This is an optimization exercise on Yosys and OpenROAD, whose aim is small area, a short achievable clock period and few clock cycles, not a production implementation.
Where RTL was checked, it was by simulation tests only, not by an equivalence proof against the original.
Not every run is shown, and edits may drop behaviour that the tests do not exercise.
Function not checked in runs 5 and 6: the RTL went through the layout flow alone.

$ cat flow/design.v
module Flip_Flop(
    input logic        clk,
    input logic        clear,
    input logic        D,
    output logic       Q,
    output logic       Q_bar
    );
    always_ff @(posedge clk or posedge clear) begin 
        if(clear) 
            Q <= 1'b0;
        else 
            Q <= D;
    end
    assign Q_bar = ~Q;
endmodule
module CU(
    input logic        Enter,
    input logic        Clk,
    input logic        Reset,
    input logic        Aeq0,
    input logic        Apos,
    input logic [2:0]  IR,
    output logic       IRload,
    output logic       JMPmux,
    output logic       PCload,
    output logic       Meminst,
    output logic       MemWr,
    output logic [1:0] Asel,
    output logic       Aload,
    output logic       Sub,
    output logic       Halt
    );
    logic [3:0] Q;
    logic [3:0] Q_bar;
    wire [4:0] and_gate_g;
    wire [3:0] or_gate_ff;
    wire [2:0] and_gate_ff;
    wire [1:0] and_gate_jmp_pc;
    wire [1:0] and_gate_pc;
    wire and_gate_Meminst;
    wire [1:0] and_gate_Aload;
    Flip_Flop U0 (
        .clk(Clk),
        .clear(Reset),
        .D(or_gate_ff[0]),
        .Q(Q[0]),
        .Q_bar(Q_bar[0])
    );
    Flip_Flop U1 (
        .clk(Clk),
        .clear(Reset),
        .D(or_gate_ff[1]),
        .Q(Q[1]),
        .Q_bar(Q_bar[1])
    );
    Flip_Flop U2 (
        .clk(Clk),
        .clear(Reset),
        .D(or_gate_ff[2]),
        .Q(Q[2]),
        .Q_bar(Q_bar[2])
    );
    Flip_Flop U3 (
        .clk(Clk),
        .clear(Reset),
        .D(or_gate_ff[3]),
        .Q(Q[3]),
        .Q_bar(Q_bar[3])
    );
    assign or_gate_ff[3] = and_gate_g[4] | and_gate_g[3] | and_gate_g[2];
    assign or_gate_ff[2] = and_gate_g[2] | and_gate_ff[2] | and_gate_g[4];
    assign or_gate_ff[1] = and_gate_g[1] | and_gate_ff[1] | and_gate_g[4];
    assign or_gate_ff[0] = and_gate_g[0] | and_gate_ff[0] | and_gate_g[4];
    assign and_gate_ff[2] = and_gate_g[3] & IR[2];
    assign and_gate_ff[1] = and_gate_g[3] & IR[1];
    assign and_gate_ff[0] = and_gate_g[3] & IR[0];
    assign and_gate_g[4] = Q[0] & Q[1] & Q[2] & Q[3];
    assign and_gate_g[3] = Q_bar[0] & Q[1] & Q_bar[2] & Q_bar[3];
    assign and_gate_g[2] = Q_bar[0] & Q_bar[1] & Q[2] & Q[3] & ~Enter;
    assign and_gate_g[1] = Q[0] & Q_bar[1] & Q_bar[2] & Q_bar[3];
    assign and_gate_g[0] = Q_bar[0] & Q_bar[1] & Q_bar[2] & Q_bar[3];
    assign IRload = Q_bar[3] & Q_bar[2] & Q_bar[1] & Q[0];
    assign and_gate_jmp_pc[1] = Q[3] & Q[2] & Q_bar[1] & Q[0];
    assign and_gate_jmp_pc[0] = Q[3] & Q[2] & Q[1] & Q_bar[0];
    assign JMPmux = and_gate_jmp_pc[1] | and_gate_jmp_pc[0];
    assign and_gate_pc[1] = and_gate_jmp_pc[1] & Aeq0;
    assign and_gate_pc[0] = and_gate_jmp_pc[0] & Apos;
    assign PCload = IRload | and_gate_pc[1] | and_gate_pc[0];
    assign and_gate_Meminst = Q_bar[3] & Q_bar[2] & Q[1] & Q_bar[0];
    assign MemWr = Q[3] & Q_bar[2] & Q_bar[1] & Q[0];
    assign Meminst = and_gate_Meminst | MemWr;
    assign Asel[1] = Q[3] & Q_bar[2] & Q_bar[1] & Q_bar[0];
    assign Asel[0] = Q[3] & Q[2] & Q_bar[1] & Q_bar[0];
    assign and_gate_Aload[1] = Q[3] & Q_bar[1] & Q_bar[0];
    assign and_gate_Aload[0] = Q[3] & Q_bar[2] & Q[1];
    assign Aload = and_gate_Aload[1] | and_gate_Aload[0];
    assign Sub = Q[3] & Q_bar[2] & Q[1] & Q[0];
    assign Halt = Q[3] & Q[2] & Q[1] & Q[0];
endmodule
module Mux4to1(
    input logic [1:0] sel,
    input logic [7:0] A,
    input logic [7:0] B,
    input logic [7:0] C,
    input logic [7:0] D,
    output logic [7:0] E
);
    always_comb begin 
        case(sel) 
            2'd0: E = A;
            2'd1: E = B; 
            2'd2: E = C;
            2'd3: E = D;
            default: E = 8'h00;
        endcase
    end
endmodule
module Mux2to1(
    input logic        sel,
    input logic [4:0]  A,
    input logic [4:0]  B,
    output logic [4:0] C
);
    always_comb begin 
        C = sel? B : A;
    end
endmodule
module Register8bit(
    input logic  clk, 
    input logic  clear, 
    input logic  load,
    input logic  [7:0] D,
    output logic [7:0] Q
    );
    always_ff @(posedge clk or posedge clear) begin
        if(clear)
            Q <= '0;
        else if(load)
            Q <= D;
    end
endmodule
module Register5bit(
    input logic  clk, 
    input logic  clear, 
    input logic  load,
    input logic  [4:0] D,
    output logic [4:0] Q
    );
    always_ff @(posedge clk or posedge clear) begin
        if(clear)
            Q <= '0;
        else if(load)
            Q <= D;
    end
endmodule
module Incr5bit(
    input logic  [4:0] D,
    output logic [4:0] Q
);
    always_comb begin
        Q = D + 1;
    end
endmodule 
module Adder8bit(
    input logic        sub,
    input logic [7:0]  A,
    input logic [7:0]  B,
    output logic [7:0] C
);
    always_comb begin 
        C = A + (sub ? -B : B);
    end 
endmodule 
module RAM32LocX8bit(
    input logic        clk,
    input logic        WE,
    input logic [4:0]  addr,
    input logic [7:0]  D,
    input logic        Load_en,
    input logic [4:0]  Load_addr,
    input logic [7:0]  Load_data,
    output logic [7:0] Q
);
    logic [7:0] mem [0:31];
    always_ff @(posedge clk) begin 
        if(Load_en)
            mem[Load_addr] <= Load_data;
        else if(WE) 
            mem[addr] <= D;
        Q <= mem[addr];
    end
endmodule
module DP(
    input logic        Clk,
    input logic        IRload,
    input logic        JMPmux,
    input logic        PCload,
    input logic        Meminst,
    input logic        MemWr,
    input logic        Aload,
    input logic        Reset,
    input logic        Sub,
    input logic [1:0]  Asel,
    input logic [7:0]  Data_input,
    input logic        Load_en,
    input logic [4:0]  Load_addr,
    input logic [7:0]  Load_data,
    output logic       Aeq0,
    output logic       Apos,
    output logic [2:0] IR,
    output logic [7:0] Data_output
    );
    logic [7:0] Mux4to1_out;
    logic [7:0] Adder8bit_out;
    logic [7:0] RAM_out;
    logic [4:0] Mux2to1_addr_out;
    logic [4:0] Mux2to1_jmp_out;
    logic [4:0] Register5bit_out;
    logic [4:0] Incr5bit_out;
    logic [7:0] Register8bit_out;
    logic [4:0] IR_intern;
    Mux4to1 U1 (
        .sel(Asel),
        .A(Adder8bit_out),
        .B(Data_input),
        .C(RAM_out),
        .D(8'h00),
        .E(Mux4to1_out)
    );
    Register8bit U2 (
        .clk(Clk),
        .clear(Reset),
        .load(Aload),
        .D(Mux4to1_out),
        .Q(Data_output)
    );
    Adder8bit U3 (
        .sub(Sub),
        .A(Data_output),
        .B(RAM_out),
        .C(Adder8bit_out)
    ); 
    RAM32LocX8bit U4 (
        .clk(Clk),
        .WE(MemWr),
        .addr(Mux2to1_addr_out),
        .D(Data_output),
        .Load_en(Load_en),
        .Load_addr(Load_addr),
        .Load_data(Load_data),
        .Q(RAM_out)
    );
    Mux2to1 U5 (
        .sel(Meminst),
        .A(Register5bit_out),
        .B(IR_intern),
        .C(Mux2to1_addr_out)
    );
    Register5bit U6 (
        .clk(Clk),
        .clear(Reset),
        .load(PCload),
        .D(Mux2to1_jmp_out),
        .Q(Register5bit_out)
    );
    Mux2to1 U7 (
        .sel(JMPmux),
        .A(Incr5bit_out),
        .B(IR_intern),
        .C(Mux2to1_jmp_out)
    );
    Incr5bit U8 (
        .D(Register5bit_out),
        .Q(Incr5bit_out)
    );
    Register8bit U9 (
        .clk(Clk),
        .clear(Reset),
        .load(IRload),
        .D(RAM_out),
        .Q(Register8bit_out)
    );
    assign IR = Register8bit_out[7:5];
    assign IR_intern = Register8bit_out[4:0];
    assign Aeq0 = ~|Data_output;
    assign Apos = ~Data_output[7];
endmodule
module EC_2(
    input logic        Enter,
    input logic        Clk,
    input logic        Reset, 
    input logic [7:0]  Data_input,
    input logic        Load_en,
    input logic [4:0]  Load_addr,
    input logic [7:0]  Load_data,
    output logic       Halt,
    output logic       In_wait,
    output logic [7:0] Data_output
    );
    logic       Aeq0;
    logic       Apos;
    logic [2:0] IR;
    logic       IRload;
    logic       JMPmux;
    logic       PCload;
    logic       Meminst;
    logic       MemWr;
    logic [1:0] Asel;
    logic       Aload;
    logic       Sub;
    CU U1 (
        .Enter(Enter),
        .Clk(Clk),
        .Reset(Reset),
        .Aeq0(Aeq0),
        .Apos(Apos),
        .IR(IR),
        .IRload(IRload),
        .JMPmux(JMPmux),
        .PCload(PCload),
        .Meminst(Meminst),
        .MemWr(MemWr),
        .Asel(Asel),
        .Aload(Aload),
        .Sub(Sub),
        .Halt(Halt)  
    );
    DP U2 (
        .Clk(Clk),
        .IRload(IRload),
        .JMPmux(JMPmux),
        .PCload(PCload),
        .Meminst(Meminst),
        .MemWr(MemWr),
        .Aload(Aload),
        .Reset(Reset),
        .Sub(Sub),
        .Asel(Asel),
        .Data_input(Data_input),
        .Load_en(Load_en),
        .Load_addr(Load_addr),
        .Load_data(Load_data),
        .Aeq0(Aeq0),
        .Apos(Apos),
        .IR(IR),
        .Data_output(Data_output)
    );
    assign In_wait = Asel[0];
endmodule
$ cat flow/run.sh
#!/bin/bash
# synth_recipe.tcl (not shown) runs the flow's synth.tcl, then flattens the netlist and writes it again
# the make line also repeats each setting of config.mk as NAME=value (left out here)
make -C /OpenROAD-flow-scripts/flow DESIGN_CONFIG=/design/flow/config.mk WORK_HOME=/design/flow/orfs CLKGATE_MAP_FILE= SYNTH_SCRIPT=/design/flow/synth_recipe.tcl finish
$ cat flow/config.mk
export PLATFORM = sky130hd
export DESIGN_NAME = EC_2
export DESIGN_NICKNAME = EC_2
export VERILOG_FILES = /design/flow/design.v
export SDC_FILE = /design/flow/constraint.sdc
export NUM_CORES = 4
export LEC_CHECK = 0
export CAP_MARGIN = 20
export CORE_MARGIN = 2
export CORE_UTILIZATION = 40
export SLEW_MARGIN = 20
$ cat flow/constraint.sdc
create_clock -name core_clock -period 8.0 [get_ports {Clk}]
set_input_delay 1.6000 -clock core_clock [delete_from_list [all_inputs] [get_ports {Clk}]]
set_output_delay 1.6000 -clock core_clock [all_outputs]
set_load 0.01 [all_outputs]
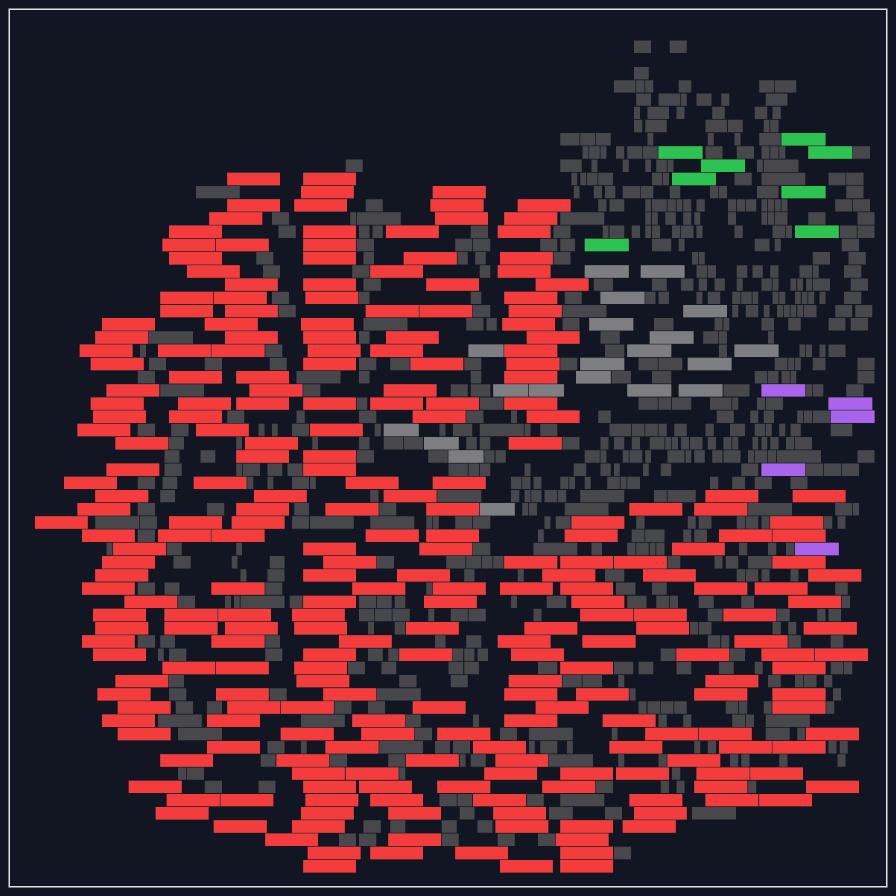
**Above:** run 1 (register map, names as in the netlist).
Other sequential cells in the stronger gray, the rest of the logic in the fainter gray.
| color | signal | flops |
|---|---|---|
| red | `U2.U4.mem` | 256 |
| green | `U2.U2.Q` | 8 |
| purple | `U2.U6.Q` | 5 |
utilization after layout: 46.0%
storage element area: 8470 um^2
Seq area share: 60.2%

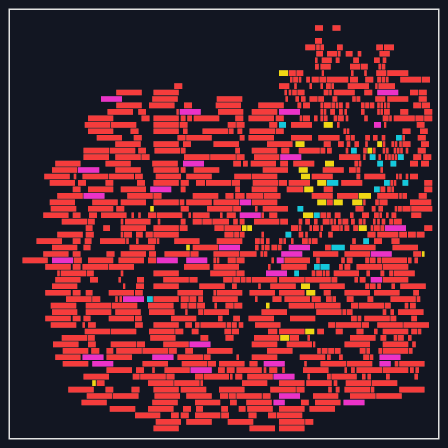
**Above:** run 1 (cells by drive strength).
| color | size | cells | share |
|---|---|---|---|
| cyan | _3 and _4 cells | 20 | 2.2% |
| yellow | _2 cells | 27 | 2.9% |
| red | _0 and _1 cells | 839 | 91% |
| magenta | _6 and larger | 36 | 3.9% |

==> flow_metrics.py, run 1 <==
metrics = {
    "sta": {
        "setup-violations-final": 0,
        "setup-tns-final_ns": 0,
        "min_period_ns": 4.54,
        "relSlewSlack_pct": 23.8,
        "holdWs_ns": 0.505,
        "rsz0062_at_grt": "no",
        "period_share_pct": 56.8,
        "setup_ws_ns": 3.46,
        "skew_ns": 0.00672,
        "fmaxAchievable_ghz": 0.220,
        "hold_viol": 0,
        "slew_violations": 0,
        "worst_pin_slew_ns": 1.11,
    },
    "logic_synthesis": {
        "synth_area_per_cell_um2": 14.3,
        "synth_compound_area_share_pct": 10.5,
        "synth-async-reset-ratio_pct": 8.65,
        "ys.flop_type": "edfxtp_1",
        "synth_seq_cells": 289,
        "synth_top_family_by_area": "compound AO/OA/AOI/OAI gates",
        "synthAdderAreaFrac_pct": 1.27,
        "syn_area_um2": 12400,
        "synthTopCellsByArea": "edfxtp_1 62%, mux2i_1 8.3%, dfrtp_1 5.0%",
        "synth_top_area_cell": "edfxtp_1",
        "netlist_instances": 868,
        "syn_nets": 905,
        "synthMuxAreaShare_pct": 9.92,
        "yosys_warnings": 8,
        "ys_top_cells_by_count": "256 x edfxtp_1, 103 x mux2i_1, 56 x nand2_1, 52 x nor2_1, 38 x nand3_1",
        "synth.most_common_cell": "edfxtp_1",
        "synth_edf_count": 256,
        "synth_top_area_share_pct": 61.8,
        "yosys.area_share.simple_pct": 7.18,
        "ys_seq_area_share_pct": 68.2,
        "synth_cell_type_count": 59,
        "synth_xor_area_share_pct": 0.845,
    },
    "floorplan": {
        "coreArea_um2": 30600,
        "die_w_um": 180,
        "ios": 35,
        "rows": 64,
        "die_area_um2": 32500,
        "die_h_um": 180,
        "tapCellCount": 396,
        "initial_core_util_pct": 40.6,
    },
    "global_route": {
        "busiest_layer": "met2",
        "grt_util_met3_pct": 2.99,
        "use_met1_pct": 26.4,
        "grt_max_degree": 57,
        "gr-usage-met2_pct": 28.9,
        "grt_pass1_vias": 7294,
        "grt_usage_pct": 18.2,
        "overflow": 0,
        "grt_pass1_wl_um": 45100,
    },
    "cells_and_area": {
        "multi_input_cells": 518,
        "largest-register": "U2.U4.mem",
        "area_delta_synth_final_pct": 13.2,
        "nNetsFinal": 938,
        "clkCellAreaFrac_pct": 6.39,
        "dominant_cells": "sequential cells",
        "n_sequential_cell": 289,
        "nClkBuffers": 38,
        "multi_input_area_share_pct": 26.3,
        "inv_count": 15,
        "nFillCells": 2727,
        "diodes": 0,
        "largest_reg_flops": 256,
        "design_area_um2": 14100,
        "fin_cells": 1318,
        "buffer_area_share_pct": 3.16,
        "final_common_cell": "edfxtp_1",
        "signal_buffers": 48,
        "multiInputGateArea_um2": 3710,
        "final_cell_mix": "256 x edfxtp_1, 103 x mux2i_1, 55 x nand2_1",
    },
    "setup_path": {
        "end_kind": "flop",
        "reg2regPathDepth": 8,
        "crit_arrival_ns": 4.95,
        "critPathBufInv": 1,
        "cp_slowest_cell": "a2111oi_0",
        "start_kind": "flop",
        "worstPathRequired_ns": 8.41,
        "reg2reg_to": "U2.U4.Q[1]$_DFF_P_",
        "reg2reg_slack_ns": 3.46,
        "critPathKind": "flop to flop",
        "crit_fanout": 50,
        "cp-startpoint": "U1.U3.Q$_DFF_PP0_",
        "r2r_start": "U1.U3.Q$_DFF_PP0_",
        "cp_num_cells": 8,
        "critical-path-max-stage-delay_ns": 0.99,
        "cp_top_family": "compound AO/OA/AOI/OAI gates",
        "critical_path.endpoint": "U2.U4.Q[1]$_DFF_P_",
        "crit_chain": "nand4bb_1, a21oi_4, nor2_4, buf_4, mux2_2, a2111oi_0, nand4_1, o41a_1",
    },
    "clocking": {
        "clock-sinks": 289,
        "post-cts-setup-buffers": 0,
        "cts_made_buffers": 29,
        "htreeDepth": 1,
        "root_buffer": "clkbuf_16",
        "cts_tree": "yes",
        "clockBufferDepth": 3,
        "clk_pin_slew_ns": 0.06,
        "clk_latency_ns": 0.54,
    },
    "placement": {
        "dpl_cell_area_um2": 13200,
        "io_buffers": 34,
        "dp.cells": 1265,
        "post-place-ws_ns": 3.30,
        "routabilityCongestion": 0.815,
        "dp_hpwl_um": 19100,
    },
    "detailed_routing": {
        "drtPass1Iterations": 5,
        "drcViolationCount": 0,
        "top_layer": "met5",
        "met2WireLength_um": 13900,
        "wl_met3_um": 1840,
        "m1WireLength_um": 13700,
        "ant_nets": 0,
        "wl_per_cell_um": 22.8,
        "drt_iter0_markers": 839,
    },
    "worst_hold_path": {
        "hold_start": "U2.U9.Q[7]$_DFFE_PP0P_",
        "worstHoldPathCells": 1,
        "min_path_type": "flop to flop",
        "hold_end": "U1.U2.Q$_DFF_PP0_",
    },
    "run_status": {
        "status": "timing/DRC/antenna clean",
    },
    "job": {
        "drv_cap": 0,
    },
}
Testbench counts for the RTL of run 1, summed over its fixed seeds: cycles 174,096.
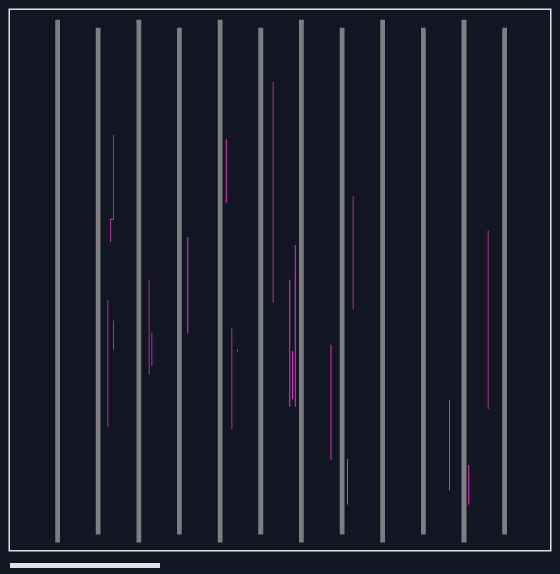
**Above:** run 1 (signal wires on met4).
Scale bar: 50 um. Supply wires on this layer in gray.
main direction: vertical
longest straight run: 73.4 um
routed wire length: 30000 um
routed via count: 7515

==> run 2: changes to the inputs <==
==> flow/design.v (replaced) <==
module EC_2(
    input  logic       Enter,
    input  logic       Clk,
    input  logic       Reset,
    input  logic [7:0] Data_input,
    input  logic       Load_en,
    input  logic [4:0] Load_addr,
    input  logic [7:0] Load_data,
    output logic       Halt,
    output logic       In_wait,
    output logic [7:0] Data_output
    );
    localparam logic [2:0] OP_LOAD  = 3'd0;
    localparam logic [2:0] OP_STORE = 3'd1;
    localparam logic [2:0] OP_ADD   = 3'd2;
    localparam logic [2:0] OP_SUB   = 3'd3;
    localparam logic [2:0] OP_IN    = 3'd4;
    localparam logic [2:0] OP_JZ    = 3'd5;
    localparam logic [2:0] OP_JPOS  = 3'd6;
    localparam logic [2:0] OP_HALT  = 3'd7;
    logic [7:0] mem [0:31];
    logic [4:0] pc;       
    logic [7:0] ir_d;     
    logic       vd;       
    logic [7:0] ir_e;     
    logic       ve;       
    logic [7:0] opnd;     
    logic       tk;       
    logic [7:0] a;
    logic       halt_r;
    logic       inw;
    wire stall = halt_r | (inw & ~Enter);
    wire       squash   = ve & tk;
    wire [7:0] nx_word  = squash ? opnd : ir_d;
    wire       nx_valid = squash | vd;
    wire [2:0] nx_op    = nx_word[7:5];
    wire [4:0] ra       = nx_word[4:0];
    wire e_store = ve & (ir_e[7:5] == OP_STORE);
    logic [7:0] a_nx;
    always_comb begin
        a_nx = a;
        if (ve) begin
            case (ir_e[7:5])
                OP_LOAD: a_nx = opnd;
                OP_ADD:  a_nx = a + opnd;
                OP_SUB:  a_nx = a - opnd;
                OP_IN:   a_nx = Data_input;
                default: a_nx = a;
            endcase
        end
    end
    wire [7:0] rd_op = mem[ra];
    wire [7:0] rd_f  = mem[pc];
    wire [7:0] op_nx = (e_store && ir_e[4:0] == ra) ? a : rd_op;
    wire       nx_store = nx_valid & (nx_op == OP_STORE);
    wire [7:0] f_nx = (nx_store && ra == pc)              ? a_nx :
                      (e_store && ir_e[4:0] == pc)        ? a    : rd_f;
    wire tk_nx = nx_valid & (((nx_op == OP_JZ) & (a_nx == 8'd0)) |
                             ((nx_op == OP_JPOS) & ~a_nx[7]));
    wire [4:0] pc_nx = tk_nx ? ra + 5'd1 : pc + 5'd1;
    always_ff @(posedge Clk or posedge Reset) begin
        if (Reset) begin
            pc     <= 5'd0;
            vd     <= 1'b0;
            ve     <= 1'b0;
            a      <= 8'd0;
            halt_r <= 1'b0;
            inw    <= 1'b0;
        end else if (!stall) begin
            pc     <= pc_nx;
            vd     <= 1'b1;
            ve     <= nx_valid;
            a      <= a_nx;
            halt_r <= nx_valid & (nx_op == OP_HALT);
            inw    <= nx_valid & (nx_op == OP_IN);
        end
    end
    always_ff @(posedge Clk) begin
        if (!stall) begin
            ir_d <= f_nx;
            ir_e <= nx_word;
            opnd <= op_nx;
            tk   <= tk_nx;
        end
    end
    always_ff @(posedge Clk) begin
        if (Load_en)
            mem[Load_addr] <= Load_data;
        else if (e_store)
            mem[ir_e[4:0]] <= a;
    end
    assign Halt        = halt_r;
    assign In_wait     = inw;
    assign Data_output = a;
endmodule
--- a/flow/config.mk
+++ b/flow/config.mk
@@ -8,4 +8,5 @@
 export CAP_MARGIN = 20
 export CORE_MARGIN = 2
 export CORE_UTILIZATION = 40
+export SETUP_SLACK_MARGIN = 5
 export SLEW_MARGIN = 20
==> flow_metrics.py, run 2 <==
metrics = {
    "setup_path": {
        "cp_num_cells": 16,
        "worstPathRequired_ns": 8.46,
        "critical-path-max-stage-delay_ns": 0.54,
        "crit_fanout": 7,
        "reg2regPathDepth": 16,
        "critPathBufInv": 1,
        "reg2reg_to": "pc[2]$_DFFE_PP0N_",
        "cp-startpoint": "opnd[1]$_DFFE_PN_",
        "critical_path.endpoint": "pc[2]$_DFFE_PP0N_",
        "cp_common_cell": "or3_1",
        "crit_chain": "inv_2, ha_4, mux2i_2, fa_2, and3_4, or3_1, a21o_1, a211oi_2, o2111a_2, o21ai_4, nand2_1, o21ai_1, ha_2, or3_1, a21oi_2, a211o_1",
        "r2r_start": "opnd[1]$_DFFE_PN_",
        "crit_arrival_ns": 4.16,
        "start_kind": "flop",
        "cp_slowest_cell": "edfxtp_1",
        "reg2reg_slack_ns": 4.30,
        "cp_top_family": "compound AO/OA/AOI/OAI gates",
        "end_kind": "flop",
        "critPathKind": "flop to flop",
    },
    "global_route": {
        "busiest_layer": "met2",
        "grt_usage_pct": 24.1,
        "grt_pass1_wl_um": 72600,
        "grt_max_degree": 73,
        "overflow": 0,
        "use_met1_pct": 33.7,
        "antenna_found_initial": 1,
        "grt_util_met3_pct": 4.91,
        "gr-usage-met2_pct": 37.5,
        "grt_pass1_vias": 10960,
    },
    "placement": {
        "dp_hpwl_um": 28400,
        "routabilityCongestion": 0.856,
        "io_buffers": 34,
        "dp.cells": 1707,
        "dpl_cell_area_um2": 16300,
        "post-place-ws_ns": 3.27,
    },
    "clocking": {
        "clock-sinks": 298,
        "cts_resized": 120,
        "htreeDepth": 2,
        "cts_tree": "yes",
        "clk_pin_slew_ns": 0.06,
        "clockBufferDepth": 3,
        "cts_made_buffers": 34,
        "post-cts-setup-buffers": 66,
        "hold_buffers": 0,
        "clk_latency_ns": 0.54,
        "root_buffer": "clkbuf_16",
    },
    "job": {
        "drv_cap": 0,
    },
    "logic_synthesis": {
        "ys_seq_area_share_pct": 57.4,
        "synth_top_area_cell": "edfxtp_1",
        "ys_top_cells_by_count": "281 x edfxtp_1, 279 x nand2_1, 80 x mux4_2, 73 x nand3_1, 53 x nor2_1",
        "synthMuxAreaShare_pct": 14.1,
        "synth_top_area_share_pct": 54.7,
        "synth-async-reset-ratio_pct": 5.70,
        "synth.most_common_cell": "edfxtp_1",
        "synth_edf_count": 281,
        "netlist_instances": 1240,
        "yosys_warnings": 1,
        "synthTopCellsByArea": "edfxtp_1 55%, mux4_2 12%, nand2_1 6.8%",
        "synth_seq_cells": 298,
        "synth_area_per_cell_um2": 12.4,
        "synth_top_family_by_area": "simple AND/OR/NAND/NOR gates",
        "syn_area_um2": 15400,
        "yosys.area_share.simple_pct": 14.4,
        "ys.flop_type": "edfxtp_1",
        "synth_xor_area_share_pct": 1.59,
        "synth_compound_area_share_pct": 8.51,
        "syn_nets": 1275,
        "synth_cell_type_count": 58,
        "synthAdderAreaFrac_pct": 0.860,
    },
    "detailed_routing": {
        "wl_met3_um": 4810,
        "drtPass1Iterations": 6,
        "ant_nets": 0,
        "vias_per_cell": 6.15,
        "met2WireLength_um": 23100,
        "top_layer": "met4",
        "wl_per_cell_um": 26.9,
        "m1WireLength_um": 20400,
        "drcViolationCount": 0,
        "drt_iter0_markers": 1434,
    },
    "sta": {
        "relSlewSlack_pct": 35.8,
        "setup_ws_ns": 4.30,
        "worst_pin_slew_ns": 0.945,
        "hold_viol": 0,
        "holdWs_ns": 0.491,
        "rsz0062_at_grt": "yes",
        "period_share_pct": 46.2,
        "skew_ns": 0.0327,
        "slew_violations": 0,
        "setup-violations-final": 0,
        "fmaxAchievable_ghz": 0.270,
    },
    "worst_hold_path": {
        "worstHoldPathCells": 2,
        "hold_start": "inw$_DFFE_PP0N_",
        "hold_end": "inw$_DFFE_PP0N_",
        "min_path_type": "flop to flop",
    },
    "cells_and_area": {
        "largest-register": "mem",
        "inv_count": 20,
        "diodes": 0,
        "dominant_cells": "sequential cells",
        "final_common_cell": "edfxtp_1",
        "multiInputGateArea_um2": 6830,
        "clkCellAreaFrac_pct": 5.78,
        "n_sequential_cell": 298,
        "signal_buffers": 145,
        "nNetsFinal": 1366,
        "final_cell_mix": "281 x edfxtp_1, 278 x nand2_1, 80 x mux4_2",
        "largest_reg_flops": 256,
        "multi_input_area_share_pct": 35.5,
        "buffer_area_share_pct": 8.68,
        "nFillCells": 3197,
        "seq_area_um2": 8880,
        "fin_util_pct": 50.8,
        "nClkBuffers": 42,
        "drive_gt1_share_pct": 28.1,
        "multi_input_cells": 832,
        "area_delta_synth_final_pct": 24.7,
        "sh_seq_area_pct": 46.2,
        "fin_cells": 1867,
        "design_area_um2": 19200,
    },
    "floorplan": {
        "die_w_um": 200,
        "coreArea_um2": 37800,
        "die_h_um": 200,
        "initial_core_util_pct": 40.8,
        "rows": 71,
        "ios": 35,
        "tapCellCount": 511,
        "die_area_um2": 40200,
    },
    "run_status": {
        "status": "timing/DRC/antenna clean",
    },
}
Testbench counts for the RTL of run 2, summed over its fixed seeds: cycles 43,844.
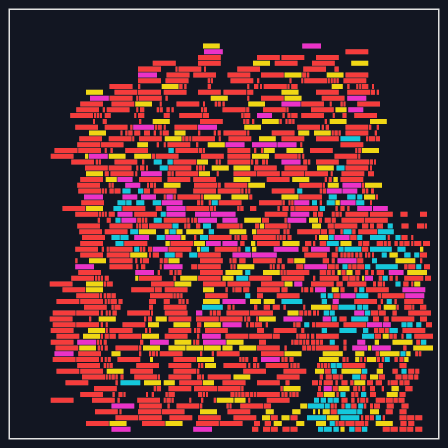
**Above:** run 2 (cells by drive strength).
| color | size | cells | share |
|---|---|---|---|
| red | _0 and _1 cells | 975 | 72% |
| magenta | _6 and larger | 84 | 6.2% |
| yellow | _2 cells | 174 | 13% |
| cyan | _3 and _4 cells | 123 | 9.1% |

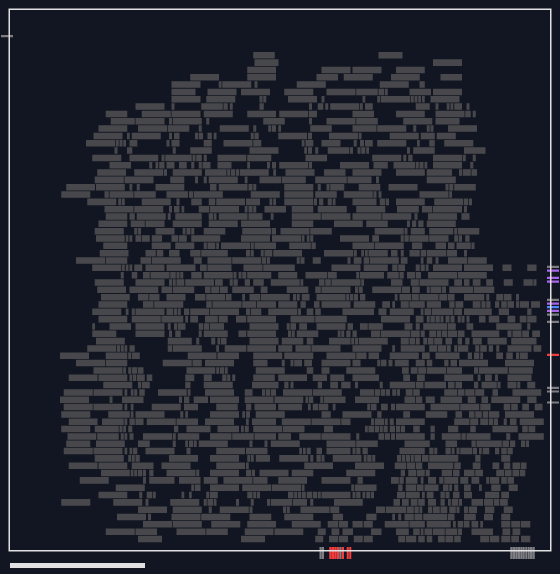
**Above:** run 2 (ports around the boundary).
Scale bar: 50 um. Pins as bars across the die edge, other pins in gray.
| color | port | pins | direction | edge |
|---|---|---|---|---|
| red | `Load_data` | 8 | input | 7 bottom, 1 right |
| blue | `Enter` | 1 | input | right |
| purple | `Load_addr` | 5 | input | right |
all pins by edge: 20 bottom, 14 right, 1 left

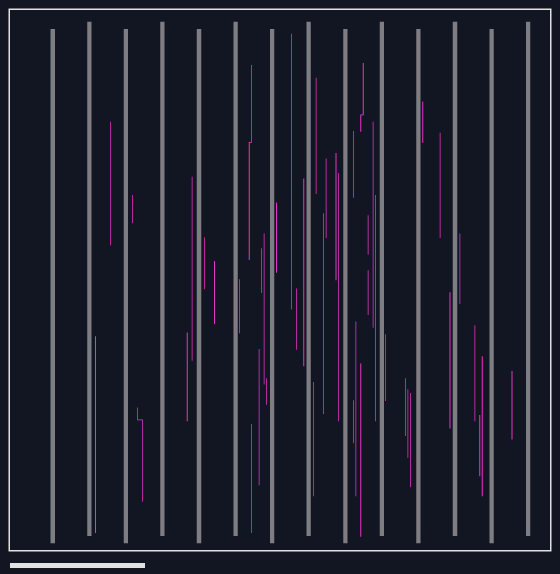
**Above:** run 2 (signal wires on met4).
Scale bar: 50 um. Supply wires on this layer in gray.
share of all routed wire: 3.7%
longest straight run: 102 um
routed via count: 11483
routed wire length: 50200 um

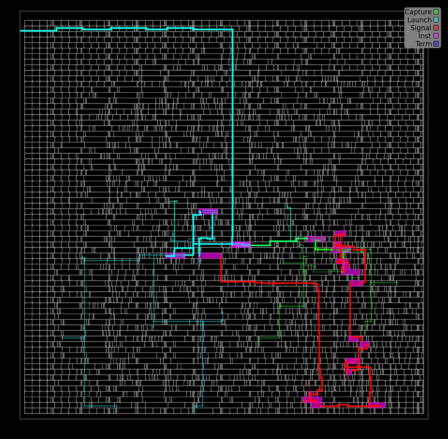
**Above:** run 2 (critical path on the layout).
Tmin final: 3.70 ns
setup TNS: 0 ns

==> run 3: changes to the inputs <==
--- a/flow/config.mk
+++ b/flow/config.mk
@@ -8,5 +8,5 @@
 export CAP_MARGIN = 20
 export CORE_MARGIN = 2
 export CORE_UTILIZATION = 40
-export SETUP_SLACK_MARGIN = 5
+export SETUP_SLACK_MARGIN = 3
 export SLEW_MARGIN = 20
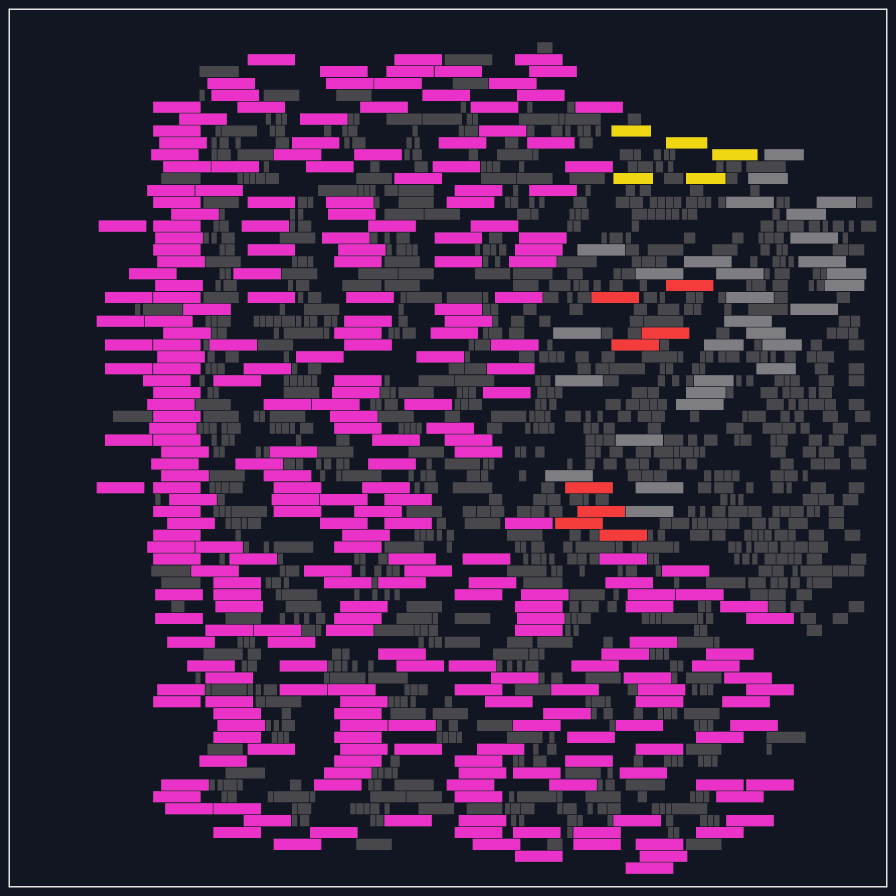
**Above:** run 3 (register map, names as in the netlist).
Other sequential cells in the stronger gray, the rest of the logic in the fainter gray.
| color | signal | flops |
|---|---|---|
| yellow | `pc` | 5 |
| magenta | `mem` | 256 |
| red | `opnd` | 8 |
storage element area: 8870 um^2
Seq area share: 51.5%
utilization after layout: 45.5%

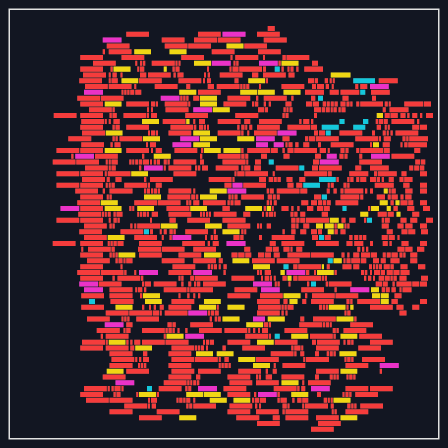
**Above:** run 3 (cells by drive strength).
| color | size | cells | share |
|---|---|---|---|
| magenta | _6 and larger | 41 | 3.3% |
| yellow | _2 cells | 108 | 8.6% |
| red | _0 and _1 cells | 1082 | 86% |
| cyan | _3 and _4 cells | 24 | 1.9% |

==> flow_metrics.py, run 3 <==
metrics = {
    "floorplan": {
        "ios": 35,
        "rows": 71,
        "initial_core_util_pct": 40.8,
        "coreArea_um2": 37800,
        "die_area_um2": 40200,
        "die_w_um": 200,
        "die_h_um": 200,
    },
    "cells_and_area": {
        "design_area_um2": 17200,
        "inv_count": 19,
        "multiInputGateArea_um2": 6130,
        "dominant_cells": "sequential cells",
        "multi_input_cells": 830,
        "final_common_cell": "edfxtp_1",
        "area_delta_synth_final_pct": 11.6,
        "multi_input_area_share_pct": 35.6,
        "final_cell_mix": "281 x edfxtp_1, 279 x nand2_1, 80 x mux4_2",
        "nFillCells": 3361,
        "buffer_area_share_pct": 2.72,
        "diodes": 0,
        "clkCellAreaFrac_pct": 6.09,
        "n_sequential_cell": 298,
        "drive_gt1_share_pct": 13.8,
    },
    "logic_synthesis": {
        "synth.most_common_cell": "edfxtp_1",
        "synthMuxAreaShare_pct": 14.1,
        "synth_seq_cells": 298,
        "synth_compound_area_share_pct": 8.51,
        "ys_top_cells_by_count": "281 x edfxtp_1, 279 x nand2_1, 80 x mux4_2, 73 x nand3_1, 53 x nor2_1",
        "yosys_warnings": 1,
        "synth_cell_type_count": 58,
        "syn_nets": 1275,
        "ys.flop_type": "edfxtp_1",
        "synthAdderAreaFrac_pct": 0.860,
        "synth-async-reset-ratio_pct": 5.70,
        "synth_edf_count": 281,
        "synth_top_family_by_area": "simple AND/OR/NAND/NOR gates",
        "synth_xor_area_share_pct": 1.59,
        "yosys.area_share.simple_pct": 14.4,
        "ys_seq_area_share_pct": 57.4,
        "syn_area_um2": 15400,
    },
    "worst_hold_path": {
        "hold_start": "vd$_DFFE_PP0N_",
        "worstHoldPathCells": 1,
        "hold_end": "vd$_DFFE_PP0N_",
        "min_path_type": "flop to flop",
    },
    "sta": {
        "rsz0062_at_grt": "no",
        "fmaxAchievable_ghz": 0.217,
        "skew_ns": 0.0165,
        "setup-violations-final": 0,
        "hold_viol": 0,
        "setup-tns-final_ns": 0,
        "relSlewSlack_pct": 24.3,
        "period_share_pct": 57.7,
        "holdWs_ns": 0.507,
    },
    "placement": {
        "routabilityCongestion": 0.926,
        "dp.cells": 1709,
        "dp_hpwl_um": 29100,
        "post-place-ws_ns": 3.33,
        "dpl_cell_area_um2": 16200,
    },
    "clocking": {
        "cts_made_buffers": 34,
        "cts_resized": 0,
        "root_buffer": "clkbuf_16",
        "post-cts-setup-buffers": 0,
        "cts_tree": "yes",
        "clock-sinks": 298,
        "htreeDepth": 2,
        "hold_buffers": 0,
        "clk_pin_slew_ns": 0.06,
        "clockBufferDepth": 3,
    },
    "global_route": {
        "gr-usage-met2_pct": 34.9,
        "busiest_layer": "met2",
        "overflow": 0,
        "use_met1_pct": 31.8,
        "grt_pass1_vias": 10228,
        "antenna_found_initial": 0,
        "grt_pass1_wl_um": 68000,
        "grt_usage_pct": 22.3,
    },
    "detailed_routing": {
        "met2WireLength_um": 21000,
        "drt_iter0_markers": 1285,
        "vias_per_cell": 6.13,
        "wl_per_cell_um": 25.6,
        "wl_met3_um": 3650,
        "drtPass1Iterations": 5,
        "m1WireLength_um": 19200,
        "top_layer": "met4",
    },
    "setup_path": {
        "r2r_start": "ve$_DFFE_PP0N_",
        "crit_arrival_ns": 5.00,
        "worstPathRequired_ns": 8.38,
        "reg2regPathDepth": 10,
        "cp_top_family": "compound AO/OA/AOI/OAI gates",
        "critPathBufInv": 2,
        "critical-path-max-stage-delay_ns": 0.72,
        "end_kind": "flop",
        "critPathKind": "flop to flop",
        "cp_slowest_cell": "a2111oi_0",
        "cp_num_cells": 10,
        "cp-startpoint": "ve$_DFFE_PP0N_",
        "crit_fanout": 68,
    },
    "job": {
        "drv_cap": 0,
    },
    "run_status": {
        "status": "timing/DRC/antenna clean",
    },
}
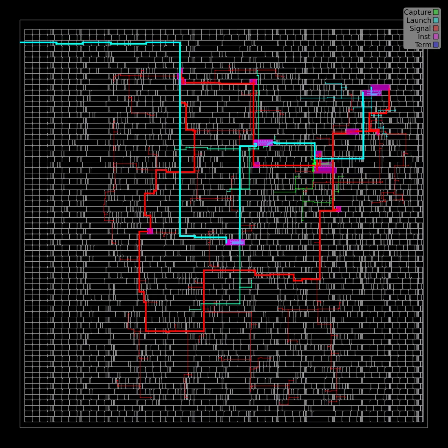
**Above:** run 3 (critical path on the layout).
post-layout worst setup margin: 3.39 ns
Tmin final: 4.61 ns
fin cells: 1766

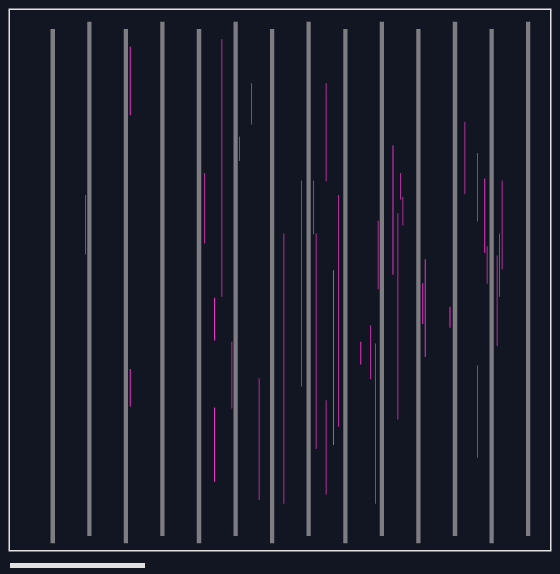
**Above:** run 3 (signal wires on met4).
Scale bar: 50 um. Supply wires on this layer in gray.
longest straight run: 100 um
main direction: vertical
wire length on this layer: 1340 um
share of all routed wire: 3.0%
routed wire length: 45100 um
routed via count: 10821

==> run 4: changes to the inputs <==
--- a/flow/config.mk
+++ b/flow/config.mk
@@ -8,5 +8,4 @@
 export CAP_MARGIN = 20
 export CORE_MARGIN = 2
 export CORE_UTILIZATION = 40
-export SETUP_SLACK_MARGIN = 3
 export SLEW_MARGIN = 20
==> flow_metrics.py, run 4 <==
metrics = {
    "run_status": {
        "status": "timing/DRC/antenna clean",
    },
    "cells_and_area": {
        "clkCellAreaFrac_pct": 6.09,
        "design_area_um2": 17200,
        "inv_count": 19,
        "nFillCells": 3361,
        "multi_input_area_share_pct": 35.6,
        "diodes": 0,
        "buffer_area_share_pct": 2.72,
        "final_cell_mix": "281 x edfxtp_1, 279 x nand2_1, 80 x mux4_2",
        "seq_area_um2": 8870,
        "fin_cells": 1766,
        "area_delta_synth_final_pct": 11.6,
        "dominant_cells": "sequential cells",
        "n_sequential_cell": 298,
        "multiInputGateArea_um2": 6120,
    },
    "global_route": {
        "grt_pass1_wl_um": 68000,
        "grt_usage_pct": 22.3,
        "use_met1_pct": 31.8,
        "gr-usage-met2_pct": 34.9,
        "grt_pass1_vias": 10228,
    },
    "clocking": {
        "post-cts-setup-buffers": 0,
        "cts_made_buffers": 34,
        "cts_tree": "yes",
        "clockBufferDepth": 3,
        "root_buffer": "clkbuf_16",
        "clock-sinks": 298,
        "cts_resized": 0,
    },
    "detailed_routing": {
        "m1WireLength_um": 19000,
        "top_layer": "met4",
        "drt_iter0_markers": 1299,
        "vias_per_cell": 6.09,
        "totalWireLength_um": 45100,
        "met2WireLength_um": 20900,
        "wl_met3_um": 3860,
        "via_count": 10748,
    },
    "job": {
        "drv_cap": 0,
    },
    "placement": {
        "dpl_cell_area_um2": 16200,
        "routabilityCongestion": 0.926,
        "post-place-ws_ns": 3.33,
        "dp_hpwl_um": 29100,
        "dp.cells": 1709,
    },
    "logic_synthesis": {
        "yosys.area_share.simple_pct": 14.4,
        "synthAdderAreaFrac_pct": 0.860,
        "synth_seq_cells": 298,
        "synth_top_family_by_area": "simple AND/OR/NAND/NOR gates",
        "synthMuxAreaShare_pct": 14.1,
        "ys_seq_area_share_pct": 57.4,
        "synth_compound_area_share_pct": 8.51,
        "syn_nets": 1275,
        "yosys_warnings": 1,
        "syn_area_um2": 15400,
        "ys.flop_type": "edfxtp_1",
        "synth_xor_area_share_pct": 1.59,
        "synth-async-reset-ratio_pct": 5.70,
    },
    "sta": {
        "fmaxAchievable_ghz": 0.213,
        "setup-tns-final_ns": 0,
        "setup-violations-final": 0,
        "relSlewSlack_pct": 27.1,
        "skew_ns": 0.0157,
        "period_share_pct": 58.7,
    },
    "setup_path": {
        "crit_arrival_ns": 5.14,
        "end_kind": "flop",
        "critPathKind": "flop to flop",
        "cp_slowest_cell": "o21ai_1",
        "cp-startpoint": "ir_e[7]$_DFFE_PN_",
        "r2r_start": "ir_e[7]$_DFFE_PN_",
        "reg2regPathDepth": 15,
        "critPathBufInv": 0,
        "cp_top_family": "compound AO/OA/AOI/OAI gates",
        "crit_fanout": 16,
    },
    "floorplan": {
        "die_w_um": 200,
        "rows": 71,
        "die_area_um2": 40200,
        "die_h_um": 200,
    },
    "worst_hold_path": {
        "min_path_type": "flop to flop",
        "hold_end": "vd$_DFFE_PP0N_",
    },
}
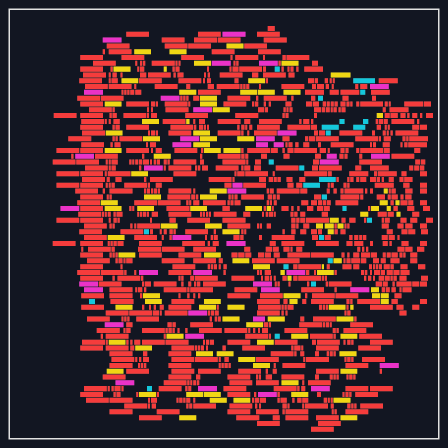
**Above:** run 4 (cells by drive strength).
| color | size | cells | share |
|---|---|---|---|
| yellow | _2 cells | 107 | 8.5% |
| cyan | _3 and _4 cells | 24 | 1.9% |
| red | _0 and _1 cells | 1083 | 86% |
| magenta | _6 and larger | 41 | 3.3% |

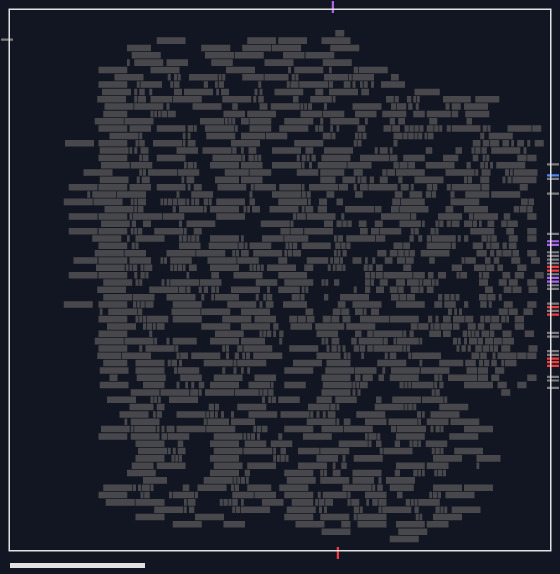
**Above:** run 4 (ports around the boundary).
Scale bar: 50 um. Pins as bars across the die edge, other pins in gray.
| color | port | pins | direction | edge |
|---|---|---|---|---|
| red | `Load_data` | 8 | input | 7 right, 1 bottom |
| purple | `Load_addr` | 5 | input | 4 right, 1 top |
| blue | `Enter` | 1 | input | right |
all pins by edge: 32 right, 1 left, 1 top, 1 bottom

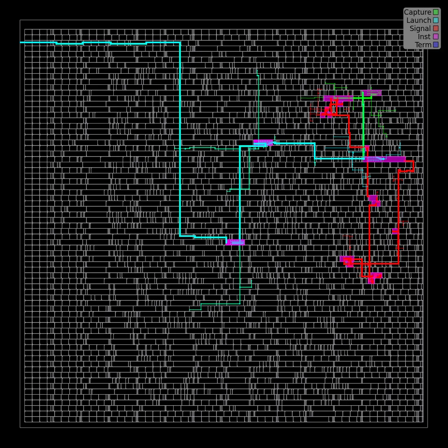
**Above:** run 4 (critical path on the layout).
utilization after layout: 45.5%
post-layout worst setup margin: 3.30 ns
Tmin final: 4.70 ns

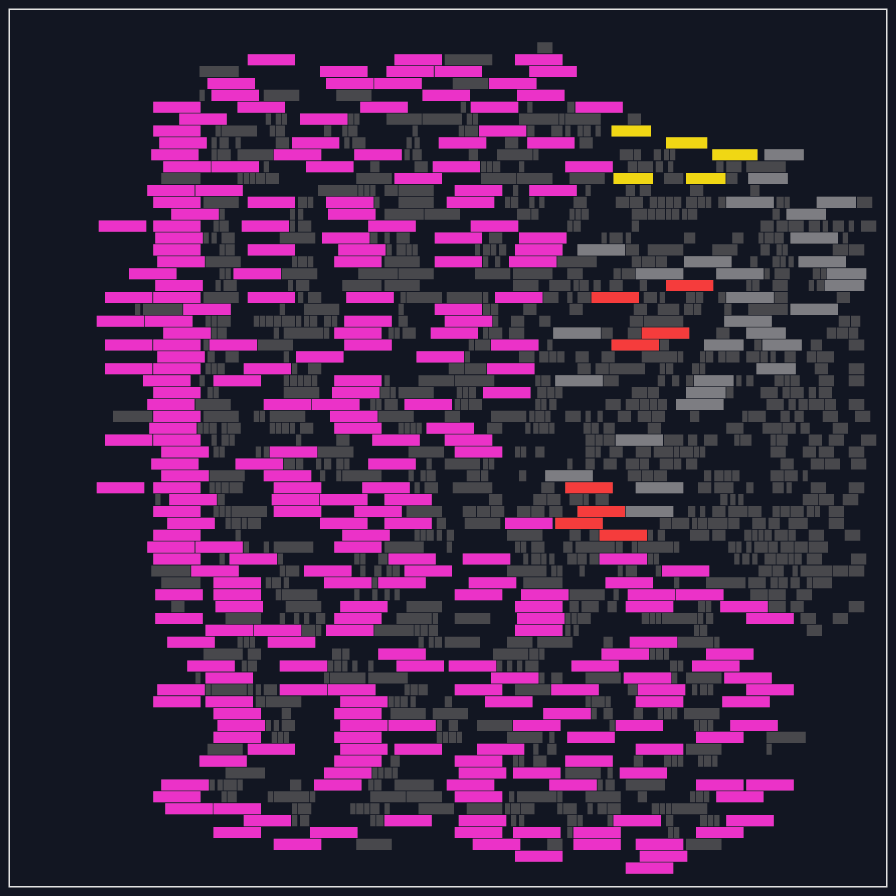
**Above:** run 4 (register map, names as in the netlist).
Other sequential cells in the stronger gray, the rest of the logic in the fainter gray.
| color | signal | flops |
|---|---|---|
| red | `opnd` | 8 |
| magenta | `mem` | 256 |
| yellow | `pc` | 5 |
Seq area share: 51.5%

**Run 4: signal wires on met4**

Scale bar: 50 um. Supply wires on this layer in gray.
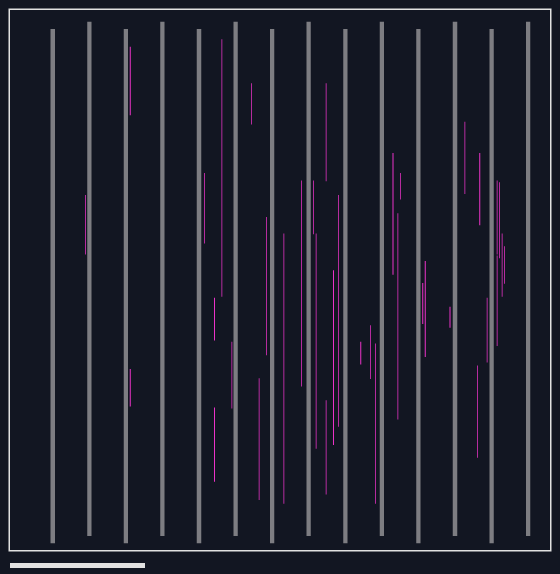

==> run 5: changes to the inputs <==
==> flow/design.v (replaced) <==
module EC_2(
    input  logic       Enter,
    input  logic       Clk,
    input  logic       Reset,
    input  logic [7:0] Data_input,
    input  logic       Load_en,
    input  logic [4:0] Load_addr,
    input  logic [7:0] Load_data,
    output logic       Halt,
    output logic       In_wait,
    output logic [7:0] Data_output
    );
    localparam logic [2:0] OP_LOAD  = 3'd0;
    localparam logic [2:0] OP_STORE = 3'd1;
    localparam logic [2:0] OP_ADD   = 3'd2;
    localparam logic [2:0] OP_SUB   = 3'd3;
    localparam logic [2:0] OP_IN    = 3'd4;
    localparam logic [2:0] OP_JZ    = 3'd5;
    localparam logic [2:0] OP_JPOS  = 3'd6;
    localparam logic [2:0] OP_HALT  = 3'd7;
    logic [7:0] mem [0:31];
    logic [4:0] pc;       
    logic [7:0] ir_d;     
    logic       vd;       
    logic [4:0] ir_e;     
    logic       e_ld, e_st, e_add, e_sub;
    logic [7:0] opnd;     
    logic       tk;       
    logic [7:0] a;
    logic       halt_r;   
    logic       inw;      
    wire stall = halt_r | (inw & ~Enter);
    wire       nx_valid = tk | vd;
    wire [7:0] nx_word  = tk ? opnd : ir_d;
    wire [2:0] nx_op    = nx_word[7:5];
    wire [4:0] ra       = nx_word[4:0];
    wire [7:0] bx    = opnd ^ {8{e_sub}};
    wire [7:0] g0    = a & bx;
    wire [7:0] p0    = a ^ bx;
    wire [7:0] gk = {g0[7:1], g0[0] | (p0[0] & e_sub)};
    wire [7:0] pk = {p0[7:1], 1'b0};
    wire [7:0] g1 = gk | (pk & {gk[6:0], 1'b0});
    wire [7:0] p1 = pk & {pk[6:0], 1'b0};
    wire [7:0] g2 = g1 | (p1 & {g1[5:0], 2'b0});
    wire [7:0] p2 = p1 & {p1[5:0], 2'b0};
    wire [7:0] g3 = g2 | (p2 & {g2[3:0], 4'b0});
    wire [7:0] carry = {g3[6:0], e_sub};
    wire [7:0] sum   = p0 ^ carry;
    wire [7:0] ab_x     = a ^ opnd;
    wire       add_zero = (ab_x == {a[6:0] | opnd[6:0], 1'b0});
    wire       sub_zero = (ab_x == 8'd0);
    wire e_keep = ~(e_ld | e_add | e_sub | inw);
    wire [7:0] a_nx = ({8{e_ld}}          & opnd) |
                      ({8{e_add | e_sub}} & sum) |
                      ({8{inw}}           & Data_input) |
                      ({8{e_keep}}        & a);
    wire z_nx = (e_ld  & (opnd == 8'd0)) |
                (e_add & add_zero) |
                (e_sub & sub_zero) |
                (inw   & (Data_input == 8'd0)) |
                (e_keep & (a == 8'd0));
    logic [7:0] rd_op, rd_f;
    always_comb begin
        rd_op = 8'd0;
        rd_f  = 8'd0;
        for (int i = 0; i < 32; i++) begin
            rd_op = rd_op | (mem[i] & {8{ra == 5'(i)}});
            rd_f  = rd_f  | (mem[i] & {8{pc == 5'(i)}});
        end
    end
    wire [7:0] op_nx = (e_st && ir_e == ra) ? a : rd_op;
    wire       nx_store = nx_valid & (nx_op == OP_STORE);
    wire [7:0] f_nx = (nx_store && ra == pc)              ? a_nx :
                      (e_st && ir_e == pc)                ? a    : rd_f;
    wire tk_nx = nx_valid & (((nx_op == OP_JZ) & z_nx) |
                             ((nx_op == OP_JPOS) & ~a_nx[7]));
    wire [4:0] ra_p1 = {ra[4] ^ (&ra[3:0]), ra[3] ^ (&ra[2:0]), ra[2] ^ (&ra[1:0]), ra[1] ^ ra[0], ~ra[0]};
    wire [4:0] pc_p1 = {pc[4] ^ (&pc[3:0]), pc[3] ^ (&pc[2:0]), pc[2] ^ (&pc[1:0]), pc[1] ^ pc[0], ~pc[0]};
    wire [4:0] pc_nx = tk_nx ? ra_p1 : pc_p1;
    always_ff @(posedge Clk or posedge Reset) begin
        if (Reset) begin
            pc     <= 5'd0;
            vd     <= 1'b0;
            a      <= 8'd0;
            e_ld   <= 1'b0;
            e_st   <= 1'b0;
            e_add  <= 1'b0;
            e_sub  <= 1'b0;
            tk     <= 1'b0;
            halt_r <= 1'b0;
            inw    <= 1'b0;
        end else if (!stall) begin
            pc     <= pc_nx;
            vd     <= 1'b1;
            a      <= a_nx;
            e_ld   <= nx_valid & (nx_op == OP_LOAD);
            e_st   <= nx_store;
            e_add  <= nx_valid & (nx_op == OP_ADD);
            e_sub  <= nx_valid & (nx_op == OP_SUB);
            tk     <= tk_nx;
            halt_r <= nx_valid & (nx_op == OP_HALT);
            inw    <= nx_valid & (nx_op == OP_IN);
        end
    end
    always_ff @(posedge Clk) begin
        if (!stall) begin
            ir_d <= f_nx;
            ir_e <= ra;
            opnd <= op_nx;
        end
    end
    always_ff @(posedge Clk) begin
        if (Load_en)
            mem[Load_addr] <= Load_data;
        else if (e_st)
            mem[ir_e] <= a;
    end
    assign Halt        = halt_r;
    assign In_wait     = inw;
    assign Data_output = a;
endmodule
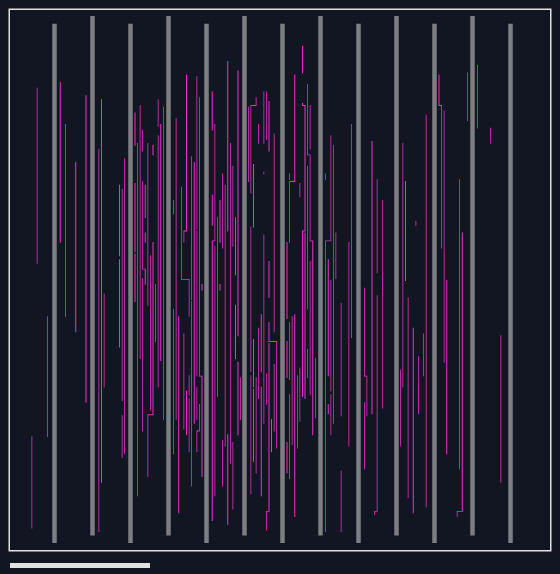
**Above:** run 5 (signal wires on met4).
Scale bar: 50 um. Supply wires on this layer in gray.
nets with wire on the layer: 120
main direction: vertical
share of all routed wire: 9.0%
routed wire length: 78600 um
routed via count: 12252

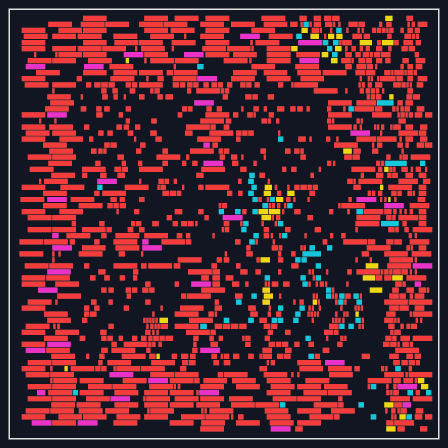
**Above:** run 5 (cells by drive strength).
| color | size | cells | share |
|---|---|---|---|
| cyan | _3 and _4 cells | 74 | 6.0% |
| yellow | _2 cells | 42 | 3.4% |
| magenta | _6 and larger | 41 | 3.3% |
| red | _0 and _1 cells | 1080 | 87% |

==> flow_metrics.py, run 5 <==
metrics = {
    "cells_and_area": {
        "buffer_area_share_pct": 4.94,
        "final_common_cell": "edfxtp_1",
        "diodes": 1,
        "clkCellAreaFrac_pct": 6.28,
        "multiInputGateArea_um2": 5240,
        "n_sequential_cell": 298,
        "drive_gt1_share_pct": 12.7,
        "nFillCells": 3209,
        "nClkBuffers": 32,
        "final_cell_mix": "277 x edfxtp_1, 165 x a22oi_1, 105 x nor2_1",
        "design_area_um2": 16700,
        "largest_reg_flops": 256,
        "signal_buffers": 99,
        "inv_count": 36,
        "multi_input_area_share_pct": 31.4,
        "dominant_cells": "sequential cells",
        "largest-register": "mem",
        "seq_area_um2": 8840,
        "nNetsFinal": 1266,
        "area_delta_synth_final_pct": 16.9,
    },
    "worst_hold_path": {
        "worstHoldPathCells": 1,
        "hold_start": "vd$_DFFE_PP0N_",
        "min_path_type": "flop to flop",
        "hold_end": "vd$_DFFE_PP0N_",
    },
    "logic_synthesis": {
        "ys.flop_type": "edfxtp_1",
        "ys_seq_area_share_pct": 62.0,
        "netlist_instances": 1111,
        "synth_top_area_share_pct": 58.3,
        "ys_top_cells_by_count": "277 x edfxtp_1, 165 x a22oi_1, 106 x nor2_1, 74 x nand2_1, 38 x nand4_1",
        "synth_area_per_cell_um2": 12.8,
        "synthAdderAreaFrac_pct": 2.51,
        "syn_area_um2": 14300,
        "synth_xor_area_share_pct": 2.20,
        "synth_top_area_cell": "edfxtp_1",
        "yosys_warnings": 1,
        "yosys.area_share.simple_pct": 11.4,
        "synthMuxAreaShare_pct": 1.76,
        "synth_edf_count": 277,
        "synth_cell_type_count": 69,
        "syn_nets": 1164,
        "synth-async-reset-ratio_pct": 7.05,
        "synth_seq_cells": 298,
        "synth_top_family_by_area": "compound AO/OA/AOI/OAI gates",
        "synth_compound_area_share_pct": 18.2,
        "synth.most_common_cell": "edfxtp_1",
    },
    "clocking": {
        "clk_latency_ns": 0.59,
        "clk_pin_slew_ns": 0.06,
        "cts_resized": 0,
        "root_buffer": "clkbuf_16",
        "hold_buffers": 0,
        "cts_tree": "yes",
        "htreeDepth": 1,
        "clock-sinks": 298,
        "clockBufferDepth": 3,
        "post-cts-setup-buffers": 0,
        "cts_made_buffers": 31,
    },
    "placement": {
        "dpl_cell_area_um2": 15600,
        "dp_hpwl_um": 59300,
        "dp.cells": 1637,
        "post-place-ws_ns": 3.40,
        "io_buffers": 34,
        "routabilityCongestion": 1.10,
    },
    "floorplan": {
        "die_h_um": 193,
        "die_w_um": 193,
        "rows": 69,
        "die_area_um2": 37200,
        "tapCellCount": 461,
        "initial_core_util_pct": 40.4,
        "coreArea_um2": 35300,
        "ios": 35,
    },
    "setup_path": {
        "critical_path.endpoint": "mem[3][6]$_DFFE_PP_",
        "critPathKind": "primary input to flop",
        "r2r_start": "tk$_DFFE_PP0N_",
        "crit_fanout": 25,
        "cp-startpoint": "Load_en",
        "cp_num_cells": 6,
        "crit_arrival_ns": 4.43,
        "critPathBufInv": 2,
        "cp_top_family": "simple AND/OR/NAND/NOR gates",
        "cp_slowest_cell": "nor2_1",
        "reg2regPathDepth": 10,
        "reg2reg_slack_ns": 3.79,
        "start_kind": "primary input",
        "worstPathRequired_ns": 8.21,
        "critical-path-max-stage-delay_ns": 0.70,
        "end_kind": "flop",
        "crit_chain": "clkdlybuf4s50_1, nand2b_1, buf_4, mux2i_1, nand2_1, nor2_1",
        "reg2reg_to": "opnd[4]$_DFFE_PN_",
    },
    "job": {
        "drv_cap": 0,
    },
    "detailed_routing": {
        "drt_iter0_markers": 2591,
        "met2WireLength_um": 33500,
        "wl_per_cell_um": 46.3,
        "m1WireLength_um": 27800,
        "drtPass1Iterations": 13,
        "drcViolationCount": 0,
        "wl_met3_um": 10100,
        "vias_per_cell": 7.21,
        "ant_nets": 0,
        "top_layer": "met5",
    },
    "sta": {
        "rsz0062_at_grt": "no",
        "holdWs_ns": 0.474,
        "setup-tns-final_ns": 0,
        "slew_violations": 0,
        "hold_viol": 0,
        "fmaxAchievable_ghz": 0.237,
        "setup-violations-final": 0,
        "relSlewSlack_pct": 14.0,
        "period_share_pct": 52.8,
        "worst_pin_slew_ns": 1.29,
        "skew_ns": 0.0235,
    },
    "global_route": {
        "busiest_layer": "met2",
        "gr-usage-met2_pct": 63.6,
        "overflow": 0,
        "antenna_found_initial": 7,
        "grt_util_met3_pct": 14.1,
        "grt_pass1_wl_um": 103000,
        "grt_pass1_vias": 11452,
        "grt_usage_pct": 42.6,
        "grt_max_degree": 33,
        "use_met1_pct": 52.5,
    },
    "run_status": {
        "status": "timing/DRC/antenna clean",
    },
}
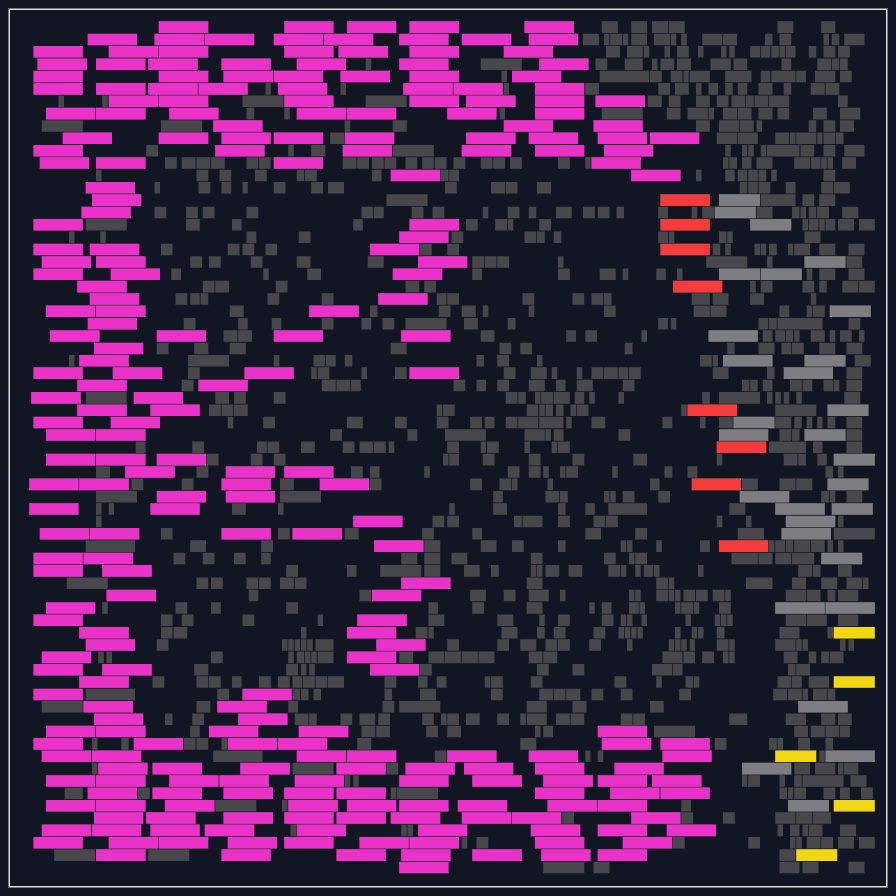
**Above:** run 5 (register map, names as in the netlist).
Other sequential cells in the stronger gray, the rest of the logic in the fainter gray.
| color | signal | flops |
|---|---|---|
| yellow | `pc` | 5 |
| magenta | `mem` | 256 |
| red | `opnd` | 8 |
Seq area share: 53.1%
utilization after layout: 47.2%

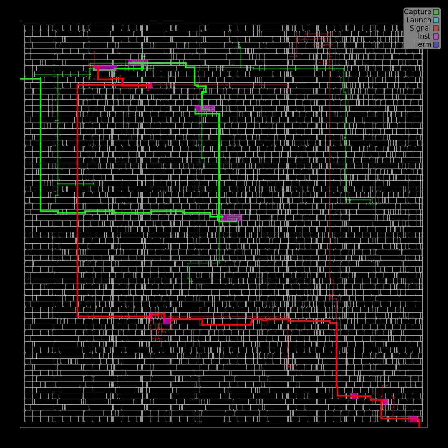
**Above:** run 5 (critical path on the layout).
fin cells: 1699
post-layout worst setup margin: 3.78 ns
Tmin final: 4.22 ns

==> run 6: changes to the inputs <==
--- a/flow/config.mk
+++ b/flow/config.mk
@@ -8,4 +8,6 @@
 export CAP_MARGIN = 20
 export CORE_MARGIN = 2
 export CORE_UTILIZATION = 40
+export SETUP_SLACK_MARGIN = 5
 export SLEW_MARGIN = 20
+export TNS_END_PERCENT = 5
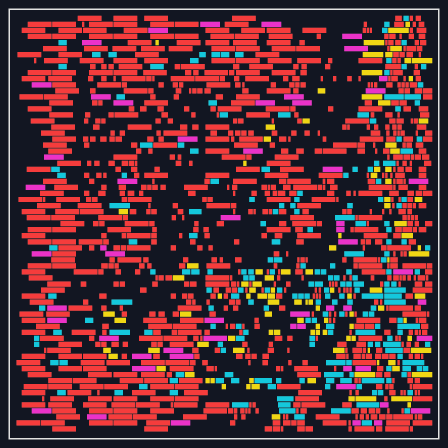
**Above:** run 6 (cells by drive strength).
| color | size | cells | share |
|---|---|---|---|
| magenta | _6 and larger | 55 | 4.2% |
| yellow | _2 cells | 106 | 8.1% |
| red | _0 and _1 cells | 940 | 72% |
| cyan | _3 and _4 cells | 206 | 16% |
Buffers excl. clock: 165
final instance area: 18300 um^2
synthesis-to-layout area growth: 28.0%

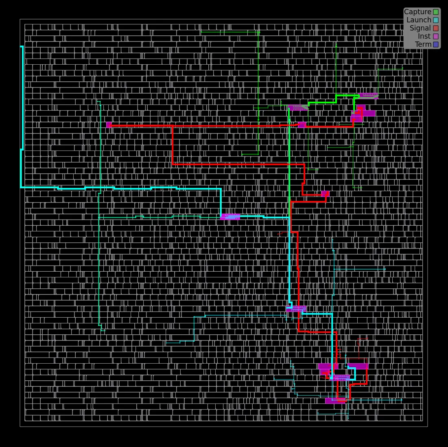
**Above:** run 6 (critical path on the layout).
Tmin final: 3.38 ns
utilization after layout: 51.7%
fin cells: 1770
post-layout worst setup margin: 4.62 ns

==> flow_metrics.py, run 6 <==
metrics = {
    "run_status": {
        "status": "timing/DRC/antenna clean",
    },
    "logic_synthesis": {
        "synth_edf_count": 277,
        "synth_area_per_cell_um2": 12.8,
        "netlist_instances": 1111,
        "syn_area_um2": 14300,
        "synth.most_common_cell": "edfxtp_1",
        "synth_cell_type_count": 69,
        "syn_nets": 1164,
        "ys.flop_type": "edfxtp_1",
        "synthAdderAreaFrac_pct": 2.51,
        "synth_top_family_by_area": "compound AO/OA/AOI/OAI gates",
        "synth_xor_area_share_pct": 2.20,
        "ys_top_cells_by_count": "277 x edfxtp_1, 165 x a22oi_1, 106 x nor2_1, 74 x nand2_1, 38 x nand4_1",
        "yosys.area_share.simple_pct": 11.4,
    },
    "clocking": {
        "clock-sinks": 298,
        "clk_latency_ns": 0.56,
        "clk_pin_slew_ns": 0.06,
        "cts_tree": "yes",
    },
    "detailed_routing": {
        "top_layer": "met5",
        "ant_nets": 0,
        "vias_per_cell": 7.30,
        "m1WireLength_um": 28100,
        "via_count": 12928,
        "totalWireLength_um": 83300,
        "met2WireLength_um": 35000,
    },
    "worst_hold_path": {
        "hold_end": "vd$_DFFE_PP0N_",
        "min_path_type": "flop to flop",
        "worstHoldPathCells": 1,
    },
    "cells_and_area": {
        "seq_area_um2": 8870,
        "inv_count": 36,
        "drive_gt1_share_pct": 28.1,
        "sh_seq_area_pct": 48.6,
        "final_cell_mix": "277 x edfxtp_1, 160 x a22oi_1, 117 x buf_4",
        "diodes": 2,
        "multiInputGateArea_um2": 6130,
        "final_common_cell": "edfxtp_1",
        "largest-register": "mem",
        "dominant_cells": "sequential cells",
    },
    "global_route": {
        "grt_max_degree": 33,
        "overflow": 0,
        "busiest_layer": "met2",
        "use_met1_pct": 51.9,
    },
    "placement": {
        "dp.cells": 1630,
        "dp_hpwl_um": 60200,
    },
    "floorplan": {
        "coreArea_um2": 35300,
        "initial_core_util_pct": 40.4,
        "die_area_um2": 37200,
    },
    "job": {
        "drv_cap": 0,
    },
    "sta": {
        "fmaxAchievable_ghz": 0.296,
        "relSlewSlack_pct": 23.1,
        "rsz0062_at_grt": "yes",
        "period_share_pct": 42.2,
    },
    "setup_path": {
        "critPathKind": "flop to flop",
        "reg2reg_slack_ns": 4.62,
        "start_kind": "flop",
        "worstPathRequired_ns": 8.27,
        "end_kind": "flop",
        "cp-startpoint": "pc[0]$_DFFE_PP0N_",
    },
}
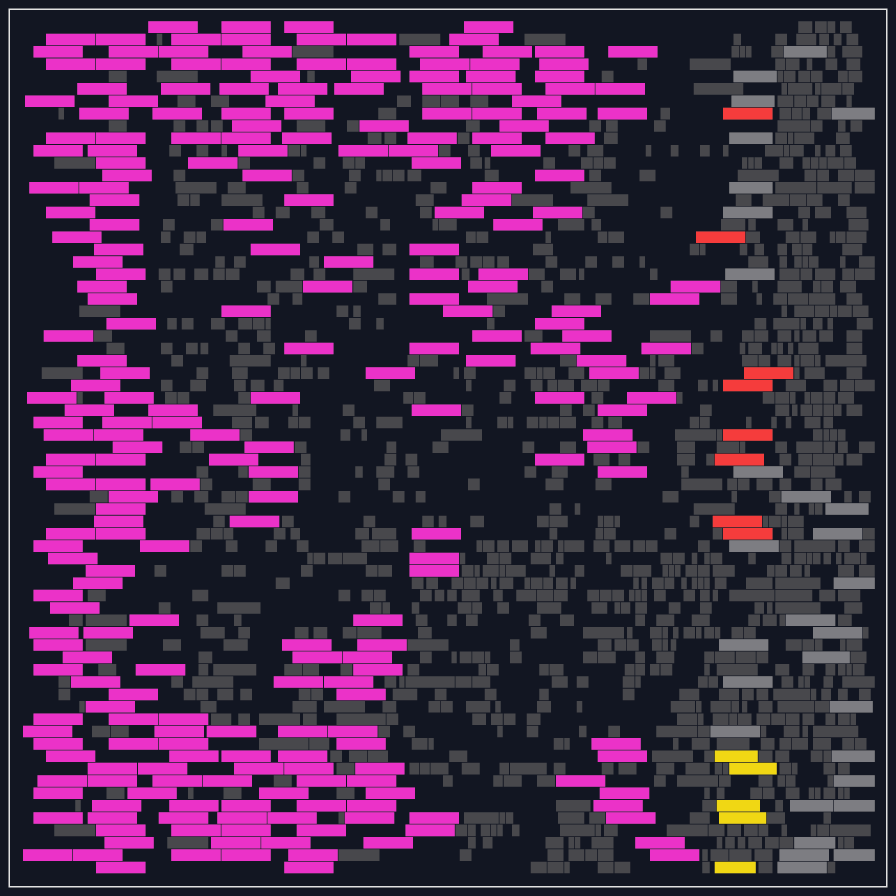
**Above:** run 6 (register map, names as in the netlist).
Other sequential cells in the stronger gray, the rest of the logic in the fainter gray.
| color | signal | flops |
|---|---|---|
| yellow | `pc` | 5 |
| red | `opnd` | 8 |
| magenta | `mem` | 256 |
not colored: 29

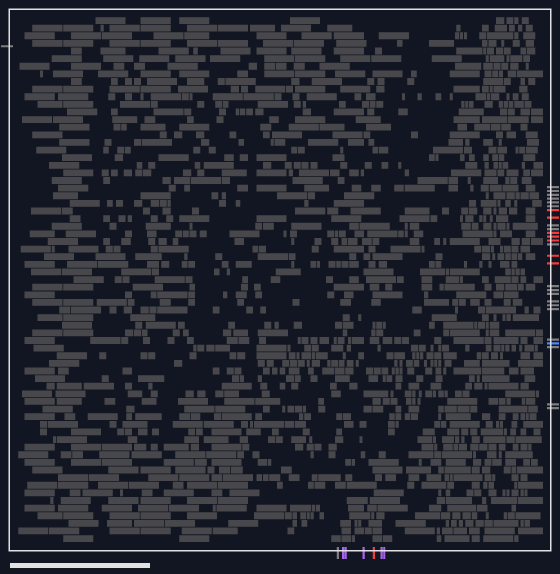
**Above:** run 6 (ports around the boundary).
Scale bar: 50 um. Pins as bars across the die edge, other pins in gray.
| color | port | pins | direction | edge |
|---|---|---|---|---|
| blue | `Enter` | 1 | input | right |
| red | `Load_data` | 8 | input | 7 right, 1 bottom |
| purple | `Load_addr` | 5 | input | bottom |
all pins by edge: 27 right, 7 bottom, 1 left

==> run 7: changes to the inputs <==
--- a/flow/design.v
+++ b/flow/design.v
@@ -70,13 +70,13 @@
     end
     wire [7:0] op_nx = (e_st && ir_e == ra) ? a : rd_op;
     wire       nx_store = nx_valid & (nx_op == OP_STORE);
-    wire [7:0] f_nx = (nx_store && ra == pc)              ? a_nx :
-                      (e_st && ir_e == pc)                ? a    : rd_f;
+    wire       refetch  = nx_store & (ra == pc);
+    wire [7:0] f_nx = (e_st && ir_e == pc) ? a : rd_f;
     wire tk_nx = nx_valid & (((nx_op == OP_JZ) & z_nx) |
                              ((nx_op == OP_JPOS) & ~a_nx[7]));
     wire [4:0] ra_p1 = {ra[4] ^ (&ra[3:0]), ra[3] ^ (&ra[2:0]), ra[2] ^ (&ra[1:0]), ra[1] ^ ra[0], ~ra[0]};
     wire [4:0] pc_p1 = {pc[4] ^ (&pc[3:0]), pc[3] ^ (&pc[2:0]), pc[2] ^ (&pc[1:0]), pc[1] ^ pc[0], ~pc[0]};
-    wire [4:0] pc_nx = tk_nx ? ra_p1 : pc_p1;
+    wire [4:0] pc_nx = tk_nx ? ra_p1 : refetch ? pc : pc_p1;
     always_ff @(posedge Clk or posedge Reset) begin
         if (Reset) begin
             pc     <= 5'd0;
@@ -91,7 +91,7 @@
             inw    <= 1'b0;
         end else if (!stall) begin
             pc     <= pc_nx;
-            vd     <= 1'b1;
+            vd     <= ~refetch;
             a      <= a_nx;
             e_ld   <= nx_valid & (nx_op == OP_LOAD);
             e_st   <= nx_store;
--- a/flow/config.mk
+++ b/flow/config.mk
@@ -7,7 +7,7 @@
 export LEC_CHECK = 0
 export CAP_MARGIN = 20
 export CORE_MARGIN = 2
-export CORE_UTILIZATION = 40
+export CORE_UTILIZATION = 50
 export SETUP_SLACK_MARGIN = 5
 export SLEW_MARGIN = 20
 export TNS_END_PERCENT = 5
==> flow_metrics.py, run 7 <==
metrics = {
    "sta": {
        "skew_ns": 0.0345,
        "period_share_pct": 43.3,
        "setup-violations-final": 0,
        "hold_viol": 0,
        "setup-tns-final_ns": 0,
        "fmaxAchievable_ghz": 0.289,
        "holdWs_ns": 0.520,
        "worst_pin_slew_ns": 1.29,
        "slew_violations": 0,
        "rsz0062_at_grt": "yes",
        "relSlewSlack_pct": 13.4,
    },
    "global_route": {
        "antenna_found_initial": 6,
        "grt_usage_pct": 48.5,
        "busiest_layer": "met2",
        "use_met1_pct": 59.0,
        "grt_pass1_wl_um": 95400,
        "grt_util_met3_pct": 20.9,
        "gr-usage-met2_pct": 69.2,
        "overflow": 0,
        "grt_max_degree": 33,
        "grt_pass1_vias": 11335,
    },
    "logic_synthesis": {
        "synth_compound_area_share_pct": 18.9,
        "syn_area_um2": 14200,
        "synth-async-reset-ratio_pct": 7.05,
        "yosys_warnings": 1,
        "synth.most_common_cell": "edfxtp_1",
        "synth_top_area_cell": "edfxtp_1",
        "netlist_instances": 1080,
        "syn_nets": 1133,
        "synth_top_family_by_area": "compound AO/OA/AOI/OAI gates",
        "synthTopCellsByArea": "edfxtp_1 59%, a22oi_1 8.3%, dfrtp_1 3.7%",
        "ys.flop_type": "edfxtp_1",
        "ys_seq_area_share_pct": 62.4,
        "synth_top_area_share_pct": 58.7,
        "synthMuxAreaShare_pct": 1.63,
        "ys_top_cells_by_count": "277 x edfxtp_1, 157 x a22oi_1, 78 x nor2_1, 56 x nand2_1, 46 x nand4_1",
        "synth_seq_cells": 298,
        "synth_edf_count": 277,
        "synthAdderAreaFrac_pct": 2.53,
        "synth_area_per_cell_um2": 13.1,
        "synth_cell_type_count": 63,
        "synth_xor_area_share_pct": 2.23,
        "yosys.area_share.simple_pct": 10.2,
    },
    "cells_and_area": {
        "multiInputGateArea_um2": 5990,
        "largest_reg_flops": 256,
        "nNetsFinal": 1240,
        "diodes": 4,
        "n_sequential_cell": 298,
        "inv_count": 33,
        "final_cell_mix": "277 x edfxtp_1, 155 x a22oi_1, 65 x buf_4",
        "largest-register": "mem",
        "multi_input_cells": 721,
        "drive_gt1_share_pct": 23.1,
        "nFillCells": 2109,
        "final_common_cell": "edfxtp_1",
        "clkCellAreaFrac_pct": 6.25,
        "buffer_area_share_pct": 4.99,
        "nClkBuffers": 34,
        "multi_input_area_share_pct": 34.4,
        "seq_area_um2": 8870,
        "dominant_cells": "sequential cells",
    },
    "detailed_routing": {
        "drtPass1Iterations": 10,
        "m1WireLength_um": 24200,
        "top_layer": "met5",
        "ant_nets": 0,
        "vias_per_cell": 7.99,
        "drt_iter0_markers": 2969,
        "met2WireLength_um": 28900,
        "wl_per_cell_um": 45.0,
        "totalWireLength_um": 71700,
        "via_count": 12723,
        "wl_met3_um": 11100,
        "drcViolationCount": 0,
    },
    "floorplan": {
        "ios": 35,
        "rows": 61,
        "tapCellCount": 378,
        "coreArea_um2": 27900,
        "initial_core_util_pct": 50.8,
        "die_area_um2": 29700,
    },
    "clocking": {
        "root_buffer": "clkbuf_16",
        "cts_resized": 48,
        "cts_made_buffers": 31,
        "hold_buffers": 0,
        "clockBufferDepth": 3,
        "htreeDepth": 1,
        "cts_tree": "yes",
        "clk_latency_ns": 0.61,
        "clock-sinks": 298,
        "clk_pin_slew_ns": 0.07,
        "post-cts-setup-buffers": 11,
    },
    "worst_hold_path": {
        "min_path_type": "flop to flop",
        "hold_end": "halt_r$_DFFE_PP0P_",
        "worstHoldPathCells": 1,
        "hold_start": "halt_r$_DFFE_PP0P_",
    },
    "setup_path": {
        "crit_fanout": 19,
        "cp_num_cells": 6,
        "cp_slowest_cell": "a222oi_1",
        "critPathKind": "flop to flop",
        "critical-path-max-stage-delay_ns": 1.10,
        "crit_chain": "nand2b_1, nor2_2, a222oi_1, nand4_1, nor3_4, mux2i_1",
        "end_kind": "flop",
        "cp_top_family": "simple AND/OR/NAND/NOR gates",
        "r2r_start": "pc[3]$_DFFE_PP0P_",
        "critPathBufInv": 0,
        "reg2reg_slack_ns": 4.54,
        "cp-startpoint": "pc[3]$_DFFE_PP0P_",
        "start_kind": "flop",
        "reg2reg_to": "ir_d[2]$_DFFE_PP_",
        "reg2regPathDepth": 6,
        "crit_arrival_ns": 3.80,
        "worstPathRequired_ns": 8.34,
        "critical_path.endpoint": "ir_d[2]$_DFFE_PP_",
    },
    "placement": {
        "dp_hpwl_um": 51200,
        "io_buffers": 34,
        "routabilityCongestion": 1.20,
        "dp.cells": 1498,
        "post-place-ws_ns": 3.77,
        "dpl_cell_area_um2": 15500,
    },
    "job": {
        "drv_cap": 0,
    },
    "run_status": {
        "status": "timing/DRC/antenna clean",
    },
}
Testbench counts for the RTL of run 7, summed over its fixed seeds: cycles 43,846.
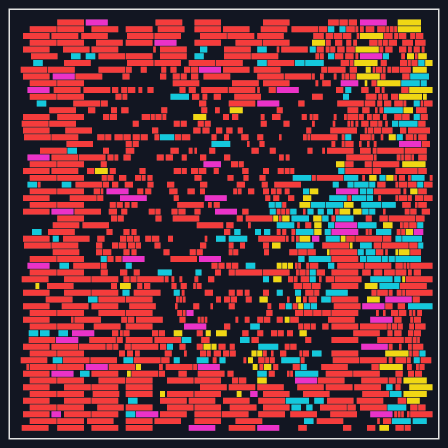
**Above:** run 7 (cells by drive strength).
| color | size | cells | share |
|---|---|---|---|
| magenta | _6 and larger | 44 | 3.6% |
| cyan | _3 and _4 cells | 152 | 13% |
| red | _0 and _1 cells | 931 | 77% |
| yellow | _2 cells | 83 | 6.9% |
synthesis-to-layout area growth: 23.1%
Buffers excl. clock: 102
final instance area: 17400 um^2
post-layout worst setup margin: 4.54 ns

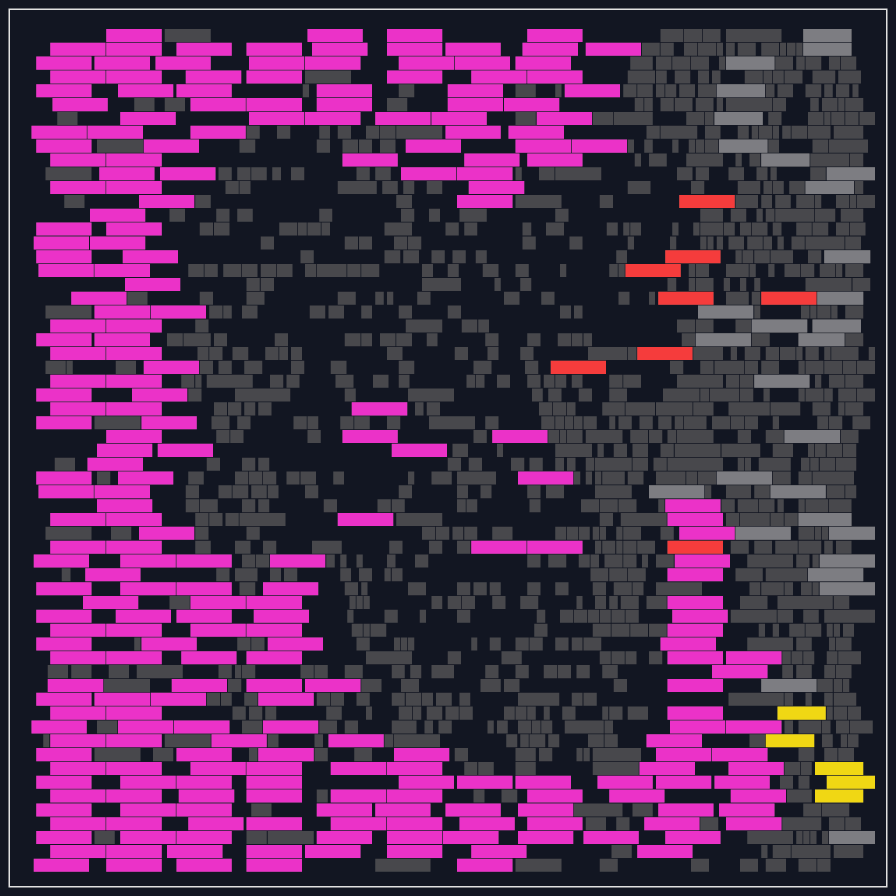
**Above:** run 7 (register map, names as in the netlist).
Other sequential cells in the stronger gray, the rest of the logic in the fainter gray.
| color | signal | flops |
|---|---|---|
| red | `opnd` | 8 |
| magenta | `mem` | 256 |
| yellow | `pc` | 5 |
not colored: 29
Seq area share: 50.9%
utilization after layout: 62.6%

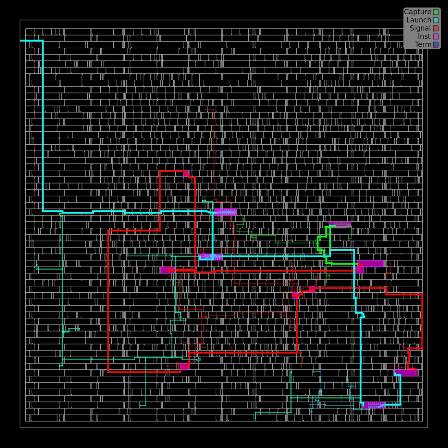
**Above:** run 7 (critical path on the layout).
fin cells: 1592
Tmin final: 3.46 ns

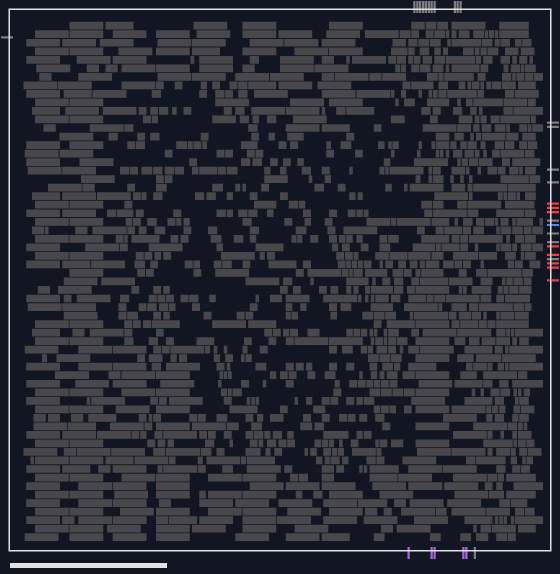
**Above:** run 7 (ports around the boundary).
Scale bar: 50 um. Pins as bars across the die edge, other pins in gray.
| color | port | pins | direction | edge |
|---|---|---|---|---|
| red | `Load_data` | 8 | input | right |
| blue | `Enter` | 1 | input | right |
| purple | `Load_addr` | 5 | input | bottom |
all pins by edge: 17 right, 11 top, 6 bottom, 1 left
Chip Width: 172 um
Chip Height: 172 um

==> run 8: changes to the inputs <==
--- a/flow/config.mk
+++ b/flow/config.mk
@@ -5,9 +5,11 @@
 export SDC_FILE = /design/flow/constraint.sdc
 export NUM_CORES = 4
 export LEC_CHECK = 0
+export ABC_AREA = 1
 export CAP_MARGIN = 20
 export CORE_MARGIN = 2
-export CORE_UTILIZATION = 50
+export CORE_UTILIZATION = 40
+export CTS_BUF_LIST = sky130_fd_sc_hd__clkbuf_4 sky130_fd_sc_hd__clkbuf_8
 export SETUP_SLACK_MARGIN = 5
 export SLEW_MARGIN = 20
 export TNS_END_PERCENT = 5
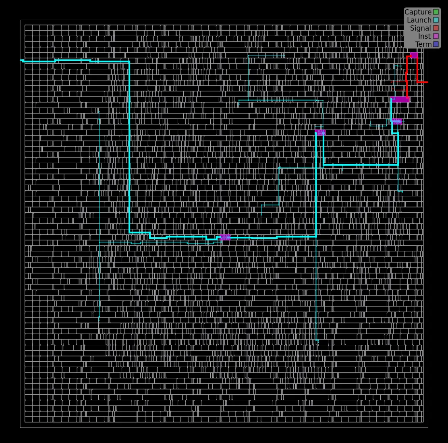
**Above:** run 8 (critical path on the layout).
Tmin final: 3.18 ns
fin cells: 2408

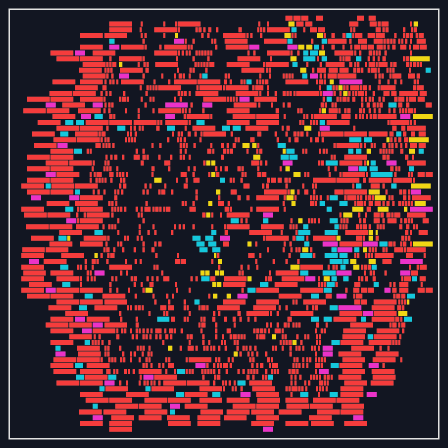
**Above:** run 8 (cells by drive strength).
| color | size | cells | share |
|---|---|---|---|
| magenta | _6 and larger | 62 | 3.3% |
| cyan | _3 and _4 cells | 127 | 6.7% |
| red | _0 and _1 cells | 1619 | 86% |
| yellow | _2 cells | 81 | 4.3% |
post-layout worst setup margin: 4.82 ns
synthesis-to-layout area growth: 17.9%
final instance area: 18300 um^2
Buffers excl. clock: 72

==> flow_metrics.py, run 8 <==
metrics = {
    "run_status": {
        "status": "timing/DRC/antenna clean",
    },
    "clocking": {
        "root_buffer": "clkbuf_8",
        "clock-sinks": 298,
        "cts_resized": 19,
        "clockBufferDepth": 3,
        "cts_tree": "yes",
    },
    "setup_path": {
        "cp_slowest_cell": "clkdlybuf4s50_1",
        "cp_top_family": "buffers and inverters",
        "start_kind": "flop",
        "critical_path.endpoint": "Data_output[1]",
        "reg2reg_to": "ir_d[2]$_DFFE_PP_",
        "crit_arrival_ns": 1.58,
        "cp-startpoint": "a[1]$_DFFE_PP0P_",
        "reg2reg_slack_ns": 4.89,
        "worstPathRequired_ns": 6.40,
        "critical-path-max-stage-delay_ns": 0.57,
        "crit_fanout": 3,
        "reg2regPathDepth": 10,
        "r2r_start": "pc[4]$_DFFE_PP0P_",
        "cp_num_cells": 1,
    },
    "global_route": {
        "grt_pass1_vias": 13124,
        "grt_usage_pct": 34.8,
        "busiest_layer": "met2",
        "gr-usage-met2_pct": 50.9,
        "grt_pass1_wl_um": 97600,
        "antenna_found_initial": 1,
        "grt_max_degree": 38,
    },
    "detailed_routing": {
        "drt_iter0_markers": 1856,
        "top_layer": "met4",
        "vias_per_cell": 5.71,
        "m1WireLength_um": 28200,
        "drtPass1Iterations": 7,
        "via_count": 13745,
        "drcViolationCount": 0,
        "wl_per_cell_um": 29.2,
        "met2WireLength_um": 29700,
        "totalWireLength_um": 70200,
        "wl_met3_um": 7230,
    },
    "logic_synthesis": {
        "synthMuxAreaShare_pct": 0,
        "synthTopCellsByArea": "edfxtp_1 54%, nand2_1 18%, nor2_1 4.3%",
        "ys.flop_type": "edfxtp_1",
        "synth_cell_type_count": 52,
        "synth_seq_cells": 298,
        "syn_area_um2": 15500,
        "netlist_instances": 1749,
        "syn_nets": 1802,
        "synthAdderAreaFrac_pct": 2.30,
        "synth_edf_count": 277,
        "ys_seq_area_share_pct": 56.9,
        "yosys.area_share.simple_pct": 29.5,
        "synth_area_per_cell_um2": 8.88,
    },
    "sta": {
        "rsz0062_at_grt": "yes",
        "setup-tns-final_ns": 0,
        "setup-violations-final": 0,
        "fmaxAchievable_ghz": 0.315,
        "slew_violations": 0,
        "period_share_pct": 39.7,
        "holdWs_ns": 0.485,
        "worst_pin_slew_ns": 0.891,
        "skew_ns": 0.0324,
    },
    "placement": {
        "dp_hpwl_um": 53600,
        "post-place-ws_ns": 3.77,
        "io_buffers": 34,
    },
    "cells_and_area": {
        "final_common_cell": "nand2_1",
        "inv_count": 171,
        "diodes": 1,
        "dominant_cells": "sequential cells",
        "largest-register": "mem",
        "multi_input_area_share_pct": 35.3,
        "multiInputGateArea_um2": 6450,
        "largest_reg_flops": 256,
        "n_sequential_cell": 298,
        "drive_gt1_share_pct": 14.3,
    },
    "floorplan": {
        "tapCellCount": 518,
        "initial_core_util_pct": 40.4,
        "ios": 35,
        "die_w_um": 201,
        "die_area_um2": 40400,
        "die_h_um": 201,
    },
    "worst_hold_path": {
        "hold_start": "vd$_DFFE_PP0P_",
        "worstHoldPathCells": 2,
    },
    "job": {
        "drv_cap": 0,
    },
}
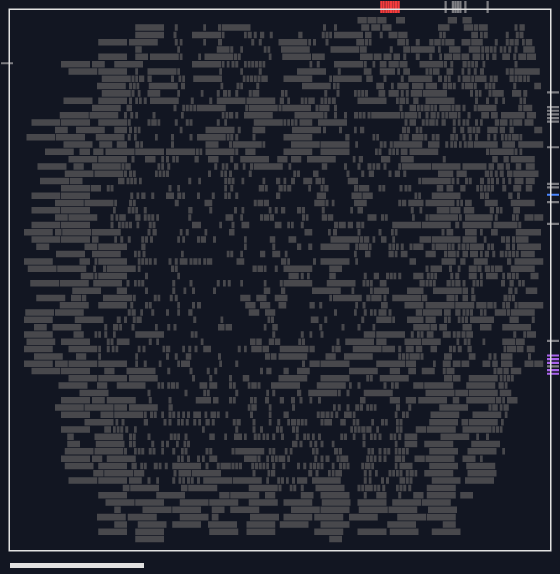
**Above:** run 8 (ports around the boundary).
Scale bar: 50 um. Pins as bars across the die edge, other pins in gray.
| color | port | pins | direction | edge |
|---|---|---|---|---|
| purple | `Load_addr` | 5 | input | right |
| blue | `Enter` | 1 | input | right |
| red | `Load_data` | 8 | input | top |
all pins by edge: 19 right, 15 top, 1 left

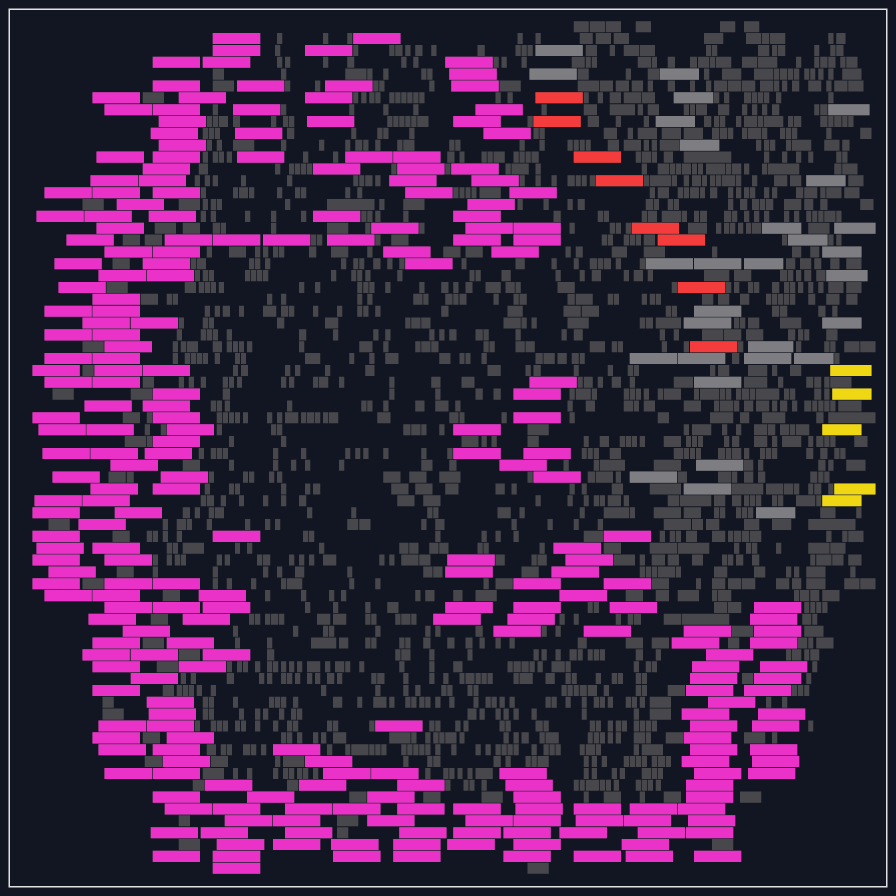
**Above:** run 8 (register map, names as in the netlist).
Other sequential cells in the stronger gray, the rest of the logic in the fainter gray.
| color | signal | flops |
|---|---|---|
| red | `opnd` | 8 |
| magenta | `mem` | 256 |
| yellow | `pc` | 5 |
not colored: 29
Seq area share: 48.4%
utilization after layout: 47.6%
storage element area: 8850 um^2

==> run 9: changes to the inputs <==
--- a/flow/config.mk
+++ b/flow/config.mk
@@ -5,7 +5,6 @@
 export SDC_FILE = /design/flow/constraint.sdc
 export NUM_CORES = 4
 export LEC_CHECK = 0
-export ABC_AREA = 1
 export CAP_MARGIN = 20
 export CORE_MARGIN = 2
 export CORE_UTILIZATION = 40
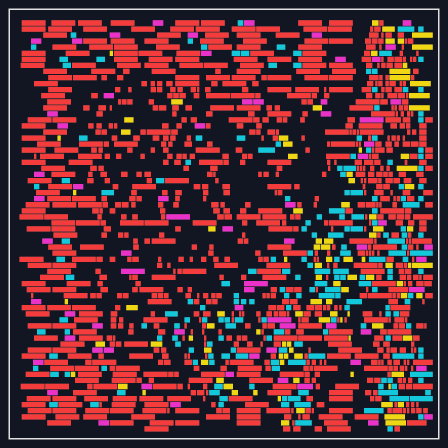
**Above:** run 9 (cells by drive strength).
| color | size | cells | share |
|---|---|---|---|
| cyan | _3 and _4 cells | 197 | 15% |
| yellow | _2 cells | 101 | 7.8% |
| magenta | _6 and larger | 68 | 5.3% |
| red | _0 and _1 cells | 926 | 72% |
final instance area: 17900 um^2
Buffers excl. clock: 149

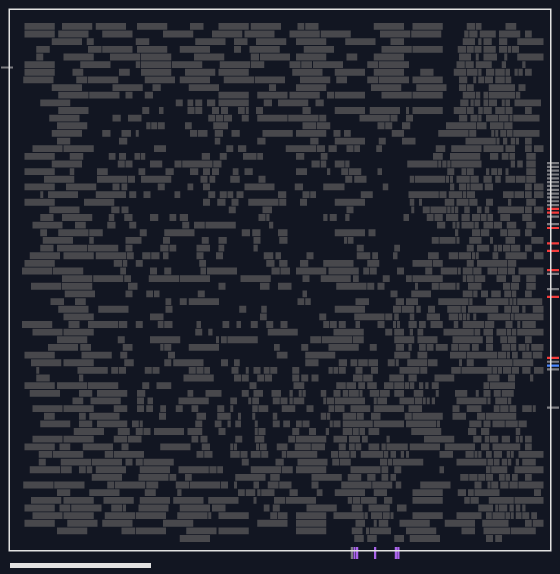
**Above:** run 9 (ports around the boundary).
Scale bar: 50 um. Pins as bars across the die edge, other pins in gray.
| color | port | pins | direction | edge |
|---|---|---|---|---|
| blue | `Enter` | 1 | input | right |
| red | `Load_data` | 8 | input | right |
| purple | `Load_addr` | 5 | input | bottom |

==> flow_metrics.py, run 9 <==
metrics = {
    "run_status": {
        "status": "timing/DRC/antenna clean",
    },
    "cells_and_area": {
        "final_cell_mix": "277 x edfxtp_1, 152 x a22oi_1, 105 x buf_4",
        "nFillCells": 3016,
        "multi_input_area_share_pct": 33.4,
        "buffer_area_share_pct": 7.12,
        "area_delta_synth_final_pct": 26.3,
        "largest-register": "mem",
        "nClkBuffers": 63,
        "n_sequential_cell": 298,
        "multi_input_cells": 721,
        "inv_count": 33,
        "dominant_cells": "sequential cells",
        "nNetsFinal": 1307,
        "multiInputGateArea_um2": 5970,
        "drive_gt1_share_pct": 28.3,
        "fin_cells": 1750,
        "diodes": 3,
        "final_common_cell": "edfxtp_1",
        "largest_reg_flops": 256,
    },
    "detailed_routing": {
        "ant_nets": 0,
        "m1WireLength_um": 28100,
        "drtPass1Iterations": 13,
        "drt_iter0_markers": 2098,
        "wl_per_cell_um": 44.7,
        "top_layer": "met5",
        "vias_per_cell": 7.19,
        "via_count": 12585,
        "met2WireLength_um": 33200,
        "wl_met3_um": 9720,
        "drcViolationCount": 0,
        "totalWireLength_um": 78200,
    },
    "global_route": {
        "grt_usage_pct": 42.6,
        "grt_pass1_wl_um": 103000,
        "grt_util_met3_pct": 15.6,
        "grt_max_degree": 33,
        "grt_pass1_vias": 11950,
        "antenna_found_initial": 3,
        "busiest_layer": "met2",
        "gr-usage-met2_pct": 63.8,
    },
    "setup_path": {
        "critical-path-max-stage-delay_ns": 0.70,
        "cp_num_cells": 7,
        "r2r_start": "pc[1]$_DFFE_PP0P_",
        "worstPathRequired_ns": 8.40,
        "critPathBufInv": 0,
        "reg2reg_to": "ir_d[7]$_DFFE_PP_",
        "end_kind": "flop",
        "start_kind": "flop",
        "reg2reg_slack_ns": 4.69,
        "cp-startpoint": "pc[1]$_DFFE_PP0P_",
        "critical_path.endpoint": "ir_d[7]$_DFFE_PP_",
        "crit_arrival_ns": 3.71,
        "critPathKind": "flop to flop",
        "reg2regPathDepth": 7,
        "cp_top_family": "simple AND/OR/NAND/NOR gates",
        "cp_slowest_cell": "a222oi_1",
        "crit_fanout": 8,
    },
    "placement": {
        "dp_hpwl_um": 55900,
        "post-place-ws_ns": 3.70,
        "dp.cells": 1586,
        "io_buffers": 34,
    },
    "floorplan": {
        "die_w_um": 192,
        "ios": 35,
        "initial_core_util_pct": 40.8,
        "coreArea_um2": 34700,
        "die_area_um2": 36900,
        "rows": 68,
        "die_h_um": 192,
        "tapCellCount": 455,
    },
    "logic_synthesis": {
        "netlist_instances": 1080,
        "synth_top_area_share_pct": 58.7,
        "synth-async-reset-ratio_pct": 7.05,
        "ys_top_cells_by_count": "277 x edfxtp_1, 157 x a22oi_1, 78 x nor2_1, 56 x nand2_1, 46 x nand4_1",
        "synth_edf_count": 277,
        "synthAdderAreaFrac_pct": 2.53,
        "synth.most_common_cell": "edfxtp_1",
        "syn_nets": 1133,
        "synth_seq_cells": 298,
        "synth_area_per_cell_um2": 13.1,
        "synth_compound_area_share_pct": 18.9,
        "syn_area_um2": 14200,
        "ys.flop_type": "edfxtp_1",
        "yosys.area_share.simple_pct": 10.2,
        "yosys_warnings": 1,
        "synth_cell_type_count": 63,
        "synthTopCellsByArea": "edfxtp_1 59%, a22oi_1 8.3%, dfrtp_1 3.7%",
        "synthMuxAreaShare_pct": 1.63,
        "ys_seq_area_share_pct": 62.4,
        "synth_top_area_cell": "edfxtp_1",
    },
    "worst_hold_path": {
        "hold_end": "halt_r$_DFFE_PP0P_",
        "min_path_type": "flop to flop",
        "hold_start": "halt_r$_DFFE_PP0P_",
        "worstHoldPathCells": 1,
    },
    "clocking": {
        "cts_tree": "yes",
        "cts_made_buffers": 51,
        "post-cts-setup-buffers": 12,
        "root_buffer": "clkbuf_8",
        "clock-sinks": 298,
        "cts_resized": 56,
        "hold_buffers": 0,
        "clockBufferDepth": 3,
    },
    "sta": {
        "skew_ns": 0.0272,
        "fmaxAchievable_ghz": 0.302,
        "setup_ws_ns": 4.69,
        "min_period_ns": 3.31,
        "period_share_pct": 41.4,
        "slew_violations": 0,
        "hold_viol": 0,
        "setup-violations-final": 0,
        "rsz0062_at_grt": "yes",
        "holdWs_ns": 0.506,
        "setup-tns-final_ns": 0,
        "worst_pin_slew_ns": 1.20,
    },
    "job": {
        "drv_cap": 0,
    },
}
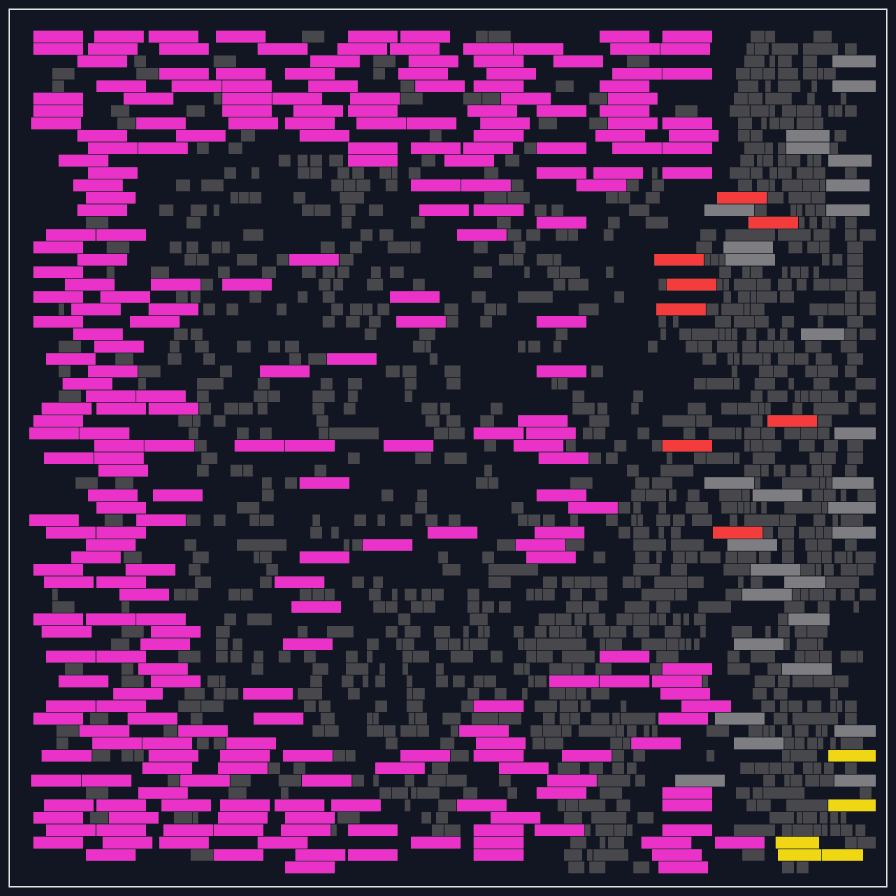
**Above:** run 9 (register map, names as in the netlist).
Other sequential cells in the stronger gray, the rest of the logic in the fainter gray.
| color | signal | flops |
|---|---|---|
| yellow | `pc` | 5 |
| magenta | `mem` | 256 |
| red | `opnd` | 8 |
not colored: 29
utilization after layout: 51.5%
Seq area share: 49.6%
storage element area: 8870 um^2

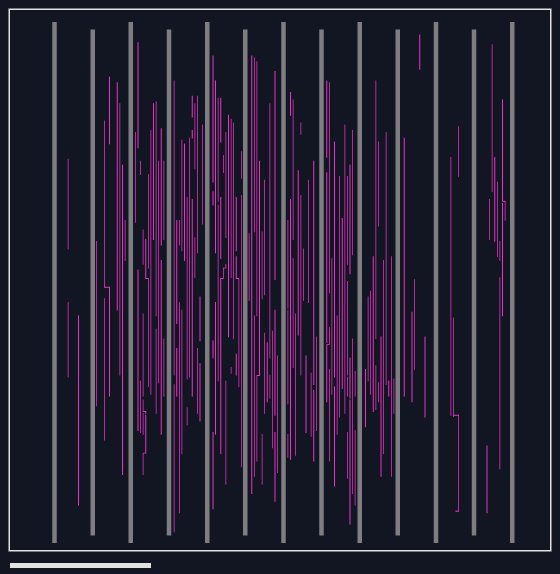
**Above:** run 9 (signal wires on met4).
Scale bar: 50 um. Supply wires on this layer in gray.
nets with wire on the layer: 137
longest straight run: 156 um
share of all routed wire: 9.1%
wire length on this layer: 7080 um
main direction: vertical

**Run 9: critical path on the layout**

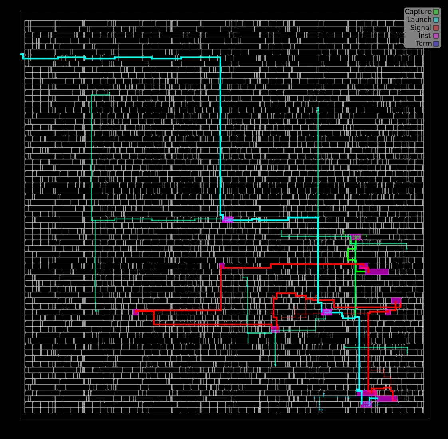

==> run 10: changes to the inputs <==
--- a/flow/design.v
+++ b/flow/design.v
@@ -103,15 +103,24 @@
         end
     end
     always_ff @(posedge Clk) begin
-        if (!stall) begin
+        if (!stall)
             ir_d <= f_nx;
-            ir_e <= ra;
-            opnd <= op_nx;
-        end
     end
     always_ff @(posedge Clk) begin
-        if (Load_en)
-            mem[Load_addr] <= Load_data;
+        ir_e <= ra;
+        opnd <= op_nx;
+    end
+    logic       ld_en;
+    logic [4:0] ld_addr;
+    logic [7:0] ld_data;
+    always_ff @(posedge Clk) begin
+        ld_en   <= Load_en;
+        ld_addr <= Load_addr;
+        ld_data <= Load_data;
+    end
+    always_ff @(posedge Clk) begin
+        if (ld_en)
+            mem[ld_addr] <= ld_data;
         else if (e_st)
             mem[ir_e] <= a;
     end
==> flow/flow/run.sh (new file) <==
#!/bin/bash
# Own layout flow: the standard flow (standard.sh) with two changes.
#  - sky130_fd_sc_hd__a222oi_1 is added to the platform's don't-use cells.
#    It has no stronger size, and as the last gate of a memory read it drives
#    a long wire slowly, which the resizer cannot fix.
#  - Ports are buffered with buf_4 rather than the default choice (a slow
#    clkdlybuf4s50_1 on the outputs).
# Everything else, including the synthesis script, is the standard flow.
# Each ORFS step logs to orfs/logs/...; make's own output goes to
# flow_make.log here.
set -euo pipefail
PLATFORM_DONT_USE="sky130_fd_sc_hd__probe_p_8 sky130_fd_sc_hd__probec_p_8 sky130_fd_sc_hd__lpflow_bleeder_1 sky130_fd_sc_hd__lpflow_clkbufkapwr_1 sky130_fd_sc_hd__lpflow_clkbufkapwr_16 sky130_fd_sc_hd__lpflow_clkbufkapwr_2 sky130_fd_sc_hd__lpflow_clkbufkapwr_4 sky130_fd_sc_hd__lpflow_clkbufkapwr_8 sky130_fd_sc_hd__lpflow_clkinvkapwr_1 sky130_fd_sc_hd__lpflow_clkinvkapwr_16 sky130_fd_sc_hd__lpflow_clkinvkapwr_2 sky130_fd_sc_hd__lpflow_clkinvkapwr_4 sky130_fd_sc_hd__lpflow_clkinvkapwr_8 sky130_fd_sc_hd__lpflow_decapkapwr_12 sky130_fd_sc_hd__lpflow_decapkapwr_3 sky130_fd_sc_hd__lpflow_decapkapwr_4 sky130_fd_sc_hd__lpflow_decapkapwr_6 sky130_fd_sc_hd__lpflow_decapkapwr_8 sky130_fd_sc_hd__lpflow_inputiso0n_1 sky130_fd_sc_hd__lpflow_inputiso0p_1 sky130_fd_sc_hd__lpflow_inputiso1n_1 sky130_fd_sc_hd__lpflow_inputiso1p_1 sky130_fd_sc_hd__lpflow_inputisolatch_1 sky130_fd_sc_hd__lpflow_isobufsrc_1 sky130_fd_sc_hd__lpflow_isobufsrc_16 sky130_fd_sc_hd__lpflow_isobufsrc_2 sky130_fd_sc_hd__lpflow_isobufsrc_4 sky130_fd_sc_hd__lpflow_isobufsrc_8 sky130_fd_sc_hd__lpflow_isobufsrckapwr_16 sky130_fd_sc_hd__lpflow_lsbuf_lh_hl_isowell_tap_1 sky130_fd_sc_hd__lpflow_lsbuf_lh_hl_isowell_tap_2 sky130_fd_sc_hd__lpflow_lsbuf_lh_hl_isowell_tap_4 sky130_fd_sc_hd__lpflow_lsbuf_lh_isowell_4 sky130_fd_sc_hd__lpflow_lsbuf_lh_isowell_tap_1 sky130_fd_sc_hd__lpflow_lsbuf_lh_isowell_tap_2 sky130_fd_sc_hd__lpflow_lsbuf_lh_isowell_tap_4 "
bash standard.sh finish \
  DONT_USE_CELLS="$PLATFORM_DONT_USE sky130_fd_sc_hd__a222oi_1" \
  BUFFER_PORTS_ARGS="-buffer_cell sky130_fd_sc_hd__buf_4" \
  > flow_make.log 2>&1
==> flow/standard.sh (new file) <==
#!/bin/bash
# synth_recipe.tcl (not shown) runs the flow's synth.tcl, then flattens the netlist and writes it again
# the make line also repeats each setting of config.mk as NAME=value (left out here)
make -C /OpenROAD-flow-scripts/flow DESIGN_CONFIG=/design/flow/config.mk WORK_HOME=/design/flow/orfs CLKGATE_MAP_FILE= SYNTH_SCRIPT=/design/flow/synth_recipe.tcl "${@:-finish}"
--- a/flow/config.mk
+++ b/flow/config.mk
@@ -5,6 +5,7 @@
 export SDC_FILE = /design/flow/constraint.sdc
 export NUM_CORES = 4
 export LEC_CHECK = 0
+export ABC_AREA = 1
 export CAP_MARGIN = 20
 export CORE_MARGIN = 2
 export CORE_UTILIZATION = 40
removed: flow/run.sh
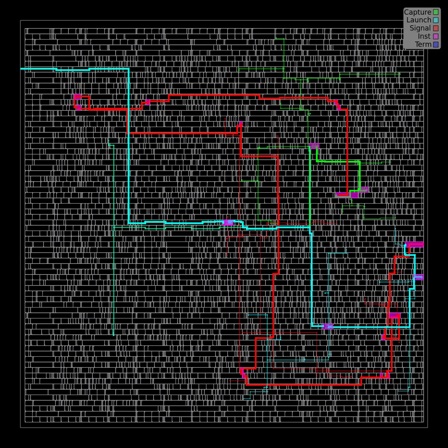
**Above:** run 10 (critical path on the layout).
utilization after layout: 46.7%
post-layout worst setup margin: 4.63 ns
Tmin final: 3.37 ns

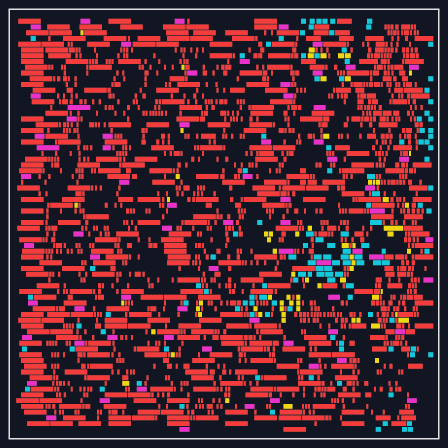
**Above:** run 10 (cells by drive strength).
| color | size | cells | share |
|---|---|---|---|
| yellow | _2 cells | 68 | 3.6% |
| red | _0 and _1 cells | 1653 | 86% |
| cyan | _3 and _4 cells | 124 | 6.5% |
| magenta | _6 and larger | 70 | 3.7% |
synthesis-to-layout area growth: 14.9%
final instance area: 18100 um^2
Buffers excl. clock: 71

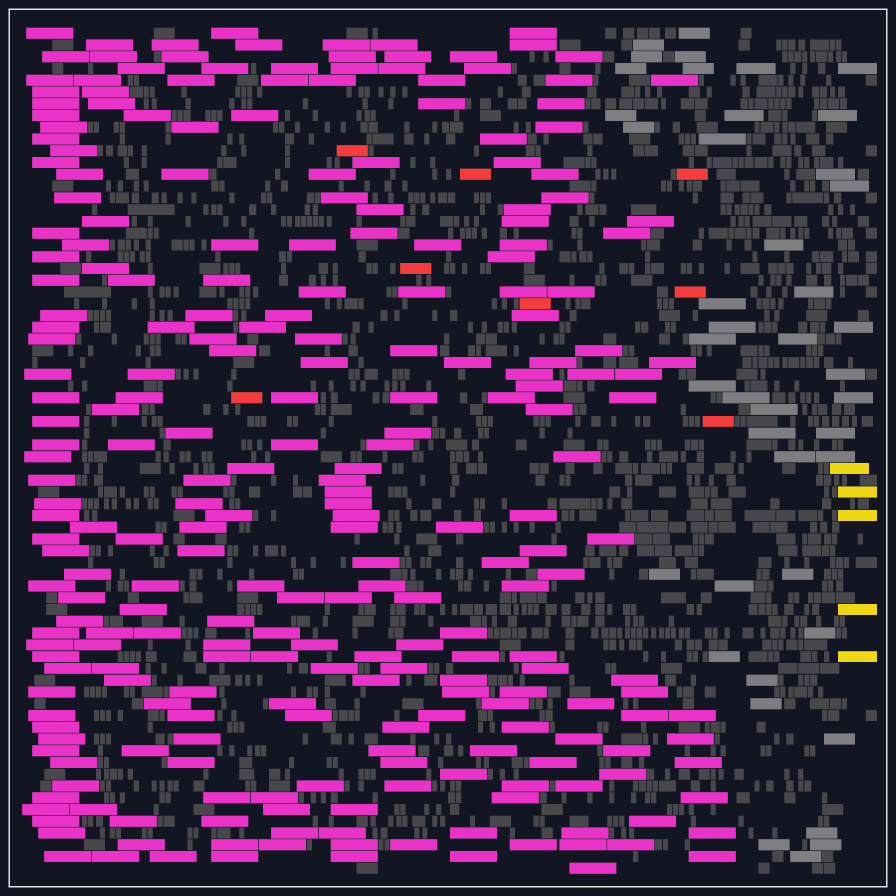
**Above:** run 10 (register map, names as in the netlist).
Other sequential cells in the stronger gray, the rest of the logic in the fainter gray.
| color | signal | flops |
|---|---|---|
| red | `opnd` | 8 |
| yellow | `pc` | 5 |
| magenta | `mem` | 256 |
not colored: 43
Seq area share: 49.6%
storage element area: 8990 um^2

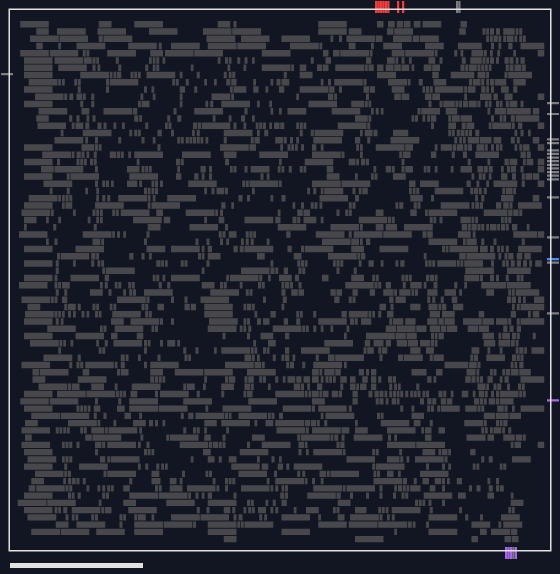
**Above:** run 10 (ports around the boundary).
Scale bar: 50 um. Pins as bars across the die edge, other pins in gray.
| color | port | pins | direction | edge |
|---|---|---|---|---|
| blue | `Enter` | 1 | input | right |
| purple | `Load_addr` | 5 | input | 4 bottom, 1 right |
| red | `Load_data` | 8 | input | top |
all pins by edge: 19 right, 10 top, 5 bottom, 1 left
Chip Height: 203 um
PortBufs: 34

==> flow_metrics.py, run 10 <==
metrics = {
    "global_route": {
        "grt_pass1_vias": 13435,
        "grt_max_degree": 33,
        "grt_util_met3_pct": 9.10,
        "busiest_layer": "met2",
        "antenna_found_initial": 1,
        "gr-usage-met2_pct": 57.1,
    },
    "logic_synthesis": {
        "yosys.area_share.simple_pct": 28.6,
        "synth_top_area_cell": "edfxtp_1",
        "synthAdderAreaFrac_pct": 2.27,
        "syn_nets": 1814,
        "synth_top_area_share_pct": 50.3,
        "synth-async-reset-ratio_pct": 6.73,
        "synth_edf_count": 264,
        "synth_cell_type_count": 49,
        "synth.most_common_cell": "nand2_1",
        "synthTopCellsByArea": "edfxtp_1 50%, nand2_1 17%, inv_1 4.3%",
        "netlist_instances": 1761,
        "ys_top_cells_by_count": "697 x nand2_1, 264 x edfxtp_1, 179 x inv_1, 177 x nor2_1, 82 x nand3_1",
        "synth_seq_cells": 312,
    },
    "clocking": {
        "root_buffer": "clkbuf_8",
        "hold_buffers": 0,
        "cts_made_buffers": 57,
        "cts_tree": "yes",
        "cts_resized": 14,
        "clockBufferDepth": 3,
        "post-cts-setup-buffers": 0,
    },
    "floorplan": {
        "die_area_um2": 41000,
        "rows": 72,
        "initial_core_util_pct": 40.6,
    },
    "worst_hold_path": {
        "min_path_type": "flop to flop",
    },
    "detailed_routing": {
        "drtPass1Iterations": 5,
        "met2WireLength_um": 33200,
        "top_layer": "met4",
    },
    "placement": {
        "dp.cells": 2323,
        "post-place-ws_ns": 4.34,
    },
    "cells_and_area": {
        "nClkBuffers": 81,
        "buffer_area_share_pct": 2.96,
        "final_common_cell": "nand2_1",
        "nNetsFinal": 1923,
        "inv_count": 185,
        "multi_input_area_share_pct": 33.5,
        "multi_input_cells": 1243,
    },
    "setup_path": {
        "cp_slowest_cell": "dfrtp_1",
        "critPathKind": "flop to flop",
        "reg2regPathDepth": 12,
        "reg2reg_to": "ir_d[4]$_DFFE_PP_",
        "critical-path-max-stage-delay_ns": 0.47,
        "cp_num_cells": 12,
        "reg2reg_slack_ns": 4.63,
        "cp-startpoint": "pc[0]$_DFFE_PP0P_",
    },
    "sta": {
        "setup-tns-final_ns": 0,
        "setup-violations-final": 0,
        "slew_violations": 0,
        "rsz0062_at_grt": "yes",
    },
    "run_status": {
        "status": "timing/DRC/antenna clean",
    },
}
Testbench counts for the RTL of run 10, summed over its fixed seeds: cycles 43,846.
==> run 11: changes to the inputs <==
--- a/flow/config.mk
+++ b/flow/config.mk
@@ -5,7 +5,6 @@
 export SDC_FILE = /design/flow/constraint.sdc
 export NUM_CORES = 4
 export LEC_CHECK = 0
-export ABC_AREA = 1
 export CAP_MARGIN = 20
 export CORE_MARGIN = 2
 export CORE_UTILIZATION = 40
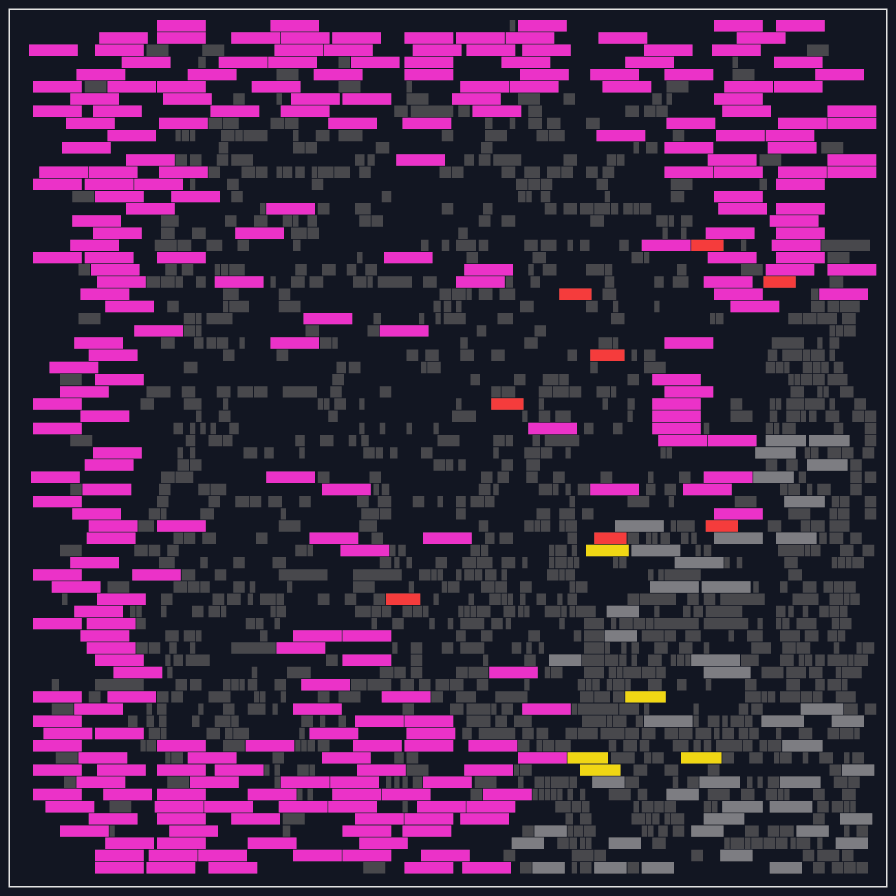
**Above:** run 11 (register map, names as in the netlist).
Other sequential cells in the stronger gray, the rest of the logic in the fainter gray.
| color | signal | flops |
|---|---|---|
| magenta | `mem` | 256 |
| yellow | `pc` | 5 |
| red | `opnd` | 8 |

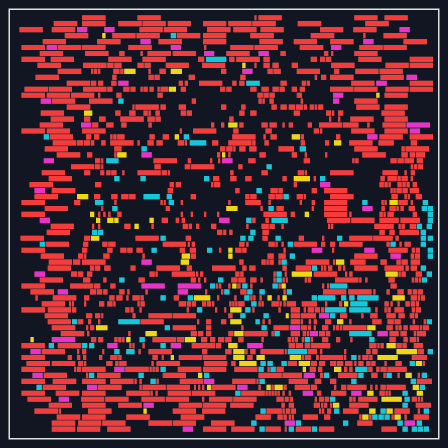
**Above:** run 11 (cells by drive strength).
| color | size | cells | share |
|---|---|---|---|
| yellow | _2 cells | 79 | 5.8% |
| red | _0 and _1 cells | 1072 | 79% |
| cyan | _3 and _4 cells | 152 | 11% |
| magenta | _6 and larger | 60 | 4.4% |

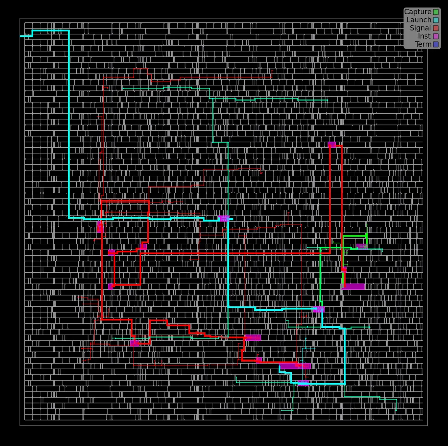
**Above:** run 11 (critical path on the layout).
post-layout worst setup margin: 4.82 ns
fin cells: 1831

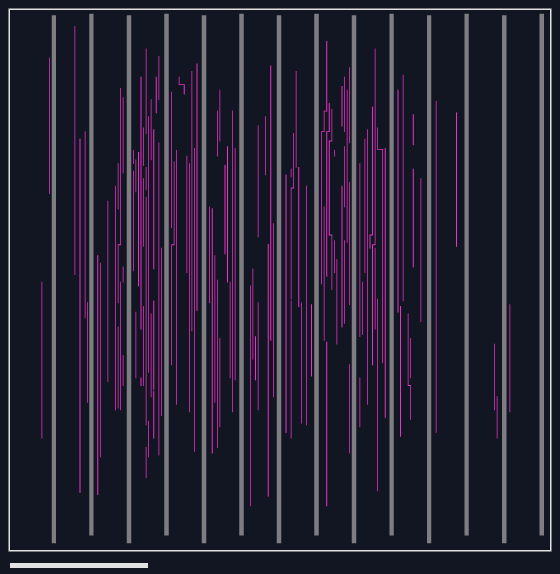
**Above:** run 11 (signal wires on met4).
Scale bar: 50 um. Supply wires on this layer in gray.
main direction: vertical
share of all routed wire: 7.6%

==> flow_metrics.py, run 11 <==
metrics = {
    "logic_synthesis": {
        "yosys_warnings": 1,
        "synthTopCellsByArea": "edfxtp_1 54%, a22oi_1 5.8%, dfxtp_1 3.7%",
        "synth_top_area_share_pct": 54.2,
        "netlist_instances": 1192,
        "ys.flop_type": "edfxtp_1",
        "ys_seq_area_share_pct": 61.5,
        "synth.most_common_cell": "edfxtp_1",
        "synth_area_per_cell_um2": 12.3,
        "ys_top_cells_by_count": "264 x edfxtp_1, 124 x nor2_1, 118 x nand2_1, 114 x a22oi_1, 59 x a22o_1",
        "synthAdderAreaFrac_pct": 2.45,
        "syn_area_um2": 14600,
        "synth_cell_type_count": 70,
        "synth_seq_cells": 312,
        "synthMuxAreaShare_pct": 2.20,
        "yosys.area_share.simple_pct": 12.0,
        "syn_nets": 1245,
        "synth_edf_count": 264,
        "synth_top_area_cell": "edfxtp_1",
        "synth-async-reset-ratio_pct": 6.73,
        "synth_compound_area_share_pct": 17.9,
    },
    "floorplan": {
        "rows": 70,
        "die_h_um": 195,
        "tapCellCount": 468,
        "initial_core_util_pct": 40.3,
        "coreArea_um2": 36300,
        "ios": 35,
        "die_area_um2": 38100,
        "die_w_um": 195,
    },
    "placement": {
        "io_buffers": 34,
        "dpl_cell_area_um2": 15900,
        "dp_hpwl_um": 58100,
        "post-place-ws_ns": 3.91,
        "dp.cells": 1722,
        "routabilityCongestion": 1.15,
    },
    "clocking": {
        "root_buffer": "clkbuf_8",
        "clk_pin_slew_ns": 0.06,
        "clk_latency_ns": 0.67,
        "cts_resized": 57,
        "clockBufferDepth": 3,
        "cts_made_buffers": 52,
        "post-cts-setup-buffers": 14,
        "cts_tree": "yes",
        "hold_buffers": 0,
        "clock-sinks": 312,
    },
    "setup_path": {
        "crit_fanout": 27,
        "cp-startpoint": "pc[4]$_DFFE_PP0P_",
        "critPathBufInv": 4,
        "critPathKind": "flop to flop",
        "reg2reg_to": "ir_d[3]$_DFFE_PP_",
        "crit_arrival_ns": 3.56,
        "worstPathRequired_ns": 8.39,
        "cp_num_cells": 11,
        "r2r_start": "pc[4]$_DFFE_PP0P_",
        "cp_slowest_cell": "nand4_1",
        "end_kind": "flop",
        "critical_path.endpoint": "ir_d[3]$_DFFE_PP_",
        "crit_chain": "buf_8, clkinvlp_4, buf_12, nand2_4, nor2_1, buf_4, a22o_1, a221oi_1, nand4_1, nor3_2, a21oi_1",
        "reg2reg_slack_ns": 4.82,
        "critical-path-max-stage-delay_ns": 0.43,
        "reg2regPathDepth": 11,
        "cp_top_family": "simple AND/OR/NAND/NOR gates",
        "start_kind": "flop",
    },
    "cells_and_area": {
        "signal_buffers": 118,
        "area_delta_synth_final_pct": 18.7,
        "drive_gt1_share_pct": 21.3,
        "clkCellAreaFrac_pct": 6.05,
        "fin_util_pct": 47.8,
        "n_sequential_cell": 312,
        "nNetsFinal": 1378,
        "sh_seq_area_pct": 51.9,
        "seq_area_um2": 9000,
        "design_area_um2": 17400,
        "multiInputGateArea_um2": 5700,
        "final_common_cell": "edfxtp_1",
        "inv_count": 31,
        "nFillCells": 3339,
        "largest_reg_flops": 256,
        "multi_input_cells": 810,
        "multi_input_area_share_pct": 32.8,
        "dominant_cells": "sequential cells",
        "final_cell_mix": "264 x edfxtp_1, 116 x buf_4, 115 x nand2_1",
        "buffer_area_share_pct": 5.22,
        "nClkBuffers": 63,
    },
    "detailed_routing": {
        "top_layer": "met5",
        "totalWireLength_um": 78300,
        "drcViolationCount": 0,
        "wl_met3_um": 8870,
        "via_count": 12688,
        "drt_iter0_markers": 2109,
        "met2WireLength_um": 33200,
        "m1WireLength_um": 30200,
        "drtPass1Iterations": 8,
    },
    "global_route": {
        "grt_util_met3_pct": 12.1,
        "grt_pass1_vias": 12145,
        "gr-usage-met2_pct": 60.9,
        "grt_usage_pct": 41.3,
        "antenna_found_initial": 1,
        "busiest_layer": "met2",
        "overflow": 0,
        "grt_pass1_wl_um": 106000,
        "grt_max_degree": 33,
        "use_met1_pct": 53.8,
    },
    "worst_hold_path": {
        "worstHoldPathCells": 1,
        "hold_start": "vd$_DFFE_PP0P_",
        "hold_end": "vd$_DFFE_PP0P_",
        "min_path_type": "flop to flop",
    },
    "sta": {
        "slew_violations": 0,
        "worst_pin_slew_ns": 1.16,
        "hold_viol": 0,
        "setup-tns-final_ns": 0,
        "setup-violations-final": 0,
        "rsz0062_at_grt": "yes",
        "skew_ns": 0.0317,
        "period_share_pct": 39.7,
        "fmaxAchievable_ghz": 0.315,
        "relSlewSlack_pct": 22.7,
        "min_period_ns": 3.18,
    },
    "run_status": {
        "status": "timing/DRC/antenna clean",
    },
    "job": {
        "drv_cap": 0,
    },
}

[static timing again, ports no longer ideal]
No port has a modelled driver above. Below, the same layouts with a new extraction and two added sets of constraints. Step 1, drivers: a clkbuf_16 drives Clk and a buf_2 each remaining input, both assumed. Step 2 adds t to the input delays and takes it off the output delays; t is the mean of the earliest and latest rising clock arrival at the registers after step 1. Input paths then give back, and output paths get back, about the clock's delay inside the block. a / b / c = ideal / step 1 / step 2; a / b = the first two.
run	shift t [ns]	setup slack, ns	worst slew at a driven data input, ns
run 1	0.582	3.459 / 3.459 / 3.185	0.05
run 2	0.578	4.300 / 4.300 / 3.813	0.04
run 3	0.568	3.387 / 3.387 / 3.387	0.08
run 4	0.568	3.305 / 3.305 / 3.285	0.09
run 5	0.632	3.778 / 3.792 / 3.173	0.04
run 6	0.599	4.622 / 4.622 / 4.283	0.06
run 7	0.643	4.538 / 4.538 / 4.272	0.04
run 8	0.671	4.822 / 4.768 / 4.355	0.04
run 9	0.697	4.689 / 4.689 / 4.226	0.04
run 10	0.738	4.631 / 4.631 / 4.253	0.04
run 11	0.706	4.823 / 4.823 / 4.497	0.04
After both steps setup and hold are still met in every run listed. The setup slack of run 5, which loses most, moves by +0.014 ns with the drivers and by -0.605 ns with both steps.
